Context: an optimization exercise on an open-source flow, tuned for small area. The choices shown serve that exercise and are no tape-out recipe. The RTL was checked by simulation tests, not by an equivalence proof against the original design. The series may have gaps, and a smaller design here may also do less where the tests do not look. Power and IR drop assume default switching activity.

## flow/design.v in outline (module list and top-level ports)
// module Monster_state_calculator: 83 lines
// module VGA_selector: 62 lines
// module VGA_generator: 23 lines
// module VGA_render: 8 lines
// module Seven_seg: 42 lines
// module Score_counter: 31 lines
// module Hero_state: 17 lines
// module State_machine: 105 lines
// module Sprite_roms: 2362 lines
// module fury: 132 lines
module fury(clk, rst, power, btn, game_tick, move, pace, scan, bg_data,
            segment, an, vsync, hsync, vga_R, vga_G, vga_B, Led, bg_addr);
  // ...
==> flow/flow/run.sh <==
#!/bin/bash
# The standard layout (standard.sh), except that synthesis maps the logic with
# an area-oriented ABC script (flow/area.abc) in place of ORFS's speed script.
# Everything else, including the registers, is the standard synthesis.
set -euo pipefail
W=$(pwd)
export FLOW_SYNTH_TCL=$W/synth_recipe.tcl
export AREA_ABC_SCRIPT=$W/flow/area.abc
bash standard.sh SYNTH_SCRIPT=$W/flow/area_synth.tcl finish > standard.log 2>&1
==> flow/flow/area.abc <==
strash
&get -n
&deepsyn -T 180
&put
dch -f
map -a
topo
stime -c
==> flow/flow/area_synth.tcl <==
# The standard flow's synthesis script (synth_recipe.tcl), with yosys's abc pass given
# the ABC script flow/area.abc instead of ORFS's mapping script.
proc abc {args} {
  set i [lsearch $args -script]
  if {$i >= 0} {
    set args [lreplace $args $i [expr {$i + 1}] -script $::env(AREA_ABC_SCRIPT)]
  }
  yosys abc {*}$args
}
source $::env(FLOW_SYNTH_TCL)
==> flow/standard.sh <==
#!/bin/bash
# synth_recipe.tcl (not shown) runs the flow's synth.tcl, then flattens the netlist and writes it again
# the make line also repeats each setting of config.mk as NAME=value (left out here)
make -C /OpenROAD-flow-scripts/flow DESIGN_CONFIG=/design/flow/config.mk WORK_HOME=/design/flow/orfs CLKGATE_MAP_FILE= SYNTH_SCRIPT=/design/flow/synth_recipe.tcl "${@:-finish}"
==> flow/config.mk <==
export PLATFORM = sky130hd
export DESIGN_NAME = fury
export DESIGN_NICKNAME = fury
export VERILOG_FILES = /design/flow/design.v
export SDC_FILE = /design/flow/constraint.sdc
export NUM_CORES = 4
export LEC_CHECK = 0
export CAP_MARGIN = 20
export CORE_MARGIN = 2
export CORE_UTILIZATION = 20
export PLACE_DENSITY = 0.3
export SLEW_MARGIN = 20
==> flow/constraint.sdc <==
create_clock -name core_clock -period 20.0 [get_ports {clk}]
set_input_delay 4.0000 -clock core_clock [delete_from_list [all_inputs] [get_ports {clk}]]
set_output_delay 4.0000 -clock core_clock [all_outputs]
set_load 0.01 [all_outputs]
Fig. 1: run 1, signal wires on met1
Cells faint in the background.
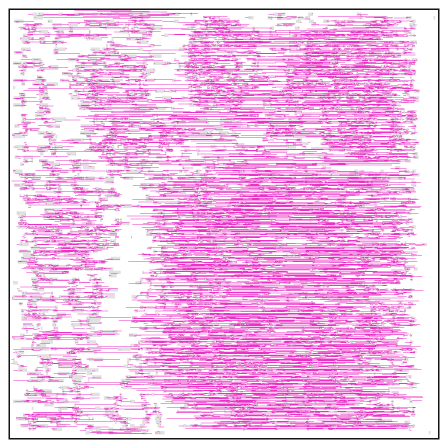
The wires run mostly horizontal. The layer holds 42% of the routed length.

Fig. 2: run 1, metal 2
Bar = 100 µm. Cells faint in the background.
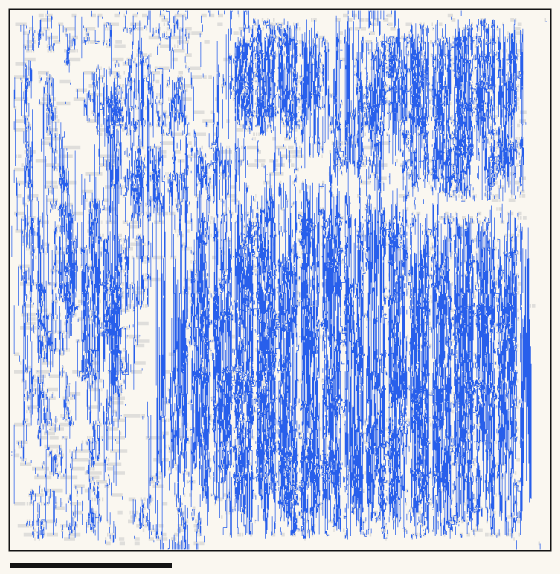
The layer holds 40% of the routed length. The wires run mostly vertical. The longest straight run is 153 µm.

Fig. 3: run 1, M3 wires
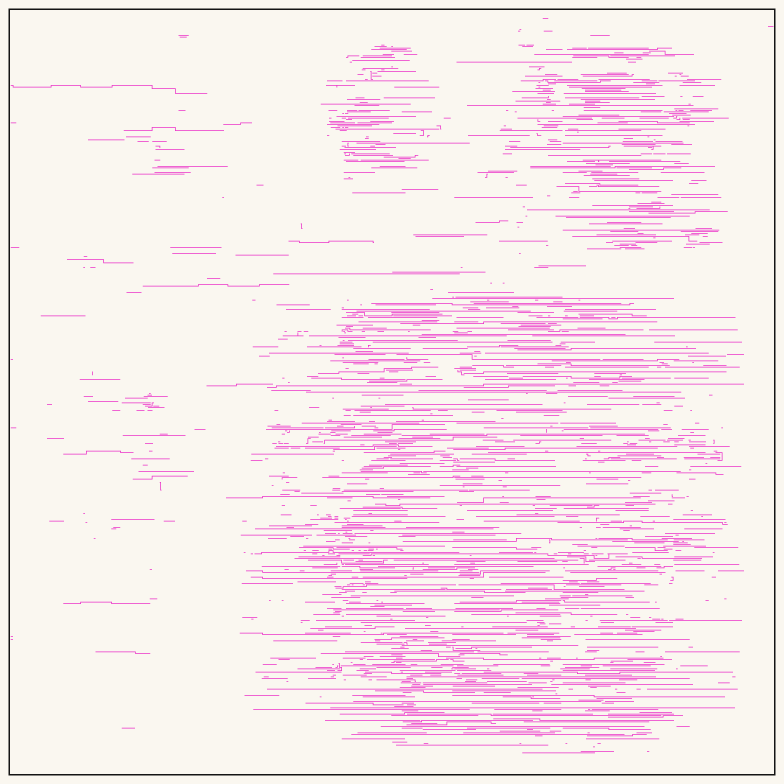
694 nets have wire on it. The layer holds 11% of the routed length.

Fig. 4: run 1, the metal 4 layer
Cells faint in the background.
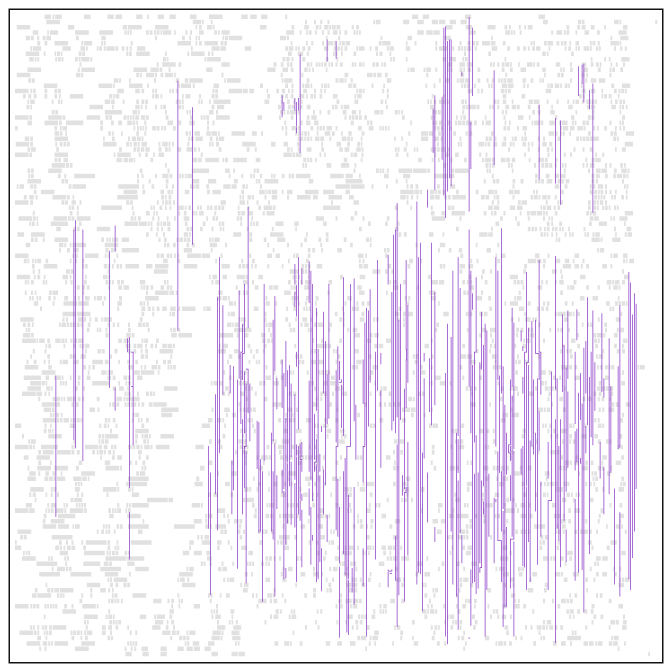
The layer holds 7.3% of the routed length. The layer carries 15500 µm of wire. 222 nets have wire on it. The longest straight run is 196 µm.

==> results.json, run 1 <==
{
  "status": "complete, no violations",
  "combPwrFrac_pct": 41.0,
  "n_all_buffers": 223,
  "die_height_um": 334,
  "io_pins": 66,
  "cts_setup_buffers": 0,
  "r2r_setup_slack_ns": 11.57,
  "buf_share_pct": 7.00,
  "critPathMaxFanout": 30,
  "n_clock_buffer": 17,
  "critPathRequiredTime_ns": 20.39,
  "cpLargestDelayFamily": "compound AO/OA/AOI/OAI gates",
  "fill_cells": 12700,
  "initial_core_util_pct": 20.1,
  "dp_cells": 5418,
  "syn_area_per_cell_um2": 5.75,
  "grt-ovfl-total": 0,
  "cts_resized": 0,
  "via_per_inst": 6.10,
  "regArea_um2": 3490,
  "n_all_inverters": 572,
  "internal-power_uw": 612,
  "synth-simple-area-share_pct": 31.9,
  "setup_tns_ns": 0,
  "hold_viol_final": 0,
  "cts_tree": "built",
  "seq_power_share_pct": 29.6,
  "slowest_stage": "o22ai_1",
  "min_period_over_period_pct": 54.4,
  "clock-root-buffer": "clkbuf_16",
  "drc_errors": 0,
  "ys_types": 53,
  "synth-xor-area-share_pct": 0.926,
  "firstDrtPassIters": 7,
  "tightest_slew_ns": 1.30,
  "grt_pass1_wl_um": 284000,
  "multi_input_area_share_pct": 62.1,
  "arrival_ns": 11.27,
  "min_period_ns": 10.88,
  "post-synth-top-count-cell": "nor2_1",
  "drt-total-wl_um": 214000,
  "start_kind": "input port",
  "grt_max_degree": 40,
  "fin_area_um2": 26100,
  "whs_ns": 0.432,
  "setup_viol": 0,
  "vias": 33300,
  "htree_levels": 4,
  "crit_path_cell_trace": "clkdlybuf4s50_1 > clkinv_1 > ha_1 > nand2_1 > clkinv_1 > or2_2 > o21ai_4 > inv_2 > buf_4 > nor2_1 > clkinv_1 > nor2_1 > clkinv_1 > nand3_1 > a21oi_1 > o21ai_0 > o2111ai_1 > o22ai_1 > a221oi_1 > nor2_1 > clkinv_1 > a21oi_1 > clkinv_1 > o221a_2",
  "slew_headroom_pct": 12.9,
  "power.leakage_nw": 8.91,
  "drt_iter0_markers": 4447,
  "worst-path-buf-inv": 9,
  "dieArea_um2": 111000,
  "slew_viol_final": 0,
  "place_ws_ns": 9.28,
  "final_util_pct": 24.0,
  "clkTransAtPathRegs_ns": 0.08
}
[run 1: placed cells by master, fill, tap and decap left out, drive strengths merged, types with 12 or more instances in the layout]
master | netlist | final
nor3 | 180 | 180
nor3b | 13 | 13
diode | 0 | 18
o31ai | 26 | 26
a21oi | 388 | 388
edfxtp | 18 | 18
buf | 9 | 167
o32ai | 12 | 12
a22oi | 27 | 27
a32oi | 17 | 17
nand4 | 33 | 33
o211ai | 61 | 61
nand3 | 166 | 166
nor4 | 28 | 28
a2111oi | 19 | 19
a311oi | 12 | 12
o21ai | 345 | 345
clkbuf | 0 | 17
o311ai | 17 | 17
dfxtp | 147 | 147
ha | 91 | 91
o221ai | 27 | 27
a221oi | 20 | 20
o22ai | 53 | 53
clkdlybuf4s50 | 0 | 56
nor2 | 760 | 760
clkinv | 572 | 578
xor2 | 19 | 19
o2111ai | 45 | 45
nand2 | 459 | 459
a31oi | 93 | 93
a211oi | 42 | 42
[run 1: routing by layer]
layer / track usage [%] / vias up
li1: - / 14100
met1: 47.6 / 16200
met2: 53.3 / 2369
met3: 12.5 / 647
met4: 23.3 / 14
met5: 0 / -
## Run 2: large edit since run 1, in outline
flow/design.v: 2865 -> 2552 lines; modules unchanged: 9
  Sprite_roms: edited, 2362 -> 2049 lines
==> run 2 against run 1 <==
Effect of this change:
- routed wire length shrank 30%
- clock-buffer cell count grew 3
- via count shrank 14%
- final area shrank 7.8%
- worst hold slack gained 0.012 ns
- die area shrank 6.4%
- non-clock buffer count shrank 63
- global-route usage shrank 9.1 points
- register-to-register slack lost 0.70 ns
- utilization shrank 0.33 points
- synthesized cell count shrank 7.4%
- largest cell class unchanged
==> results.json, run 2 <==
{
  "status": "complete, no violations",
  "final_util_pct": 23.7,
  "ys_warn_count": 8,
  "synthMuxAreaShare_pct": 0.104,
  "yosysTopAreaCell": "dfxtp_1",
  "buf_share_pct": 5.57,
  "critPathRequiredTime_ns": 20.32,
  "grt_pass1_wl_um": 211000,
  "drc_errors": 0,
  "syn_inst": 3503,
  "slew_viol_final": 0,
  "tightest_slew_ns": 1.24,
  "die_height_um": 323,
  "whs_ns": 0.444,
  "cap_violations": 0,
  "drt-total-wl_um": 149000,
  "start_kind": "input port",
  "regArea_um2": 3480,
  "synth-xor-area-share_pct": 0.774,
  "groute.layer.met1.usage_pct": 36.7,
  "fill_cells": 12000,
  "cts_resized": 0,
  "peakVddDrop_mv": 0.0644,
  "final_common_cell": "nor2_1",
  "async_flop_share_pct": 0,
  "dieArea_um2": 104000,
  "critPathMaxFanout": 19,
  "dp_cells": 5028,
  "syn_area_per_cell_um2": 5.81,
  "firstDrtPassIters": 6,
  "post-synth-top-count-cell": "nor2_1",
  "gr-max-usage-layer": "met2",
  "cts_tree": "built",
  "skew_ns": 0.0258,
  "min_period_ns": 11.36,
  "initial_core_util_pct": 20.1,
  "die-width_um": 323,
  "place_ws_ns": 8.45,
  "setup_tns_ns": 0,
  "multi_input_area_share_pct": 62.3,
  "r2r_setup_slack_ns": 10.87,
  "via_per_inst": 5.69,
  "clock-root-buffer": "clkbuf_16",
  "n_clock_buffer": 20,
  "postRouteAntennaNets": 0,
  "cts_setup_buffers": 0,
  "fin_area_um2": 24000,
  "io_pins": 66,
  "ys_types": 57,
  "multi_input_area_um2": 15000,
  "layout_common_cells": "nor2_1 (709), clkinv_1 (508), nand2_1 (421)",
  "grt-ovfl-total": 0,
  "setup_viol": 0,
  "grt_max_degree": 50,
  "synth_common_cells": "nor2_1 (713), clkinv_1 (508), nand2_1 (421)",
  "use_met2_pct": 42.7,
  "synth-simple-area-share_pct": 31.7,
  "n_all_inverters": 508,
  "arrival_ns": 11.68,
  "htree_levels": 4,
  "clkTransAtPathRegs_ns": 0.08,
  "hold_viol_final": 0,
  "use_met3_pct": 6.62,
  "power.leakage_nw": 8.08,
  "n_all_buffers": 160,
  "min_period_over_period_pct": 56.8
}
run 2: cell count changes in the layout (fill, tap and decap cells not counted), sizes merged, moves of 14 or more:
| cell | previous run | this run |
|---|---|---|
| a211oi | 42 | 21 |
| a31oi | 93 | 74 |
| diode | 18 | 1 |
| nor2 | 760 | 713 |
| o211ai | 61 | 47 |
| clkinv | 578 | 512 |
| nand2 | 459 | 421 |
| a21oi | 388 | 363 |
| buf | 167 | 104 |
run 2: worst max-delay path, stage by stage:
cell	delay, ns
clkdlybuf4s50_1	0.48
clkinv_1	0.09
ha_1	0.32
nand2_1	0.07
clkinv_1	0.04
or2_2	0.42
o21ai_4	0.51
clkinv_1	0.17
buf_4	0.26
nor2_1	0.43
clkinv_1	0.83
a31oi_1	0.35
o21ai_0	0.14
nand3_1	0.13
nand2_1	0.06
a221oi_1	0.36
a2111oi_0	0.12
a31oi_1	0.73
clkinv_1	0.45
ha_1	0.42
clkinv_1	0.06
nor2_1	0.05
a21oi_1	0.35
o21a_1	0.18
o21ai_0	0.06
a2111oi_0	0.53
run 2: where the power goes:
group,switching [mW],internal [mW]
registers,0.0171,0.345
logic,0.386,0.125
clock network,0.174,0.184
total,0.577,0.654
Fig. 5: run 2, the metal 4 layer
Cells faint in the background.
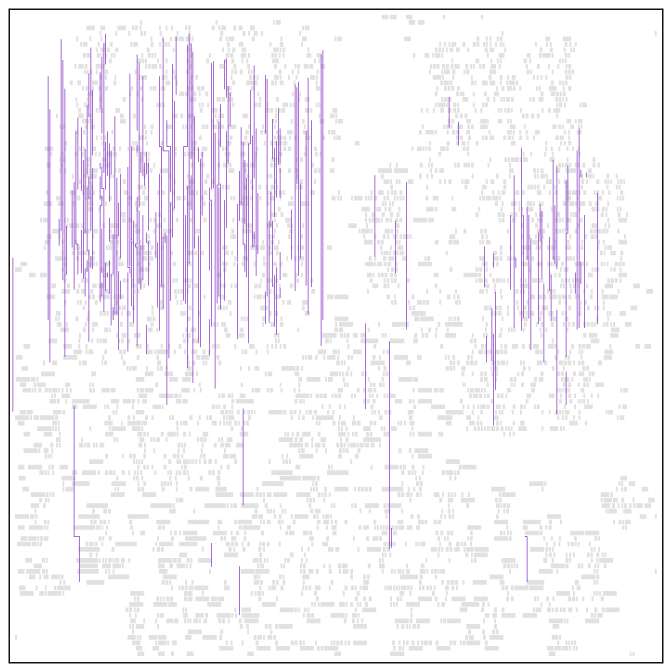
The wires run mostly vertical. 157 nets have wire on it.

Fig. 6: run 2, M3 wires
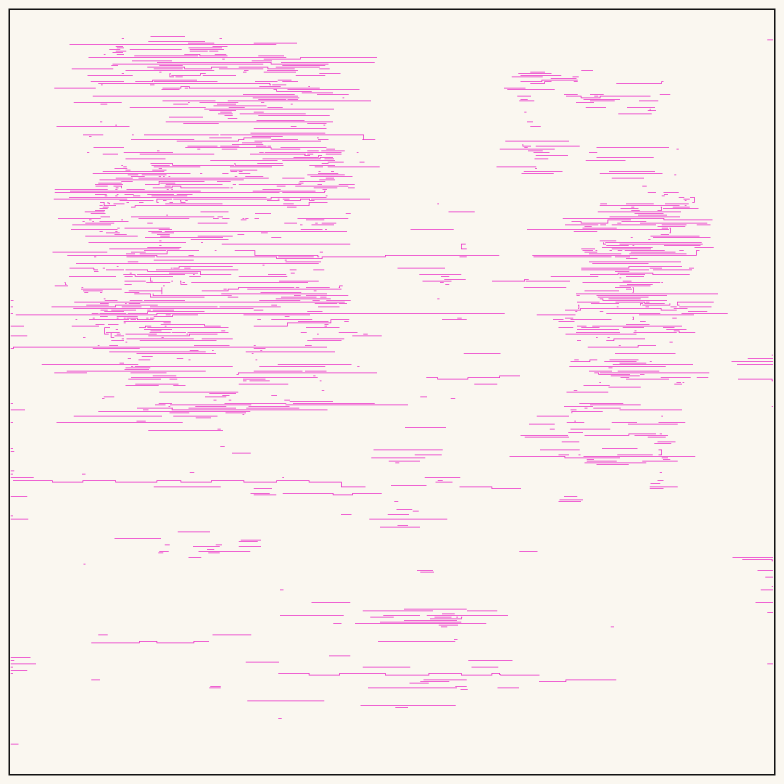
The longest straight run is 147 µm. The layer holds 9.2% of the routed length.

--- run 3: outline of the changes from run 2 ---
flow/design.v: 2552 -> 2502 lines; modules unchanged: 9
  Sprite_roms: edited, 2049 -> 1999 lines
==> flow/flow/area.abc (replaced) <==
strash
&get -n
&deepsyn -T 600
&put
dch -f
map -a
topo
stime -c
==> run 3 against run 2 <==
Effect of this change:
- still clean
- first-iteration DRC count down 6.3%
- sequential power shrank 1%
- sequential share of layout area grew 0.53 points
- final area fell by 3.5%
- die area shrank 3.2%
- flip-flop and latch count unchanged
- combinational power shrank 19%
- critical path depth is 17 lower
- global-route usage decreased by 1.3 points
- critical endpoint is now segment[1]
- largest power group unchanged
- highest routed layer unchanged
==> results.json, run 3 <==
{
  "status": "complete, no violations",
  "row_count": 115,
  "die_height_um": 318,
  "skew_ns": 0.0241,
  "clkTransAtPathRegs_ns": 0.08,
  "io_pins": 66,
  "grt_pass1_vias": 27000,
  "arrival_ns": 6.71,
  "slew_headroom_pct": 23.1,
  "slowest_delay_ns": 0.58,
  "critPathMaxFanout": 7,
  "start_kind": "input port",
  "hold_path_class": "flip-flop to flip-flop",
  "n_antenna_cell": 0,
  "initial_core_util_pct": 20.1,
  "layout_common_cells": "nor2_1 (632), clkinv_1 (515), nand2_1 (407)",
  "synthMuxAreaShare_pct": 0.0508,
  "ys_ff_latch": 165,
  "critPathRequiredTime_ns": 16.00,
  "r2r_cells": 28,
  "cts_tree": "built",
  "area_delta_synth_final_pct": 17.7,
  "place_hpwl_um": 106000,
  "final_common_cell": "nor2_1",
  "synth_top_family_by_area": "compound AO/OA/AOI/OAI gates",
  "grt_pass1_wl_um": 199000,
  "synth_edf_count": 18,
  "worst-path-buf-inv": 4,
  "place.gp.congestion": 1.08,
  "async_flop_share_pct": 0,
  "via_per_inst": 5.75,
  "cts_setup_buffers": 0,
  "grt_max_degree": 37,
  "setup_tns_ns": 0,
  "r2r_setup_slack_ns": 11.91,
  "synth-adder-area-share_pct": 5.95,
  "ys.flop_type": "dfxtp_1",
  "drc_errors": 0,
  "worst-path-stages": 9,
  "power.leakage_nw": 7.64,
  "wl_per_cell_um": 28.9,
  "slew_viol_final": 0,
  "syn_inst": 3341,
  "syn_area_per_cell_um2": 5.89,
  "grt_use_total_pct": 26.8,
  "antenna_found_initial": 6,
  "hold_viol_final": 0,
  "wl_met2_um": 59100,
  "synth-simple-area-share_pct": 30.9,
  "yosysTopAreaCell": "dfxtp_1",
  "setup_viol": 0,
  "drive_gt1_share_pct": 4.68,
  "drt-total-wl_um": 139000,
  "drt_iter0_markers": 3318,
  "final_nets": 3627,
  "die-width_um": 318,
  "dieArea_um2": 101000,
  "vias": 27700,
  "min_period_over_period_pct": 53.6,
  "rsz0062_at_grt": "false",
  "synth_compound_area_share_pct": 34.5,
  "postRouteAntennaNets": 0,
  "dp_cells": 4781,
  "ys_warn_count": 8,
  "use_met2_pct": 40.8,
  "crit_path_cell_trace": "clkdlybuf4s50_1 > nor2_1 > clkinv_1 > nor2_1 > nor3_1 > clkinv_1 > ha_1 > o21ai_0 > clkdlybuf4s50_1",
  "synth-xor-area-share_pct": 0.712,
  "clock-root-buffer": "clkbuf_16",
  "fin_cells": 4813,
  "cap_violations": 0,
  "tightest_slew_ns": 1.15,
  "io_buffers": 57,
  "htree_levels": 4,
  "ys_types": 54,
  "synth_common_cells": "nor2_1 (634), clkinv_1 (515), nand2_1 (407)",
  "fmax_ghz": 0.0933,
  "final_util_pct": 23.7,
  "use_met3_pct": 6.18,
  "cpLargestDelayFamily": "buffers and inverters",
  "slowest_stage": "clkdlybuf4s50_1",
  "clk_latency_ns": 0.49,
  "post-synth-top-count-cell": "nor2_1",
  "core_area_um2": 98000,
  "numCtsBuffers": 17,
  "grt-ovfl-total": 0,
  "peakVddDrop_mv": 0.0658,
  "firstDrtPassIters": 6,
  "min_period_ns": 10.71,
  "largest_reg_flops": 36,
  "cts_resized": 0,
  "place_ws_ns": 9.26,
  "powerDensity_nw_per_um2": 48.0,
  "path_class": "input port to primary output",
  "groute.layer.met1.usage_pct": 34.5,
  "gr-max-usage-layer": "met2"
}
==> run 3: final cells by class <==
| cell class | count | area (µm²) |
|---|---|---|
| inverters | 515 | 1930 |
| flip-flops and latches | 165 | 3480 |
| repair buffers | 157 | 1320 |
| fillers | 11300 | 74800 |
| clock inverters | 14 | 153 |
| well taps | 1287 | 1610 |
| multi-input cells | 2658 | 14300 |
| clock buffers | 17 | 425 |
==> run 3: power by group <==
group	switching, mW	total [mW]	internal [mW]
Sequential	0.0139	0.357	0.344
Clock	0.175	0.342	0.167
Combinational	0.315	0.413	0.0981
Total	0.503	1.11	0.609
==> run 3: metrics by stage <==
step,instance area (µm²),hold WS (ns)
floorplan,19700,0.371
global placement,22600,0.390
detailed placement,22600,0.402
CTS,23200,0.424
global route,23200,0.436
finish,23200,0.419
==> run 3: kinds of logic (layout without fill, tap and decap cells) <==
logic type                 count (synthesis)  count (layout)
AOI/OAI and AO/OA                       1093            1093
xor gates and xnor gates                  16              16
adders and majority gates                 93              93
buffers and inverters                    524             703
DFF                                      165             165
muxes                                      1               1
other                                      2               8
and+or+nand+nor                         1447            1447
Fig. 7: run 3, the metal 4 layer
Cells faint in the background.
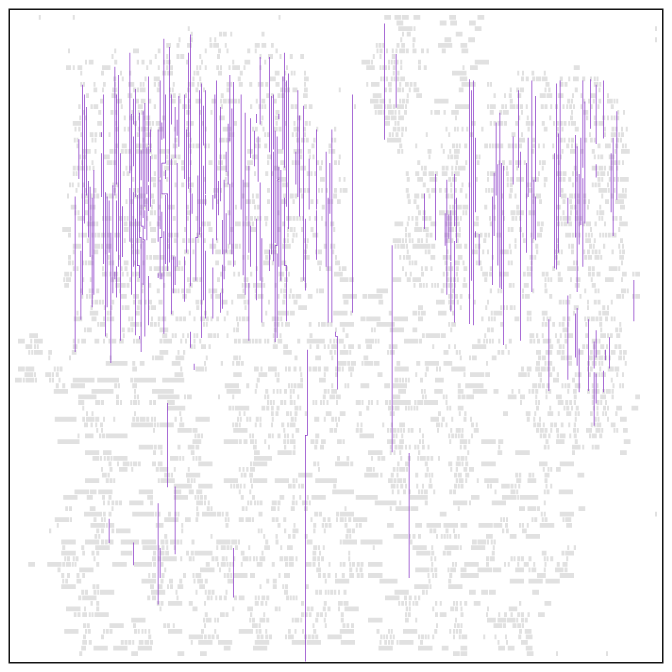
The layer holds 6.7% of the routed length. 171 nets have wire on it. The wires run mostly vertical. The longest straight run is 124 µm.

Fig. 8: run 3, metal 2
Bar = 100 µm. Cells faint in the background.
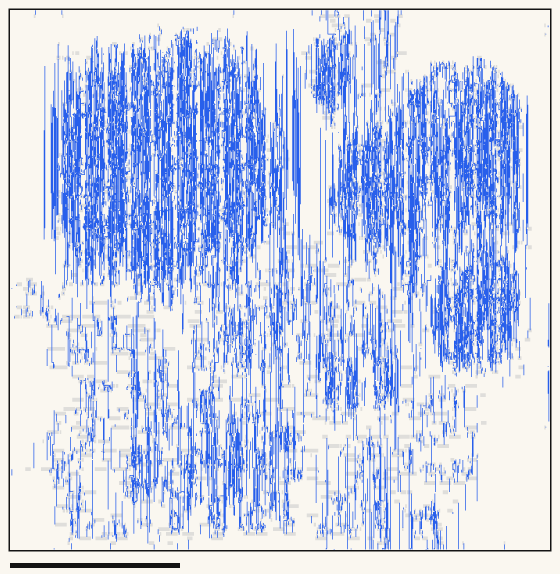
The longest straight run is 111 µm. The layer carries 59.1 mm of wire.

==> run 4, diff against run 3 <==
--- a/flow/config.mk
+++ b/flow/config.mk
@@ -8,5 +8,6 @@
 export CAP_MARGIN = 20
 export CORE_MARGIN = 2
 export CORE_UTILIZATION = 20
+export CTS_BUF_LIST = sky130_fd_sc_hd__clkbuf_4 sky130_fd_sc_hd__clkbuf_8
 export PLACE_DENSITY = 0.3
 export SLEW_MARGIN = 20
==> run 4 against run 3 <==
Effect of this change:
- final area is 0.82% lower
- sequential share of layout area rose by 0.12 points
- power is 7.3% lower
- highest routed layer is now met4
- largest cell class unchanged
- die area is the same
- global-route usage about the same
- synthesized area is the same
- largest power group unchanged
- non-clock buffer count is the same
- via count is 0.13% lower
- first-iteration DRC count grew 0.57%
- critical path depth unchanged
- flip-flop and latch count unchanged
- clock skew is 0.0069 ns higher
==> results.json, run 4 <==
{
  "status": "complete, no violations",
  "slew_viol_final": 0,
  "highest_layer": "met4",
  "yosysTopAreaCell": "dfxtp_1",
  "use_met3_pct": 6.16,
  "arrival_ns": 6.72,
  "ys.flop_type": "dfxtp_1",
  "wl_met1_um": 58200,
  "firstDrtPassIters": 6,
  "layout_common_cells": "nor2_1 (632), clkinv_1 (515), nand2_1 (407)",
  "cts_setup_buffers": 0,
  "fill_cells": 11400,
  "via_per_inst": 5.74,
  "dp_cells": 4781,
  "clkTransAtPathRegs_ns": 0.12,
  "critPathMaxFanout": 7,
  "vias": 27600,
  "hold_path_class": "flip-flop to flip-flop",
  "row_count": 115,
  "grt_use_total_pct": 26.8,
  "min_period_over_period_pct": 53.6,
  "cts_tree": "built",
  "clockBufferDepth": 2,
  "ys_ff_latch": 165,
  "setup_tns_ns": 0,
  "wl_per_cell_um": 28.9,
  "path_class": "input port to primary output",
  "die-width_um": 318,
  "syn_area_um2": 19700,
  "clk_latency_ns": 0.57,
  "cts_resized": 0,
  "regArea_um2": 3480,
  "htree_levels": 4,
  "drc_errors": 0,
  "wl_met3_um": 12400,
  "synth_edf_count": 18,
  "groute.layer.met1.usage_pct": 34.5,
  "drt-total-wl_um": 139000,
  "grt_pass1_wl_um": 199000,
  "grt_pass1_vias": 27000,
  "place_hpwl_um": 106000,
  "fin_area_um2": 23000,
  "multi_input_area_um2": 14300,
  "synth_top_area_share_pct": 14.9,
  "core_area_um2": 98000,
  "antenna_found_initial": 7,
  "gr-max-usage-layer": "met2",
  "dpl_cell_area_um2": 22600,
  "peakVddDrop_mv": 0.0454,
  "setup_slack_ns": 9.28,
  "final_util_pct": 23.5,
  "place_ws_ns": 9.26,
  "synth_common_cells": "nor2_1 (634), clkinv_1 (515), nand2_1 (407)",
  "whs_ns": 0.428,
  "ys_warn_count": 8,
  "syn_inst": 3341,
  "clock-root-buffer": "clkbuf_8",
  "io_pins": 66,
  "critPathRequiredTime_ns": 16.00,
  "grt-ovfl-total": 0,
  "cts_num_sinks": 165,
  "start_kind": "input port",
  "post-synth-top-count-cell": "nor2_1",
  "final_nets": 3627,
  "hold_viol_final": 0,
  "drt_iter0_markers": 3337,
  "drive_gt1_share_pct": 4.68,
  "area_delta_synth_final_pct": 16.7,
  "end_kind": "primary output",
  "postRouteAntennaNets": 0,
  "r2r_setup_slack_ns": 11.99,
  "setup_viol": 0,
  "skew_ns": 0.0311,
  "die_height_um": 318,
  "ys_types": 54,
  "fmax_ghz": 0.0933,
  "grt_max_degree": 37,
  "synth.area.top_cells": "dfxtp_1 (15%), nor2_1 (12%), clkinv_1 (9.8%)",
  "hold_path_depth": 0,
  "async_flop_share_pct": 0,
  "rsz0062_at_grt": "false",
  "numCtsBuffers": 17,
  "syn_area_per_cell_um2": 5.89,
  "final_common_cell": "nor2_1",
  "io_buffers": 57,
  "powerDensity_nw_per_um2": 44.8,
  "yosysSeqAreaShare_pct": 17.7,
  "use_met2_pct": 40.7,
  "fin_cells": 4814,
  "cap_violations": 0,
  "slew_headroom_pct": 22.9,
  "r2r_cells": 26,
  "initial_core_util_pct": 20.1,
  "place.gp.congestion": 1.08,
  "cts_hold_buf": 0,
  "largest_reg_flops": 36,
  "power.leakage_nw": 7.55,
  "dieArea_um2": 101000,
  "tightest_slew_ns": 1.15,
  "wl_met2_um": 58900,
  "min_period_ns": 10.72
}
run 4: cell families after synthesis:
kind of cell    share of synthesized area [%]
other cells                            0.0381
simple gates                             30.9
mux                                    0.0508
flops                                    17.7
fa+ha+maj                                5.95
buf+inv                                  10.2
compound gates                           34.5
xor+xnor                                0.712
run 4: area by class of cell:
type / count / area share [%]
Tap cell: 1287 / 7.00
Clock buffer: 17 / 1.02
Clock inverter: 14 / 0.664
Inverter: 515 / 8.41
Sequential cell: 165 / 15.2
Timing Repair Buffer: 157 / 5.73
Antenna cell: 1 / 0.0109
Multi-Input combinational cell: 2658 / 62.0
run 4: critical path, cell delays in order:
cell,delay [ns]
clkdlybuf4s50_1,0.58
nor2_1,0.10
clkinv_1,0.09
nor2_1,0.04
nor3_1,0.51
clkinv_1,0.28
ha_1,0.37
o21ai_0,0.19
clkdlybuf4s50_1,0.56
run 4: report_power, final:
| part | internal [mW] | switching, mW |
|---|---|---|
| Combinational | 0.0981 | 0.315 |
| Clock | 0.0937 | 0.166 |
| Sequential | 0.344 | 0.0140 |
| Total | 0.535 | 0.495 |
Fig. 9: run 4, IR drop map
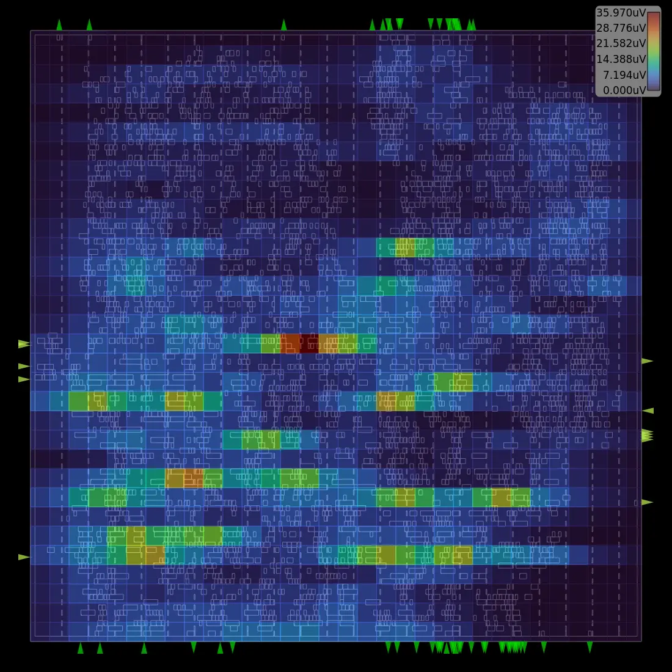
Int Power: 535 µW
post-layout total power: 1.03 mW

Fig. 10: run 4, signal wires on met1
Cells faint in the background.
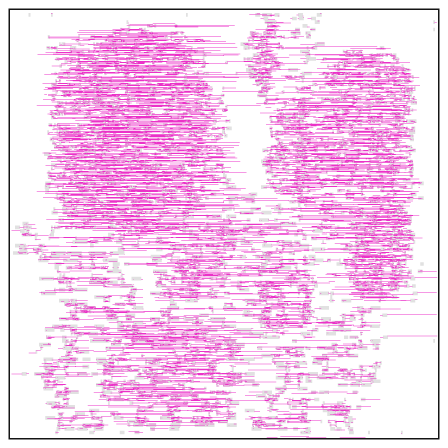
3411 nets have wire on it. The longest straight run is 86.9 µm.

--- run 5: outline of the changes from run 4 ---
flow/design.v: 2502 -> 2483 lines; modules unchanged: 9
  Sprite_roms: edited, 1999 -> 1980 lines
==> flow/flow/run.sh (replaced) <==
#!/bin/bash
# The standard layout (standard.sh), except that:
# - synthesis maps the logic with an area-oriented ABC script (flow/area.abc:
#   &deepsyn, then area-oriented &nf mapping)
#   in place of ORFS's speed script; everything else, including the
#   registers, is the standard synthesis;
# - the buffers that placement puts on every input and output port are
#   sky130_fd_sc_hd__buf_1 (BUFFER_PORTS_ARGS of ORFS's buffer_ports call).
set -euo pipefail
W=$(pwd)
export FLOW_SYNTH_TCL=$W/synth_recipe.tcl
export AREA_ABC_SCRIPT=$W/flow/area.abc
export BUFFER_PORTS_ARGS="-buffer_cell sky130_fd_sc_hd__buf_1"
bash standard.sh SYNTH_SCRIPT=$W/flow/area_synth.tcl "BUFFER_PORTS_ARGS=$BUFFER_PORTS_ARGS" finish > standard.log 2>&1
==> flow/flow/area.abc (replaced) <==
strash
&get -n
&deepsyn -T 600
&dch -f
&nf -R 1000 -p -E 100 -F 8 -A 8
&put
topo
stime -c
--- a/flow/config.mk
+++ b/flow/config.mk
@@ -9,5 +9,6 @@
 export CORE_MARGIN = 2
 export CORE_UTILIZATION = 20
-export CTS_BUF_LIST = sky130_fd_sc_hd__clkbuf_4 sky130_fd_sc_hd__clkbuf_8
+export CTS_BUF_LIST = sky130_fd_sc_hd__clkbuf_8
+export CTS_CLUSTER_SIZE = 10
 export PLACE_DENSITY = 0.3
 export SLEW_MARGIN = 20
==> run 5 against run 4 <==
Effect of this change:
- synthesized area fell by 2.7%
- clock-buffer cell count did not move
- combinational power fell by 22%
- final cell count fell by 11%
- clock skew fell by 0.0085 ns
- die area fell by 2.7%
- worst setup slack improved by 0.44 ns
- sequential share of layout area rose by 0.51 points
==> results.json, run 5 <==
{
  "cts_num_sinks": 165,
  "wl_met1_um": 57200,
  "hold_viol_final": 0,
  "clock-root-buffer": "clkbuf_8",
  "p_clk_uw": 272,
  "combPwrFrac_pct": 34.1,
  "end_kind": "flip-flop",
  "cts_tree": "built",
  "comb_cell_power_uw": 323,
  "hold_path_class": "flip-flop to flip-flop",
  "grt_pass1_wl_um": 193000,
  "largest_reg_flops": 36,
  "highest_layer": "met5",
  "firstDrtPassIters": 8,
  "min_period_ns": 10.28,
  "slowest_stage": "nor2b_1",
  "drt_iter0_markers": 3457,
  "synth_edf_count": 18,
  "cts_resized": 0,
  "critPathMaxFanout": 46,
  "core_area_um2": 95000,
  "pwr-share-clk_pct": 28.7,
  "syn_inst": 2839,
  "status": "complete, no violations",
  "setup_viol": 0,
  "r2r_setup_slack_ns": 12.08,
  "grt_pass1_vias": 25700,
  "dpl_cell_area_um2": 21800,
  "synth_top_area_share_pct": 15.4,
  "drt-total-wl_um": 135000,
  "numCtsBuffers": 17,
  "vias": 26800,
  "final_common_cell": "nand2_1",
  "seq_power_share_pct": 37.2,
  "drc_errors": 0,
  "setup_tns_ns": 0,
  "layout_common_cells": "nand2_1 (382), nor2_1 (351), a21oi_1 (317)",
  "fin_area_um2": 22300,
  "place_hpwl_um": 97100,
  "cap_violations": 0,
  "via_per_inst": 6.22,
  "cts_hold_buf": 0,
  "cpLargestDelayFamily": "compound AO/OA/AOI/OAI gates",
  "syn_area_um2": 19200,
  "wl_per_cell_um": 31.2,
  "wl_met3_um": 12200,
  "dieArea_um2": 98300,
  "io_pins": 66,
  "die-width_um": 314,
  "hold_path_depth": 0,
  "post-synth-top-count-cell": "nand2_1",
  "postRouteAntennaNets": 0,
  "powerDensity_nw_per_um2": 42.6,
  "skew_ns": 0.0226,
  "wl_met2_um": 56800,
  "ys_types": 72,
  "synth.area.top_cells": "dfxtp_1 (15%), a21oi_1 (8.3%), nand2_1 (7.5%)",
  "ys_warn_count": 8,
  "ys_ff_latch": 165,
  "maxPowerGroup": "sequential cells",
  "clkTransAtPathRegs_ns": 0.09,
  "syn_area_per_cell_um2": 6.75,
  "grt_max_degree": 52,
  "place_ws_ns": 9.45,
  "setup_slack_ns": 9.72,
  "antenna_found_initial": 8,
  "place.gp.congestion": 1.06,
  "clockBufferDepth": 2,
  "seq_cell_power_uw": 353,
  "area_delta_synth_final_pct": 16.2,
  "slew_headroom_pct": 21.7,
  "cp_common_cell": "nand2_1",
  "tightest_slew_ns": 1.16,
  "io_buffers": 57,
  "rsz0062_at_grt": "false",
  "min_period_over_period_pct": 51.4,
  "path_class": "input port to flip-flop",
  "final_nets": 3137,
  "peakVddDrop_mv": 0.0483,
  "power.leakage_nw": 7.35,
  "clk_latency_ns": 0.56,
  "worst-path-stages": 23,
  "die_height_um": 314,
  "htree_levels": 4,
  "final_util_pct": 23.4,
  "critPathRequiredTime_ns": 20.43,
  "cts_setup_buffers": 0,
  "start_kind": "input port",
  "ys.flop_type": "dfxtp_1",
  "initial_core_util_pct": 20.2,
  "r2r_cells": 23
}
## run 5: routing by layer
metal	up-vias	global-route usage, %
met3	446	5.61
met4	6	14.9
li1	11500	-
met5	-	0
met2	1728	39.7
met1	13100	35.6
## run 5: cell families after synthesis
| logic type | after synthesis | share of synthesized area, % |
|---|---|---|
| AOI/OAI and AO/OA | 1178 | 40.5 |
| xor gates and xnor gates | 49 | 2.24 |
| adders and majority gates | 93 | 6.11 |
| buffers and inverters | 94 | 2.02 |
| DFF | 165 | 18.2 |
| muxes | 15 | 1.06 |
| other | 2 | 0.0392 |
| and+or+nand+nor | 1243 | 29.8 |
## run 5: through the flow
stage / instances / hold WS [ns]
3_3_place_gp: 4269 / 0.381
6_report: 4305 / 0.406
4_1_cts: 4302 / 0.412
3_5_place_dp: 4270 / 0.387
2_1_floorplan: 2845 / 0.363
5_1_grt: 4304 / 0.426
## run 5: final cells by class
| cell class | instances | area (µm²) |
|---|---|---|
| multi-input cells | 2586 | 15400 |
| diodes | 3 | 7.51 |
| inverters | 85 | 319 |
| clock buffers | 17 | 234 |
| fillers | 10800 | 72700 |
| repair buffers | 169 | 1060 |
| flip-flops and latches | 165 | 3490 |
| well taps | 1265 | 1580 |
| clock inverters | 15 | 178 |
Fig. 11: run 5, IR drop map
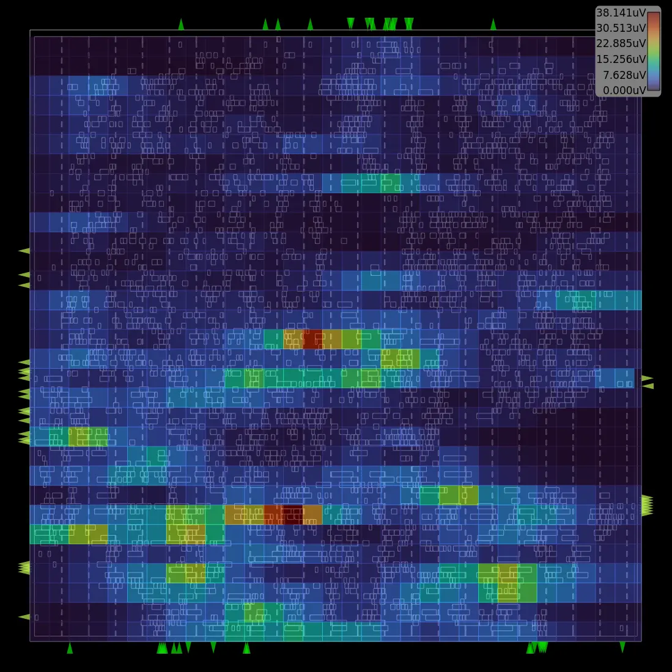
Net Switching: 401 µW
post-layout total power: 948 µW
Int Power: 547 µW

Fig. 12: run 5, signal wires on met1
Cells faint in the background.
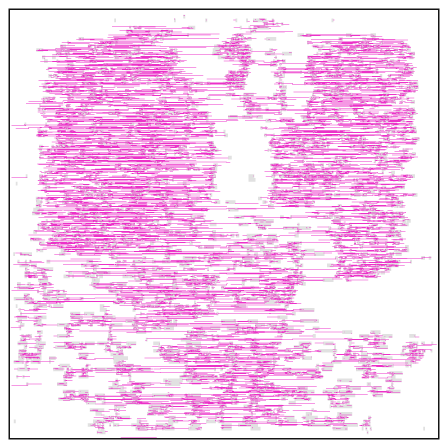
The layer holds 42% of the routed length. 2922 nets have wire on it. The longest straight run is 89.7 µm. The wires run mostly horizontal. The layer carries 57.2 mm of wire.

==> run 6, diff against run 5 <==
--- a/flow/design.v
+++ b/flow/design.v
@@ -22,11 +22,19 @@
         X_RIGHT_2 = 54,
         MONS_W = 20,
         MONS_H = 21;
+    function ge(input [9: 0] a, input [9: 0] k);
+        integer j;
+        begin
+            ge = 1'b1;
+            for (j = 0; j < 10; j = j + 1)
+                ge = k[j] ? (a[j] & ge) : (a[j] | ge);
+        end
+    endfunction
     function in_x(input [9: 0] xc, input integer x);
-        in_x = (xc >= 299 + 2 * x) && (xc < 299 + 2 * (x + MONS_W));
+        in_x = ge(xc, 299 + 2 * x) && !ge(xc, 299 + 2 * (x + MONS_W));
     endfunction
     function in_y(input [9: 0] yc, input integer y);
-        in_y = (yc >= 31 + 2 * y) && (yc < 31 + 2 * (y + MONS_H));
+        in_y = ge(yc, 31 + 2 * y) && !ge(yc, 31 + 2 * (y + MONS_H));
     endfunction
     wire [3: 0] d0, d1;
     assign d0 = {dir0 == 2'd3, dir0 == 2'd2, dir0 == 2'd1, dir0 == 2'd0};
@@ -51,17 +59,30 @@
     assign monster_right_on = rt0 | rt1 | rt2;
     wire vert = monster_up_on | monster_down_on;
     wire hori = monster_left_on | monster_right_on;
+    function [5: 0] sub6(input [9: 0] a, input [9: 0] k);
+        reg [5: 0] nk;
+        reg c;
+        integer j;
+        begin
+            nk = ~k[5: 0];
+            c = 1'b1;
+            for (j = 0; j < 6; j = j + 1) begin
+                sub6[j] = a[j] ^ nk[j] ^ c;
+                c = (a[j] & nk[j]) | (c & (a[j] ^ nk[j]));
+            end
+        end
+    endfunction
     function [4: 0] off_x(input [9: 0] xc, input integer x);
-        reg [9: 0] t;
+        reg [5: 0] t;
         begin
-            t = xc - (299 + 2 * x);
+            t = sub6(xc, 299 + 2 * x);
             off_x = t[5: 1];
         end
     endfunction
     function [4: 0] off_y(input [9: 0] yc, input integer y);
-        reg [9: 0] t;
+        reg [5: 0] t;
         begin
-            t = yc - (31 + 2 * y);
+            t = sub6(yc, 31 + 2 * y);
             off_y = t[5: 1];
         end
     endfunction
@@ -95,24 +116,56 @@
     output wire [2: 0] hero_img;
     output wire [4: 0] hero_y, hero_x;
     output reg [7: 0] RGB;
+    function ge(input [9: 0] a, input [9: 0] k);
+        integer j;
+        begin
+            ge = 1'b1;
+            for (j = 0; j < 10; j = j + 1)
+                ge = k[j] ? (a[j] & ge) : (a[j] | ge);
+        end
+    endfunction
+    function [5: 0] sub6(input [9: 0] a, input [9: 0] k);
+        reg [5: 0] nk;
+        reg c;
+        integer j;
+        begin
+            nk = ~k[5: 0];
+            c = 1'b1;
+            for (j = 0; j < 6; j = j + 1) begin
+                sub6[j] = a[j] ^ nk[j] ^ c;
+                c = (a[j] & nk[j]) | (c & (a[j] ^ nk[j]));
+            end
+        end
+    endfunction
+    function [15: 0] add16(input [15: 0] a, input [15: 0] b);
+        reg c;
+        integer j;
+        begin
+            c = 1'b0;
+            for (j = 0; j < 16; j = j + 1) begin
+                add16[j] = a[j] ^ b[j] ^ c;
+                c = (a[j] & b[j]) | (c & (a[j] ^ b[j]));
+            end
+        end
+    endfunction
     reg [15: 0] addr_r;
     wire x297 = (x_cnt == 10'd297);
     wire x298 = (x_cnt == 10'd298);
-    wire step = !x_cnt[0] && (x_cnt >= 10'd300) && (x_cnt <= 10'd626);
+    wire step = !x_cnt[0] && ge(x_cnt, 10'd300) && !ge(x_cnt, 10'd627);
     wire [15: 0] addr_inc = x297 ? (y_cnt[0] ? 16'd256 : 16'd91) :
                             x298 ? 16'hff01 : {15'b0, step};
     always @(posedge clk) begin
         if (x298 && y_cnt == 10'd31)
             addr_r <= 16'd0;
         else
-            addr_r <= addr_r + addr_inc;
+            addr_r <= add16(addr_r, addr_inc);
     end
     assign addr_bg = addr_r;
-    wire bg_x = (x_cnt >= 10'd299) && (x_cnt < 10'd629);
-    wire draw = bg_x && (y_cnt >= 10'd32) && (y_cnt < 10'd511);
-    wire hero_in = (x_cnt >= 10'd443) && (x_cnt < 10'd485) && (y_cnt >= 10'd255) && (y_cnt < 10'd293);
-    wire [9: 0] hxp = x_cnt - 10'd444;
-    wire [9: 0] hyp = y_cnt - 10'd255;
+    wire bg_x = ge(x_cnt, 10'd299) && !ge(x_cnt, 10'd629);
+    wire draw = bg_x && ge(y_cnt, 10'd32) && !ge(y_cnt, 10'd511);
+    wire hero_in = ge(x_cnt, 10'd443) && !ge(x_cnt, 10'd485) && ge(y_cnt, 10'd255) && !ge(y_cnt, 10'd293);
+    wire [5: 0] hxp = sub6(x_cnt, 10'd444);
+    wire [5: 0] hyp = sub6(y_cnt, 10'd255);
     assign hero_x = hxp[5: 1];
     assign hero_y = hyp[5: 1];
     assign hero_img = pressing ? {1'b1, state_hero} : {2'b00, ~pace};
@@ -147,13 +200,32 @@
     input wire clk, rst;
     output wire vsync, hsync;
     output reg [9: 0] x_cnt, y_cnt;
+    function [9: 0] inc10(input [9: 0] a);
+        reg c;
+        integer j;
+        begin
+            c = 1'b1;
+            for (j = 0; j < 10; j = j + 1) begin
+                inc10[j] = a[j] ^ c;
+                c = a[j] & c;
+            end
+        end
+    endfunction
+    function ge(input [9: 0] a, input [9: 0] k);
+        integer j;
+        begin
+            ge = 1'b1;
+            for (j = 0; j < 10; j = j + 1)
+                ge = k[j] ? (a[j] & ge) : (a[j] | ge);
+        end
+    endfunction
     always @(posedge clk) begin
         if (rst)
             x_cnt <= 0;
         else if (x_cnt == 10'd799)
             x_cnt <= 0;
         else
-            x_cnt <= x_cnt + 1;
+            x_cnt <= inc10(x_cnt);
     end
     always @(posedge clk) begin
         if (rst)
@@ -161,10 +233,10 @@
         else if (y_cnt == 10'd520)
             y_cnt <= 0;
         else if (x_cnt == 10'd799)
-            y_cnt <= y_cnt + 1;
+            y_cnt <= inc10(y_cnt);
     end
-    assign hsync = (x_cnt >= 10'd96);
-    assign vsync = (y_cnt >= 10'd2);
+    assign hsync = ge(x_cnt, 10'd96);
+    assign vsync = ge(y_cnt, 10'd2);
 endmodule
 module VGA_render(RGB, vga_R, vga_G, vga_B);
     input wire [7: 0] RGB;
@@ -328,6 +400,27 @@
         end
     end
     wire start_attack = alive && pressing && !pressed;
+    wire [31: 0] cnt_k = pressing ? 32'd233 : 32'd1;
+    reg [31: 0] cnt_next;
+    reg [8: 0] cnt_attack_next;
+    reg cy;
+    integer j;
+    always @* begin
+        cy = 1'b0;
+        for (j = 0; j < 32; j = j + 1) begin
+            cnt_next[j] = cnt[j] ^ cnt_k[j] ^ cy;
+            cy = (cnt[j] & cnt_k[j]) | (cy & (cnt[j] ^ cnt_k[j]));
+        end
+    end
+    reg ca;
+    integer m;
+    always @* begin
+        ca = 1'b1;
+        for (m = 0; m < 9; m = m + 1) begin
+            cnt_attack_next[m] = cnt_attack[m] ^ ca;
+            ca = cnt_attack[m] & ca;
+        end
+    end
     always @(posedge clk) begin
       if (rst) begin
         cnt <= 0;
@@ -337,10 +430,7 @@
         moved <= 0;
       end else if (game_tick) begin
         moved <= clk_move;
-        if (pressing)
-            cnt <= cnt + 233;
-        else
-            cnt <= cnt + 1;
+        cnt <= cnt_next;
         toggled <= toggle;
         if (toggled != toggle)
             alive <= ~alive;
@@ -365,7 +455,7 @@
             attack <= state_hero;
             cnt_attack <= 0;
         end else if (alive && attacking && cnt_attack != 500)
-            cnt_attack <= cnt_attack + 1;
+            cnt_attack <= cnt_attack_next;
       end
     end
 endmodule
==> flow/flow/run.sh (replaced) <==
#!/bin/bash
# The standard layout (standard.sh), except that:
# - synthesis maps the logic with an area-oriented ABC script (flow/area.abc:
#   &deepsyn, then area-oriented &nf mapping)
#   in place of ORFS's speed script; everything else, including the
#   registers, is the standard synthesis;
# - synthesis does not extract full and half adders (ADDER_MAP_FILE empty),
#   so ABC maps the adders with the rest of the logic;
# - the buffers that placement puts on every input and output port are
#   sky130_fd_sc_hd__buf_1 (BUFFER_PORTS_ARGS of ORFS's buffer_ports call).
set -euo pipefail
W=$(pwd)
export FLOW_SYNTH_TCL=$W/synth_recipe.tcl
export AREA_ABC_SCRIPT=$W/flow/area.abc
export BUFFER_PORTS_ARGS="-buffer_cell sky130_fd_sc_hd__buf_1"
bash standard.sh SYNTH_SCRIPT=$W/flow/area_synth.tcl ADDER_MAP_FILE= "BUFFER_PORTS_ARGS=$BUFFER_PORTS_ARGS" finish > standard.log 2>&1
==> run 6 against run 5 <==
Effect of this change:
- flip-flop and latch count unchanged
- worst setup slack worse by 0.14 ns
- utilization up 0.47 points
- worst hold slack better by 0.023 ns
- routed wire length down 0.94%
- sequential share of layout area up 1.2 points
- clock-buffer cell count unchanged
- via count down 4.7%
- synthesized cell count down 6.9%
- die area down 8.2%
- critical endpoint is now selector.RGB[7]
- largest cell class unchanged
==> results.json, run 6 <==
{
  "status": "complete, no violations",
  "dpl_cell_area_um2": 20300,
  "ys_types": 72,
  "ys.flop_type": "dfxtp_1",
  "regArea_um2": 3490,
  "final_nets": 2872,
  "row_count": 108,
  "slew_headroom_pct": 19.7,
  "firstDrtPassIters": 8,
  "peakVddDrop_mv": 0.0470,
  "power.total_uw": 952,
  "min_period_over_period_pct": 52.1,
  "async_flop_share_pct": 0,
  "path_class": "input port to flip-flop",
  "critPathMaxFanout": 45,
  "fin_cells": 4024,
  "clockBufferDepth": 2,
  "hold_path_class": "flip-flop to flip-flop",
  "ys_ff_latch": 165,
  "synth_common_cells": "nor2_1 (351), nand2_1 (306), a21oi_1 (276)",
  "vias": 25500,
  "cts_tree": "built",
  "post-synth-top-count-cell": "nor2_1",
  "synth_top_area_share_pct": 16.8,
  "drive_gt1_share_pct": 7.02,
  "place_hpwl_um": 96700,
  "syn_inst": 2643,
  "largest_reg_flops": 36,
  "fmax_ghz": 0.0960,
  "worst-path-buf-inv": 3,
  "clock-root-buffer": "clkbuf_8",
  "arrival_ns": 10.82,
  "final_common_cell": "nor2_1",
  "setup_tns_ns": 0,
  "dp_cells": 3988,
  "whs_ns": 0.429,
  "cts_setup_buffers": 0,
  "skew_ns": 0.0219,
  "via_per_inst": 6.34,
  "syn_area_per_cell_um2": 6.65,
  "powerDensity_nw_per_um2": 45.8,
  "worst-path-stages": 29,
  "die-width_um": 300,
  "r2r_cells": 28,
  "drt-total-wl_um": 133000,
  "synth.area.top_cells": "dfxtp_1 (17%), a21oi_1 (7.9%), nor2_1 (7.5%)",
  "cap_violations": 0,
  "dieArea_um2": 90200,
  "critPathRequiredTime_ns": 20.40,
  "antenna_found_initial": 4,
  "ys_warn_count": 8,
  "min_period_ns": 10.42,
  "place.gp.congestion": 1.05,
  "postRouteAntennaNets": 0,
  "layout_common_cells": "nor2_1 (344), nand2_1 (305), a21oi_1 (275)",
  "drc_errors": 0,
  "fill_cells": 9872,
  "clk_latency_ns": 0.55,
  "clkTransAtPathRegs_ns": 0.09,
  "die_height_um": 300,
  "rsz0062_at_grt": "false",
  "grt-ovfl-total": 0,
  "numCtsBuffers": 17,
  "start_kind": "input port",
  "power.leakage_nw": 6.55,
  "grt_max_degree": 56,
  "grt_use_total_pct": 28.7,
  "r2r_setup_slack_ns": 11.92,
  "cpLargestDelayFamily": "simple AND/OR/NAND/NOR gates",
  "cts_hold_buf": 0,
  "drt_iter0_markers": 3107,
  "core_area_um2": 86900
}
run 6: layout make-up:
class	count	area share [%]
antenna	4	0.0482
clock buffer	17	1.13
clock inverter	15	1.08
timing repair buffer	193	5.96
tap	1155	6.96
inverter	57	1.03
multi-input combinational	2418	67.0
sequential	165	16.8
run 6: metrics by stage:
| step | util (%) | setup slack [ns] |
|---|---|---|
| floorplan | - | 8.56 |
| global placement | 23.4 | 9.21 |
| detailed placement | 23.4 | 9.31 |
| CTS | 23.9 | 9.94 |
| global route | 23.9 | 9.21 |
| finish | 23.9 | 9.58 |
run 6: routing by layer:
layer,routed length [µm],track usage (%),vias to the layer above
li1,-,-,10900
met1,55300,37.2,12500
met2,56500,43.3,1643
met3,11700,5.54,494
met4,9720,18.5,0
met5,0,0,-
run 6: logic make-up (layout without fill, tap and decap cells):
logic type	Yosys count	count (layout)	synth area share [%]
other cells	2	12	0.0428
xor+xnor	52	52	2.59
fa+ha+maj	1	1	0.0570
compound gates	1111	1111	41.7
flops	165	165	19.8
buf+inv	66	282	1.60
simple gates	1236	1236	33.3
mux	10	10	0.869
run 6: power breakdown:
part           internal (mW)  switching [mW]
logic                 0.0746           0.227
registers              0.340          0.0128
clock network          0.150           0.147
Fig. 13: run 6, signal wires on met1
Cells faint in the background.
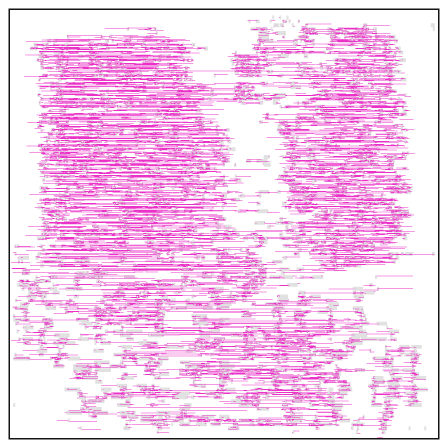
The layer carries 55.3 mm of wire. The longest straight run is 125 µm.

Fig. 14: run 6, the metal 4 layer
Cells faint in the background.
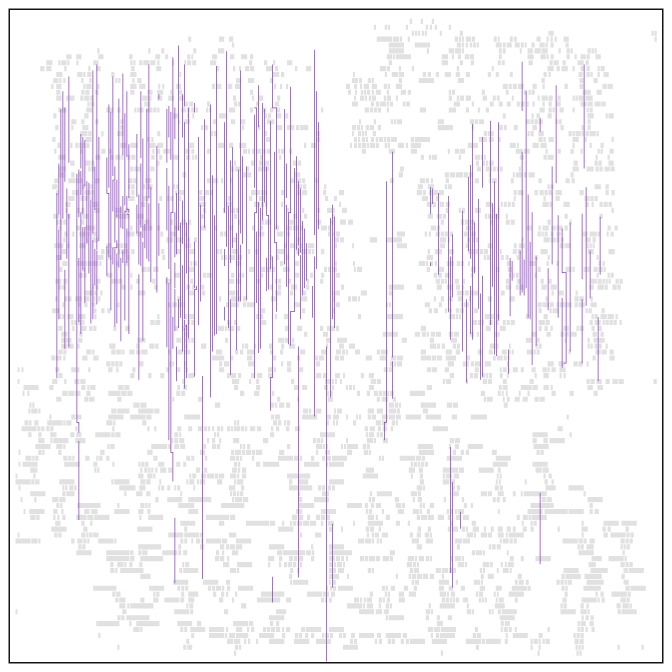
The longest straight run is 145 µm. 164 nets have wire on it.

==> run 7, diff against run 6 <==
==> flow/flow/area.abc (replaced) <==
strash
&get -n
&deepsyn -T 900
&dch -f
&nf -R 1000 -p -E 100 -F 8 -A 8
&put
topo
stime -c
==> run 7 against run 6 <==
Effect of this change:
- global-route usage is 1.7 points lower
- sequential power about the same
- clock skew fell by 0.0011 ns
- register-to-register slack lost 0.73 ns
- synthesized cell count shrank 1.2%
- clock power down 6%
- via count fell by 2.5%
- power is 4.2% higher
- critical endpoint unchanged
- largest power group is now combinational logic
==> results.json, run 7 <==
{
  "yosysSeqAreaShare_pct": 20.3,
  "highest_layer": "met5",
  "cts_num_sinks": 165,
  "grt_pass1_wl_um": 177000,
  "min_period_over_period_pct": 52.1,
  "r2r_cells": 32,
  "worst-path-stages": 23,
  "fin_cells": 3955,
  "crit_path_cell_trace": "buf_1 > xor2_1 > xnor2_2 > buf_4 > nor2_1 > a21o_2 > buf_4 > nor2_1 > a21oi_1 > o311ai_0 > nor2_1 > o41ai_1 > a21oi_1 > o21ai_0 > nand2_1 > o21ai_0 > clkinv_1 > o21ai_0 > o221ai_1 > a221oi_1 > o21ai_0 > a21oi_1 > nor2_1",
  "worst-path-buf-inv": 4,
  "drt_iter0_markers": 3735,
  "fin_area_um2": 20200,
  "critPathRequiredTime_ns": 20.44,
  "dp_cells": 3922,
  "power.leakage_nw": 6.52,
  "ys_ff_latch": 165,
  "hold_path_class": "flip-flop to flip-flop",
  "grt_pass1_vias": 23500,
  "synth_top_area_share_pct": 17.1,
  "slew_headroom_pct": 19.3,
  "post-synth-top-count-cell": "nor2_1",
  "slowest_delay_ns": 0.71,
  "dieArea_um2": 88400,
  "io_pins": 66,
  "critPathMaxFanout": 48,
  "path_class": "input port to flip-flop",
  "cpLargestDelayFamily": "compound AO/OA/AOI/OAI gates",
  "ys.flop_type": "dfxtp_1",
  "clock-root-buffer": "clkbuf_8",
  "cts_resized": 0,
  "arrival_ns": 10.87,
  "start_kind": "input port",
  "hold_viol_final": 0,
  "cts_tree": "built",
  "vias": 24900,
  "whs_ns": 0.418,
  "yosysTopAreaCell": "dfxtp_1",
  "final_util_pct": 23.7,
  "clockBufferDepth": 2,
  "largest_reg_flops": 36,
  "setup_slack_ns": 9.57,
  "setup_tns_ns": 0,
  "io_buffers": 57,
  "status": "complete, no violations",
  "numCtsBuffers": 17,
  "skew_ns": 0.0208,
  "antenna_found_initial": 5,
  "ys_warn_count": 8,
  "firstDrtPassIters": 6,
  "r2r_setup_slack_ns": 11.19,
  "final_nets": 2817,
  "clkTransAtPathRegs_ns": 0.11,
  "grt-ovfl-total": 0,
  "drc_errors": 0,
  "wl_per_cell_um": 31.5,
  "dpl_cell_area_um2": 19700,
  "initial_core_util_pct": 20.2,
  "syn_inst": 2611,
  "rsz0062_at_grt": "false",
  "wl_met2_um": 52000,
  "grt_max_degree": 53,
  "slew_viol_final": 0,
  "die-width_um": 297,
  "final_common_cell": "nor2_1",
  "htree_levels": 4,
  "end_kind": "flip-flop",
  "min_period_ns": 10.43,
  "slowest_stage": "nor2_1",
  "place_hpwl_um": 90300,
  "wl_met1_um": 52400,
  "layout_common_cells": "nor2_1 (368), nand2_1 (307), a21oi_1 (278)",
  "synth.area.top_cells": "dfxtp_1 (17%), a21oi_1 (8.1%), nor2_1 (8.1%)",
  "postRouteAntennaNets": 0,
  "synth_common_cells": "nor2_1 (371), nand2_1 (307), a21oi_1 (279)",
  "fill_cells": 9822,
  "drive_gt1_share_pct": 5.84,
  "via_per_inst": 6.29,
  "core_area_um2": 85100,
  "ys_types": 71,
  "grt_use_total_pct": 27.0,
  "peakVddDrop_mv": 0.0399,
  "wl_met3_um": 11500,
  "die_height_um": 297,
  "synth_edf_count": 18,
  "cts_hold_buf": 0,
  "area_delta_synth_final_pct": 17.3
}
[run 7: layer usage]
metal  vias up  track usage [%]
met2      1627             40.0
met3       464             6.13
met5         -                0
met4         2             15.8
li1      10700                -
met1     12100             35.7
[run 7: area by class of cell]
cell class | count | area (µm²) | share of cell area, %
flip-flops and latches | 165 | 3490 | 17.3
clock inverters | 15 | 199 | 0.986
multi-input cells | 2377 | 13500 | 66.9
inverters | 66 | 248 | 1.23
well taps | 1144 | 1430 | 7.09
repair buffers | 170 | 1070 | 5.29
diodes | 1 | 2.50 | 0.0124
clock buffers | 17 | 234 | 1.16
[run 7: cell families (layout without fill, tap and decap cells)]
group	Yosys count	after routing	share of synthesized area [%]
other	2	9	0.0437
AND/OR/NAND/NOR	1219	1219	33.1
adder cells (fa/ha/maj)	2	2	0.116
multiplexers	6	6	0.364
buffers and inverters	75	268	1.83
AO/OA/AOI/OAI	1083	1083	41.3
XOR/XNOR	59	59	3.00
flip-flops	165	165	20.3
[run 7: power by group]
group	internal [mW]	switching [mW]
Combinational	0.0915	0.268
Clock	0.127	0.153
Sequential	0.341	0.0110
Fig. 15: run 7, M3 wires
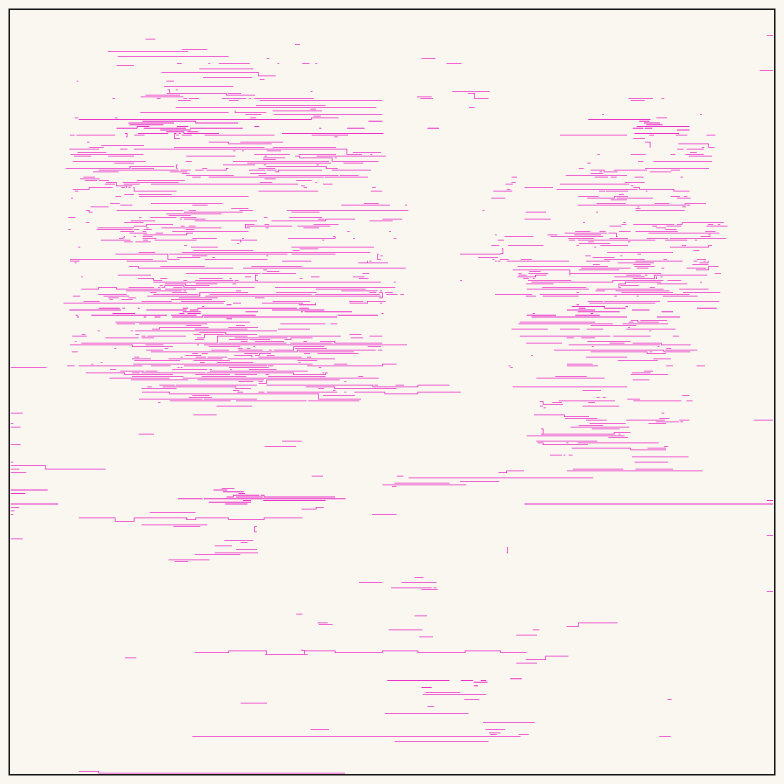
The wires run mostly horizontal. The longest straight run is 127 µm. 461 nets have wire on it. The layer carries 11500 µm of wire. The layer holds 9.2% of the routed length.

Fig. 16: run 7, signal wires on met1
Cells faint in the background.
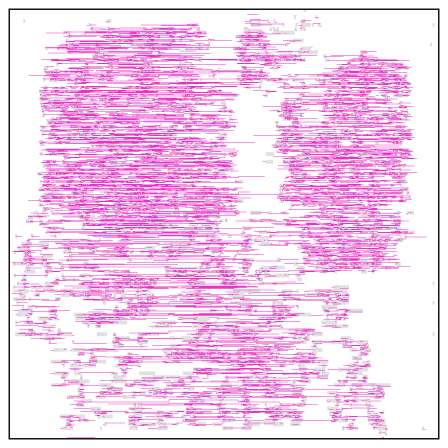
The wires run mostly horizontal. The longest straight run is 88.3 µm. The layer carries 52.4 mm of wire. 2680 nets have wire on it.

==> run 8, diff against run 7 <==
==> flow/flow/area.abc (replaced) <==
strash
&get -n
&deepsyn -T 600
&dch -f
&nf -R 1000 -p -E 100 -F 8 -A 8
&put
topo
stime -c
--- a/flow/config.mk
+++ b/flow/config.mk
@@ -8,7 +8,5 @@
 export CAP_MARGIN = 20
 export CORE_MARGIN = 2
 export CORE_UTILIZATION = 20
-export CTS_BUF_LIST = sky130_fd_sc_hd__clkbuf_8
-export CTS_CLUSTER_SIZE = 10
 export PLACE_DENSITY = 0.3
 export SLEW_MARGIN = 20
==> run 8 against run 7 <==
Effect of this change:
- highest routed layer is now met4
- sequential power barely moved
- utilization rose by 0.39 points
- still clean
- final area rose by 3.7%
==> results.json, run 8 <==
{
  "drc_errors": 0,
  "path_class": "input port to flip-flop",
  "ys_types": 72,
  "critPathRequiredTime_ns": 20.34,
  "drt_iter0_markers": 3230,
  "initial_core_util_pct": 20.2,
  "ys_ff_latch": 165,
  "hold_path_depth": 0,
  "powerDensity_nw_per_um2": 48.5,
  "min_period_over_period_pct": 52.5,
  "yosysTopAreaCell": "dfxtp_1",
  "dp_cells": 3988,
  "io_buffers": 57,
  "yosysSeqAreaShare_pct": 19.8,
  "final_util_pct": 24.1,
  "slew_headroom_pct": 20.7,
  "slew_viol_final": 0,
  "io_pins": 66,
  "slowest_delay_ns": 0.55,
  "cts_num_sinks": 165,
  "r2r_cells": 28,
  "final_nets": 2872,
  "fin_area_um2": 20900,
  "ys_warn_count": 8,
  "cap_violations": 0,
  "async_flop_share_pct": 0,
  "clockBufferDepth": 2,
  "post-synth-top-count-cell": "nor2_1",
  "fmax_ghz": 0.0952,
  "die-width_um": 300,
  "syn_inst": 2643,
  "setup_slack_ns": 9.50,
  "largest_reg_flops": 36,
  "slowest_stage": "nor3_1",
  "status": "complete, no violations",
  "synth_common_cells": "nor2_1 (351), nand2_1 (306), a21oi_1 (276)",
  "grt_use_total_pct": 28.7,
  "grt-ovfl-total": 0,
  "whs_ns": 0.421,
  "min_period_ns": 10.50,
  "hold_path_class": "flip-flop to flip-flop",
  "grt_pass1_vias": 24500,
  "cp_common_cell": "nand2_1",
  "wl_per_cell_um": 33.1,
  "grt_max_degree": 56,
  "dpl_cell_area_um2": 20300,
  "skew_ns": 0.0138,
  "clock-root-buffer": "clkbuf_16",
  "final_common_cell": "nor2_1",
  "grt_pass1_wl_um": 188000,
  "layout_common_cells": "nor2_1 (344), nand2_1 (305), a21oi_1 (275)",
  "row_count": 108,
  "cts_setup_buffers": 0,
  "drt-total-wl_um": 133000,
  "peakVddDrop_mv": 0.0656,
  "place_ws_ns": 9.31,
  "arrival_ns": 10.84,
  "die_height_um": 300,
  "firstDrtPassIters": 7,
  "drive_gt1_share_pct": 7.02,
  "end_kind": "flip-flop",
  "syn_area_per_cell_um2": 6.65,
  "area_delta_synth_final_pct": 19.2,
  "hold_viol_final": 0,
  "postRouteAntennaNets": 0,
  "power.leakage_nw": 6.62,
  "cts_hold_buf": 0,
  "syn_area_um2": 17600,
  "power.total_mw": 1.02,
  "synth_top_area_share_pct": 16.8,
  "r2r_setup_slack_ns": 11.95,
  "fin_cells": 4021,
  "vias": 25600,
  "antenna_found_initial": 2,
  "cts_resized": 0,
  "synth.area.top_cells": "dfxtp_1 (17%), a21oi_1 (7.9%), nor2_1 (7.5%)",
  "tightest_slew_ns": 1.16,
  "htree_levels": 4,
  "place.gp.congestion": 1.05,
  "critPathMaxFanout": 45,
  "clk_latency_ns": 0.48,
  "cts_tree": "built",
  "numCtsBuffers": 17,
  "synth_edf_count": 18,
  "start_kind": "input port",
  "clkTransAtPathRegs_ns": 0.06,
  "core_area_um2": 86900,
  "via_per_inst": 6.36,
  "place_hpwl_um": 96700,
  "ys.flop_type": "dfxtp_1",
  "rsz0062_at_grt": "false",
  "setup_tns_ns": 0,
  "dieArea_um2": 90200,
  "setup_viol": 0
}
run 8: power by group:
group	leakage (nW)	internal, mW	switching [mW]
sequential	1.36	0.340	0.0128
clock	0.304	0.204	0.157
combinational	4.95	0.0746	0.227
total	6.62	0.619	0.397
run 8: critical path, delay by kind of cell:
family                    cells  cell delay [ns]
buffers and inverters         3             0.81
and+or+nand+nor              11             2.94
AOI/OAI and AO/OA            13             2.64
xor gates and xnor gates      2             0.40
run 8: metal layers:
layer	vias to the layer above	global-route usage (%)	part of all wire, %
met5	-	0	0
met3	486	5.77	8.8
met4	0	18.3	7.3
met1	12500	37.2	41
li1	10900	-	-
met2	1711	43.3	43
run 8: cell type report:
type	count	area, µm²
well taps	1155	1450
multi-input cells	2418	13900
clock inverters	9	97.6
repair buffers	193	1240
fillers	9854	66000
flip-flops and latches	165	3490
diodes	1	2.50
clock buffers	23	533
inverters	57	214
run 8: cell families after synthesis:
logic type      synth area share, %
compound gates                 41.7
xor+xnor                       2.59
fa+ha+maj                    0.0570
buf+inv                        1.60
flops                          19.8
mux                           0.869
other cells                  0.0428
simple gates                   33.3
Fig. 17: run 8, signal wires on met1
Cells faint in the background.
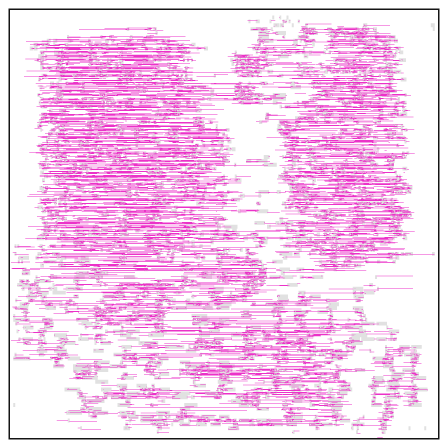
The longest straight run is 125 µm. The layer holds 41% of the routed length. The layer carries 55.2 mm of wire.

Fig. 18: run 8, M3 wires
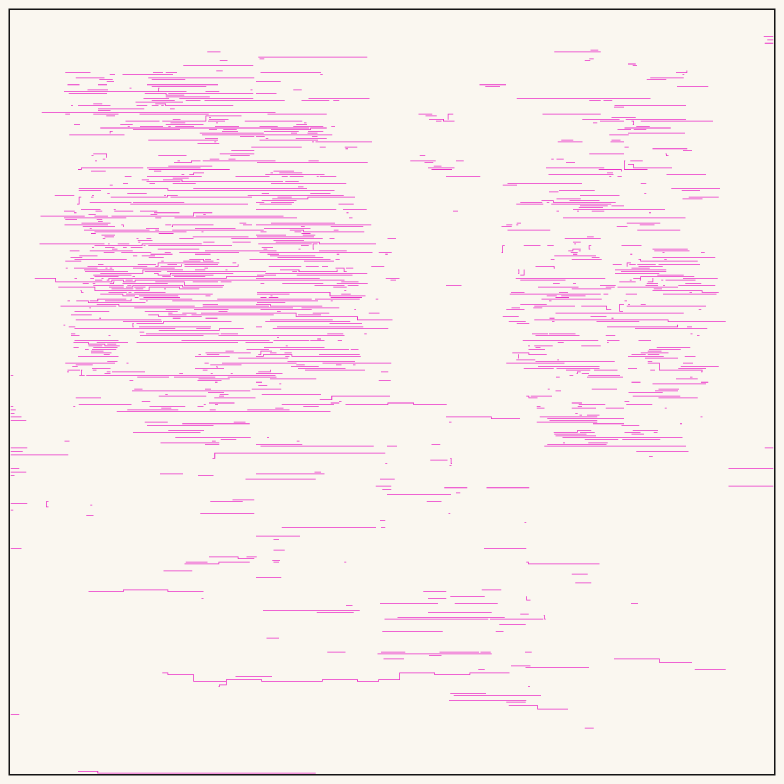
The layer carries 11700 µm of wire. 467 nets have wire on it. The wires run mostly horizontal. The longest straight run is 91.5 µm. The layer holds 8.8% of the routed length.


## Gallery

M3 wires.
Plate I
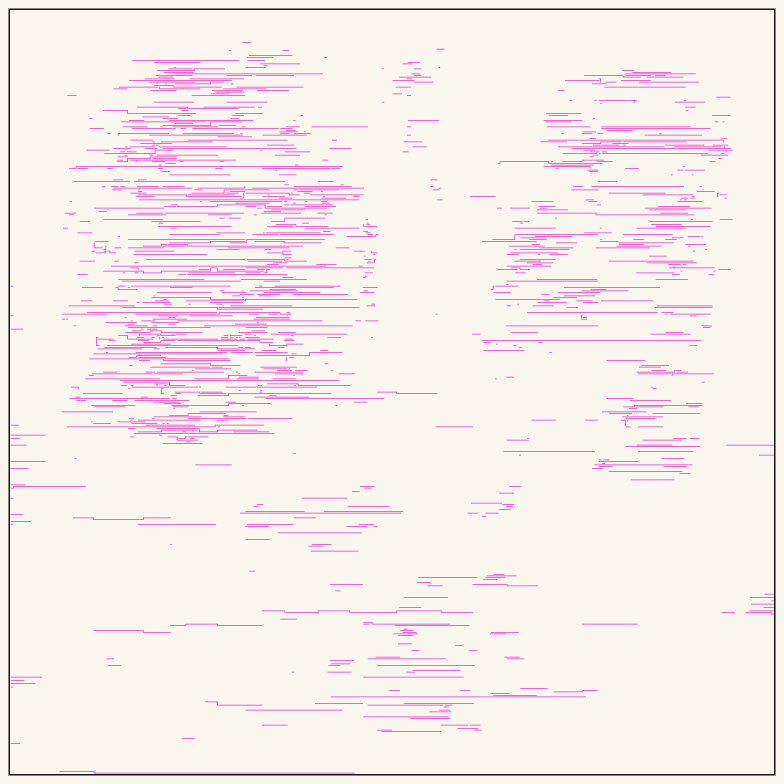
Plate II
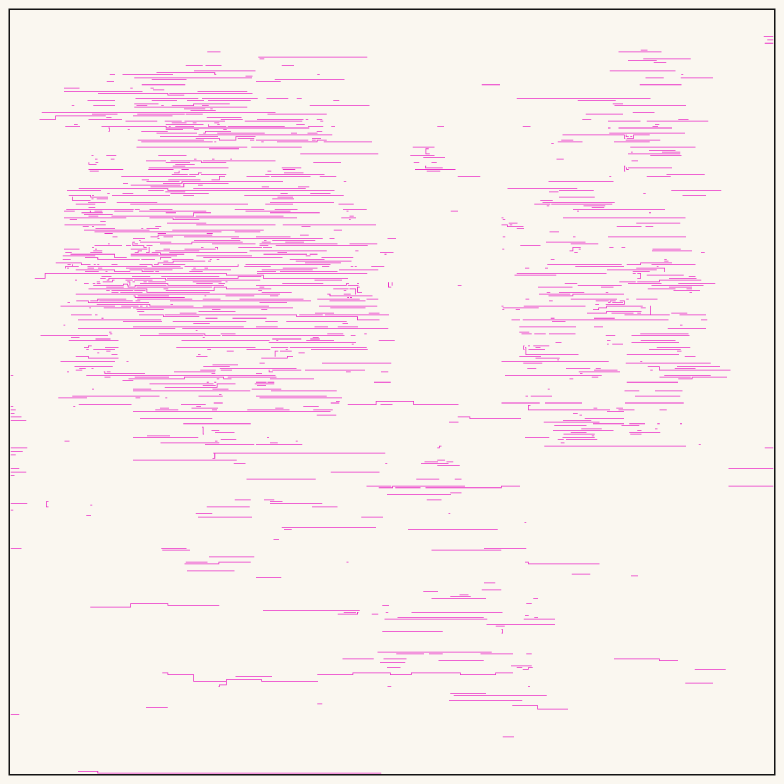
- Plate II = run 6
- Plate I = run 5

Key to Plate I:
The wires run mostly horizontal. The layer holds 9.0% of the routed length. The layer carries 12200 µm of wire. The longest straight run is 109 µm. 518 nets have wire on it.

==> re-timing with driven ports <==
No port has a modelled driver above. Below, the same layouts with a new extraction and two added sets of constraints. Step 1, drivers: a clkbuf_16 drives clk and a buf_2 each remaining input, both assumed. Step 2 also shifts input and output timing later by t, the mid clock arrival at the registers, as if the neighbouring blocks saw the same clock. Slacks: no drivers / after step 1 / after step 2; pairs: no drivers / after step 1.
run	t (ns)	setup slack, ns	hold WS [ns]	latest minus earliest clock arrival (ns)
run 1	0.563	9.122 / 9.166 / 8.603	0.432 / 0.432 / 0.432	0.015 / 0.016
run 2	0.540	8.640 / 8.675 / 8.135	0.444 / 0.444 / 0.444	0.025 / 0.026
run 3	0.542	9.287 / 9.265 / 9.062	0.419 / 0.419 / 0.419	0.027 / 0.027
run 4	0.617	9.284 / 9.262 / 9.020	0.428 / 0.428 / 0.428	0.031 / 0.031
run 5	0.605	9.724 / 9.759 / 9.154	0.406 / 0.406 / 0.406	0.022 / 0.023
run 6	0.598	9.584 / 9.616 / 9.018	0.429 / 0.429 / 0.429	0.022 / 0.022
run 7	0.601	9.573 / 9.604 / 9.003	0.418 / 0.418 / 0.418	0.021 / 0.020
run 8	0.535	9.496 / 9.530 / 8.995	0.421 / 0.421 / 0.421	0.015 / 0.016
After both steps every run listed still meets setup and hold.
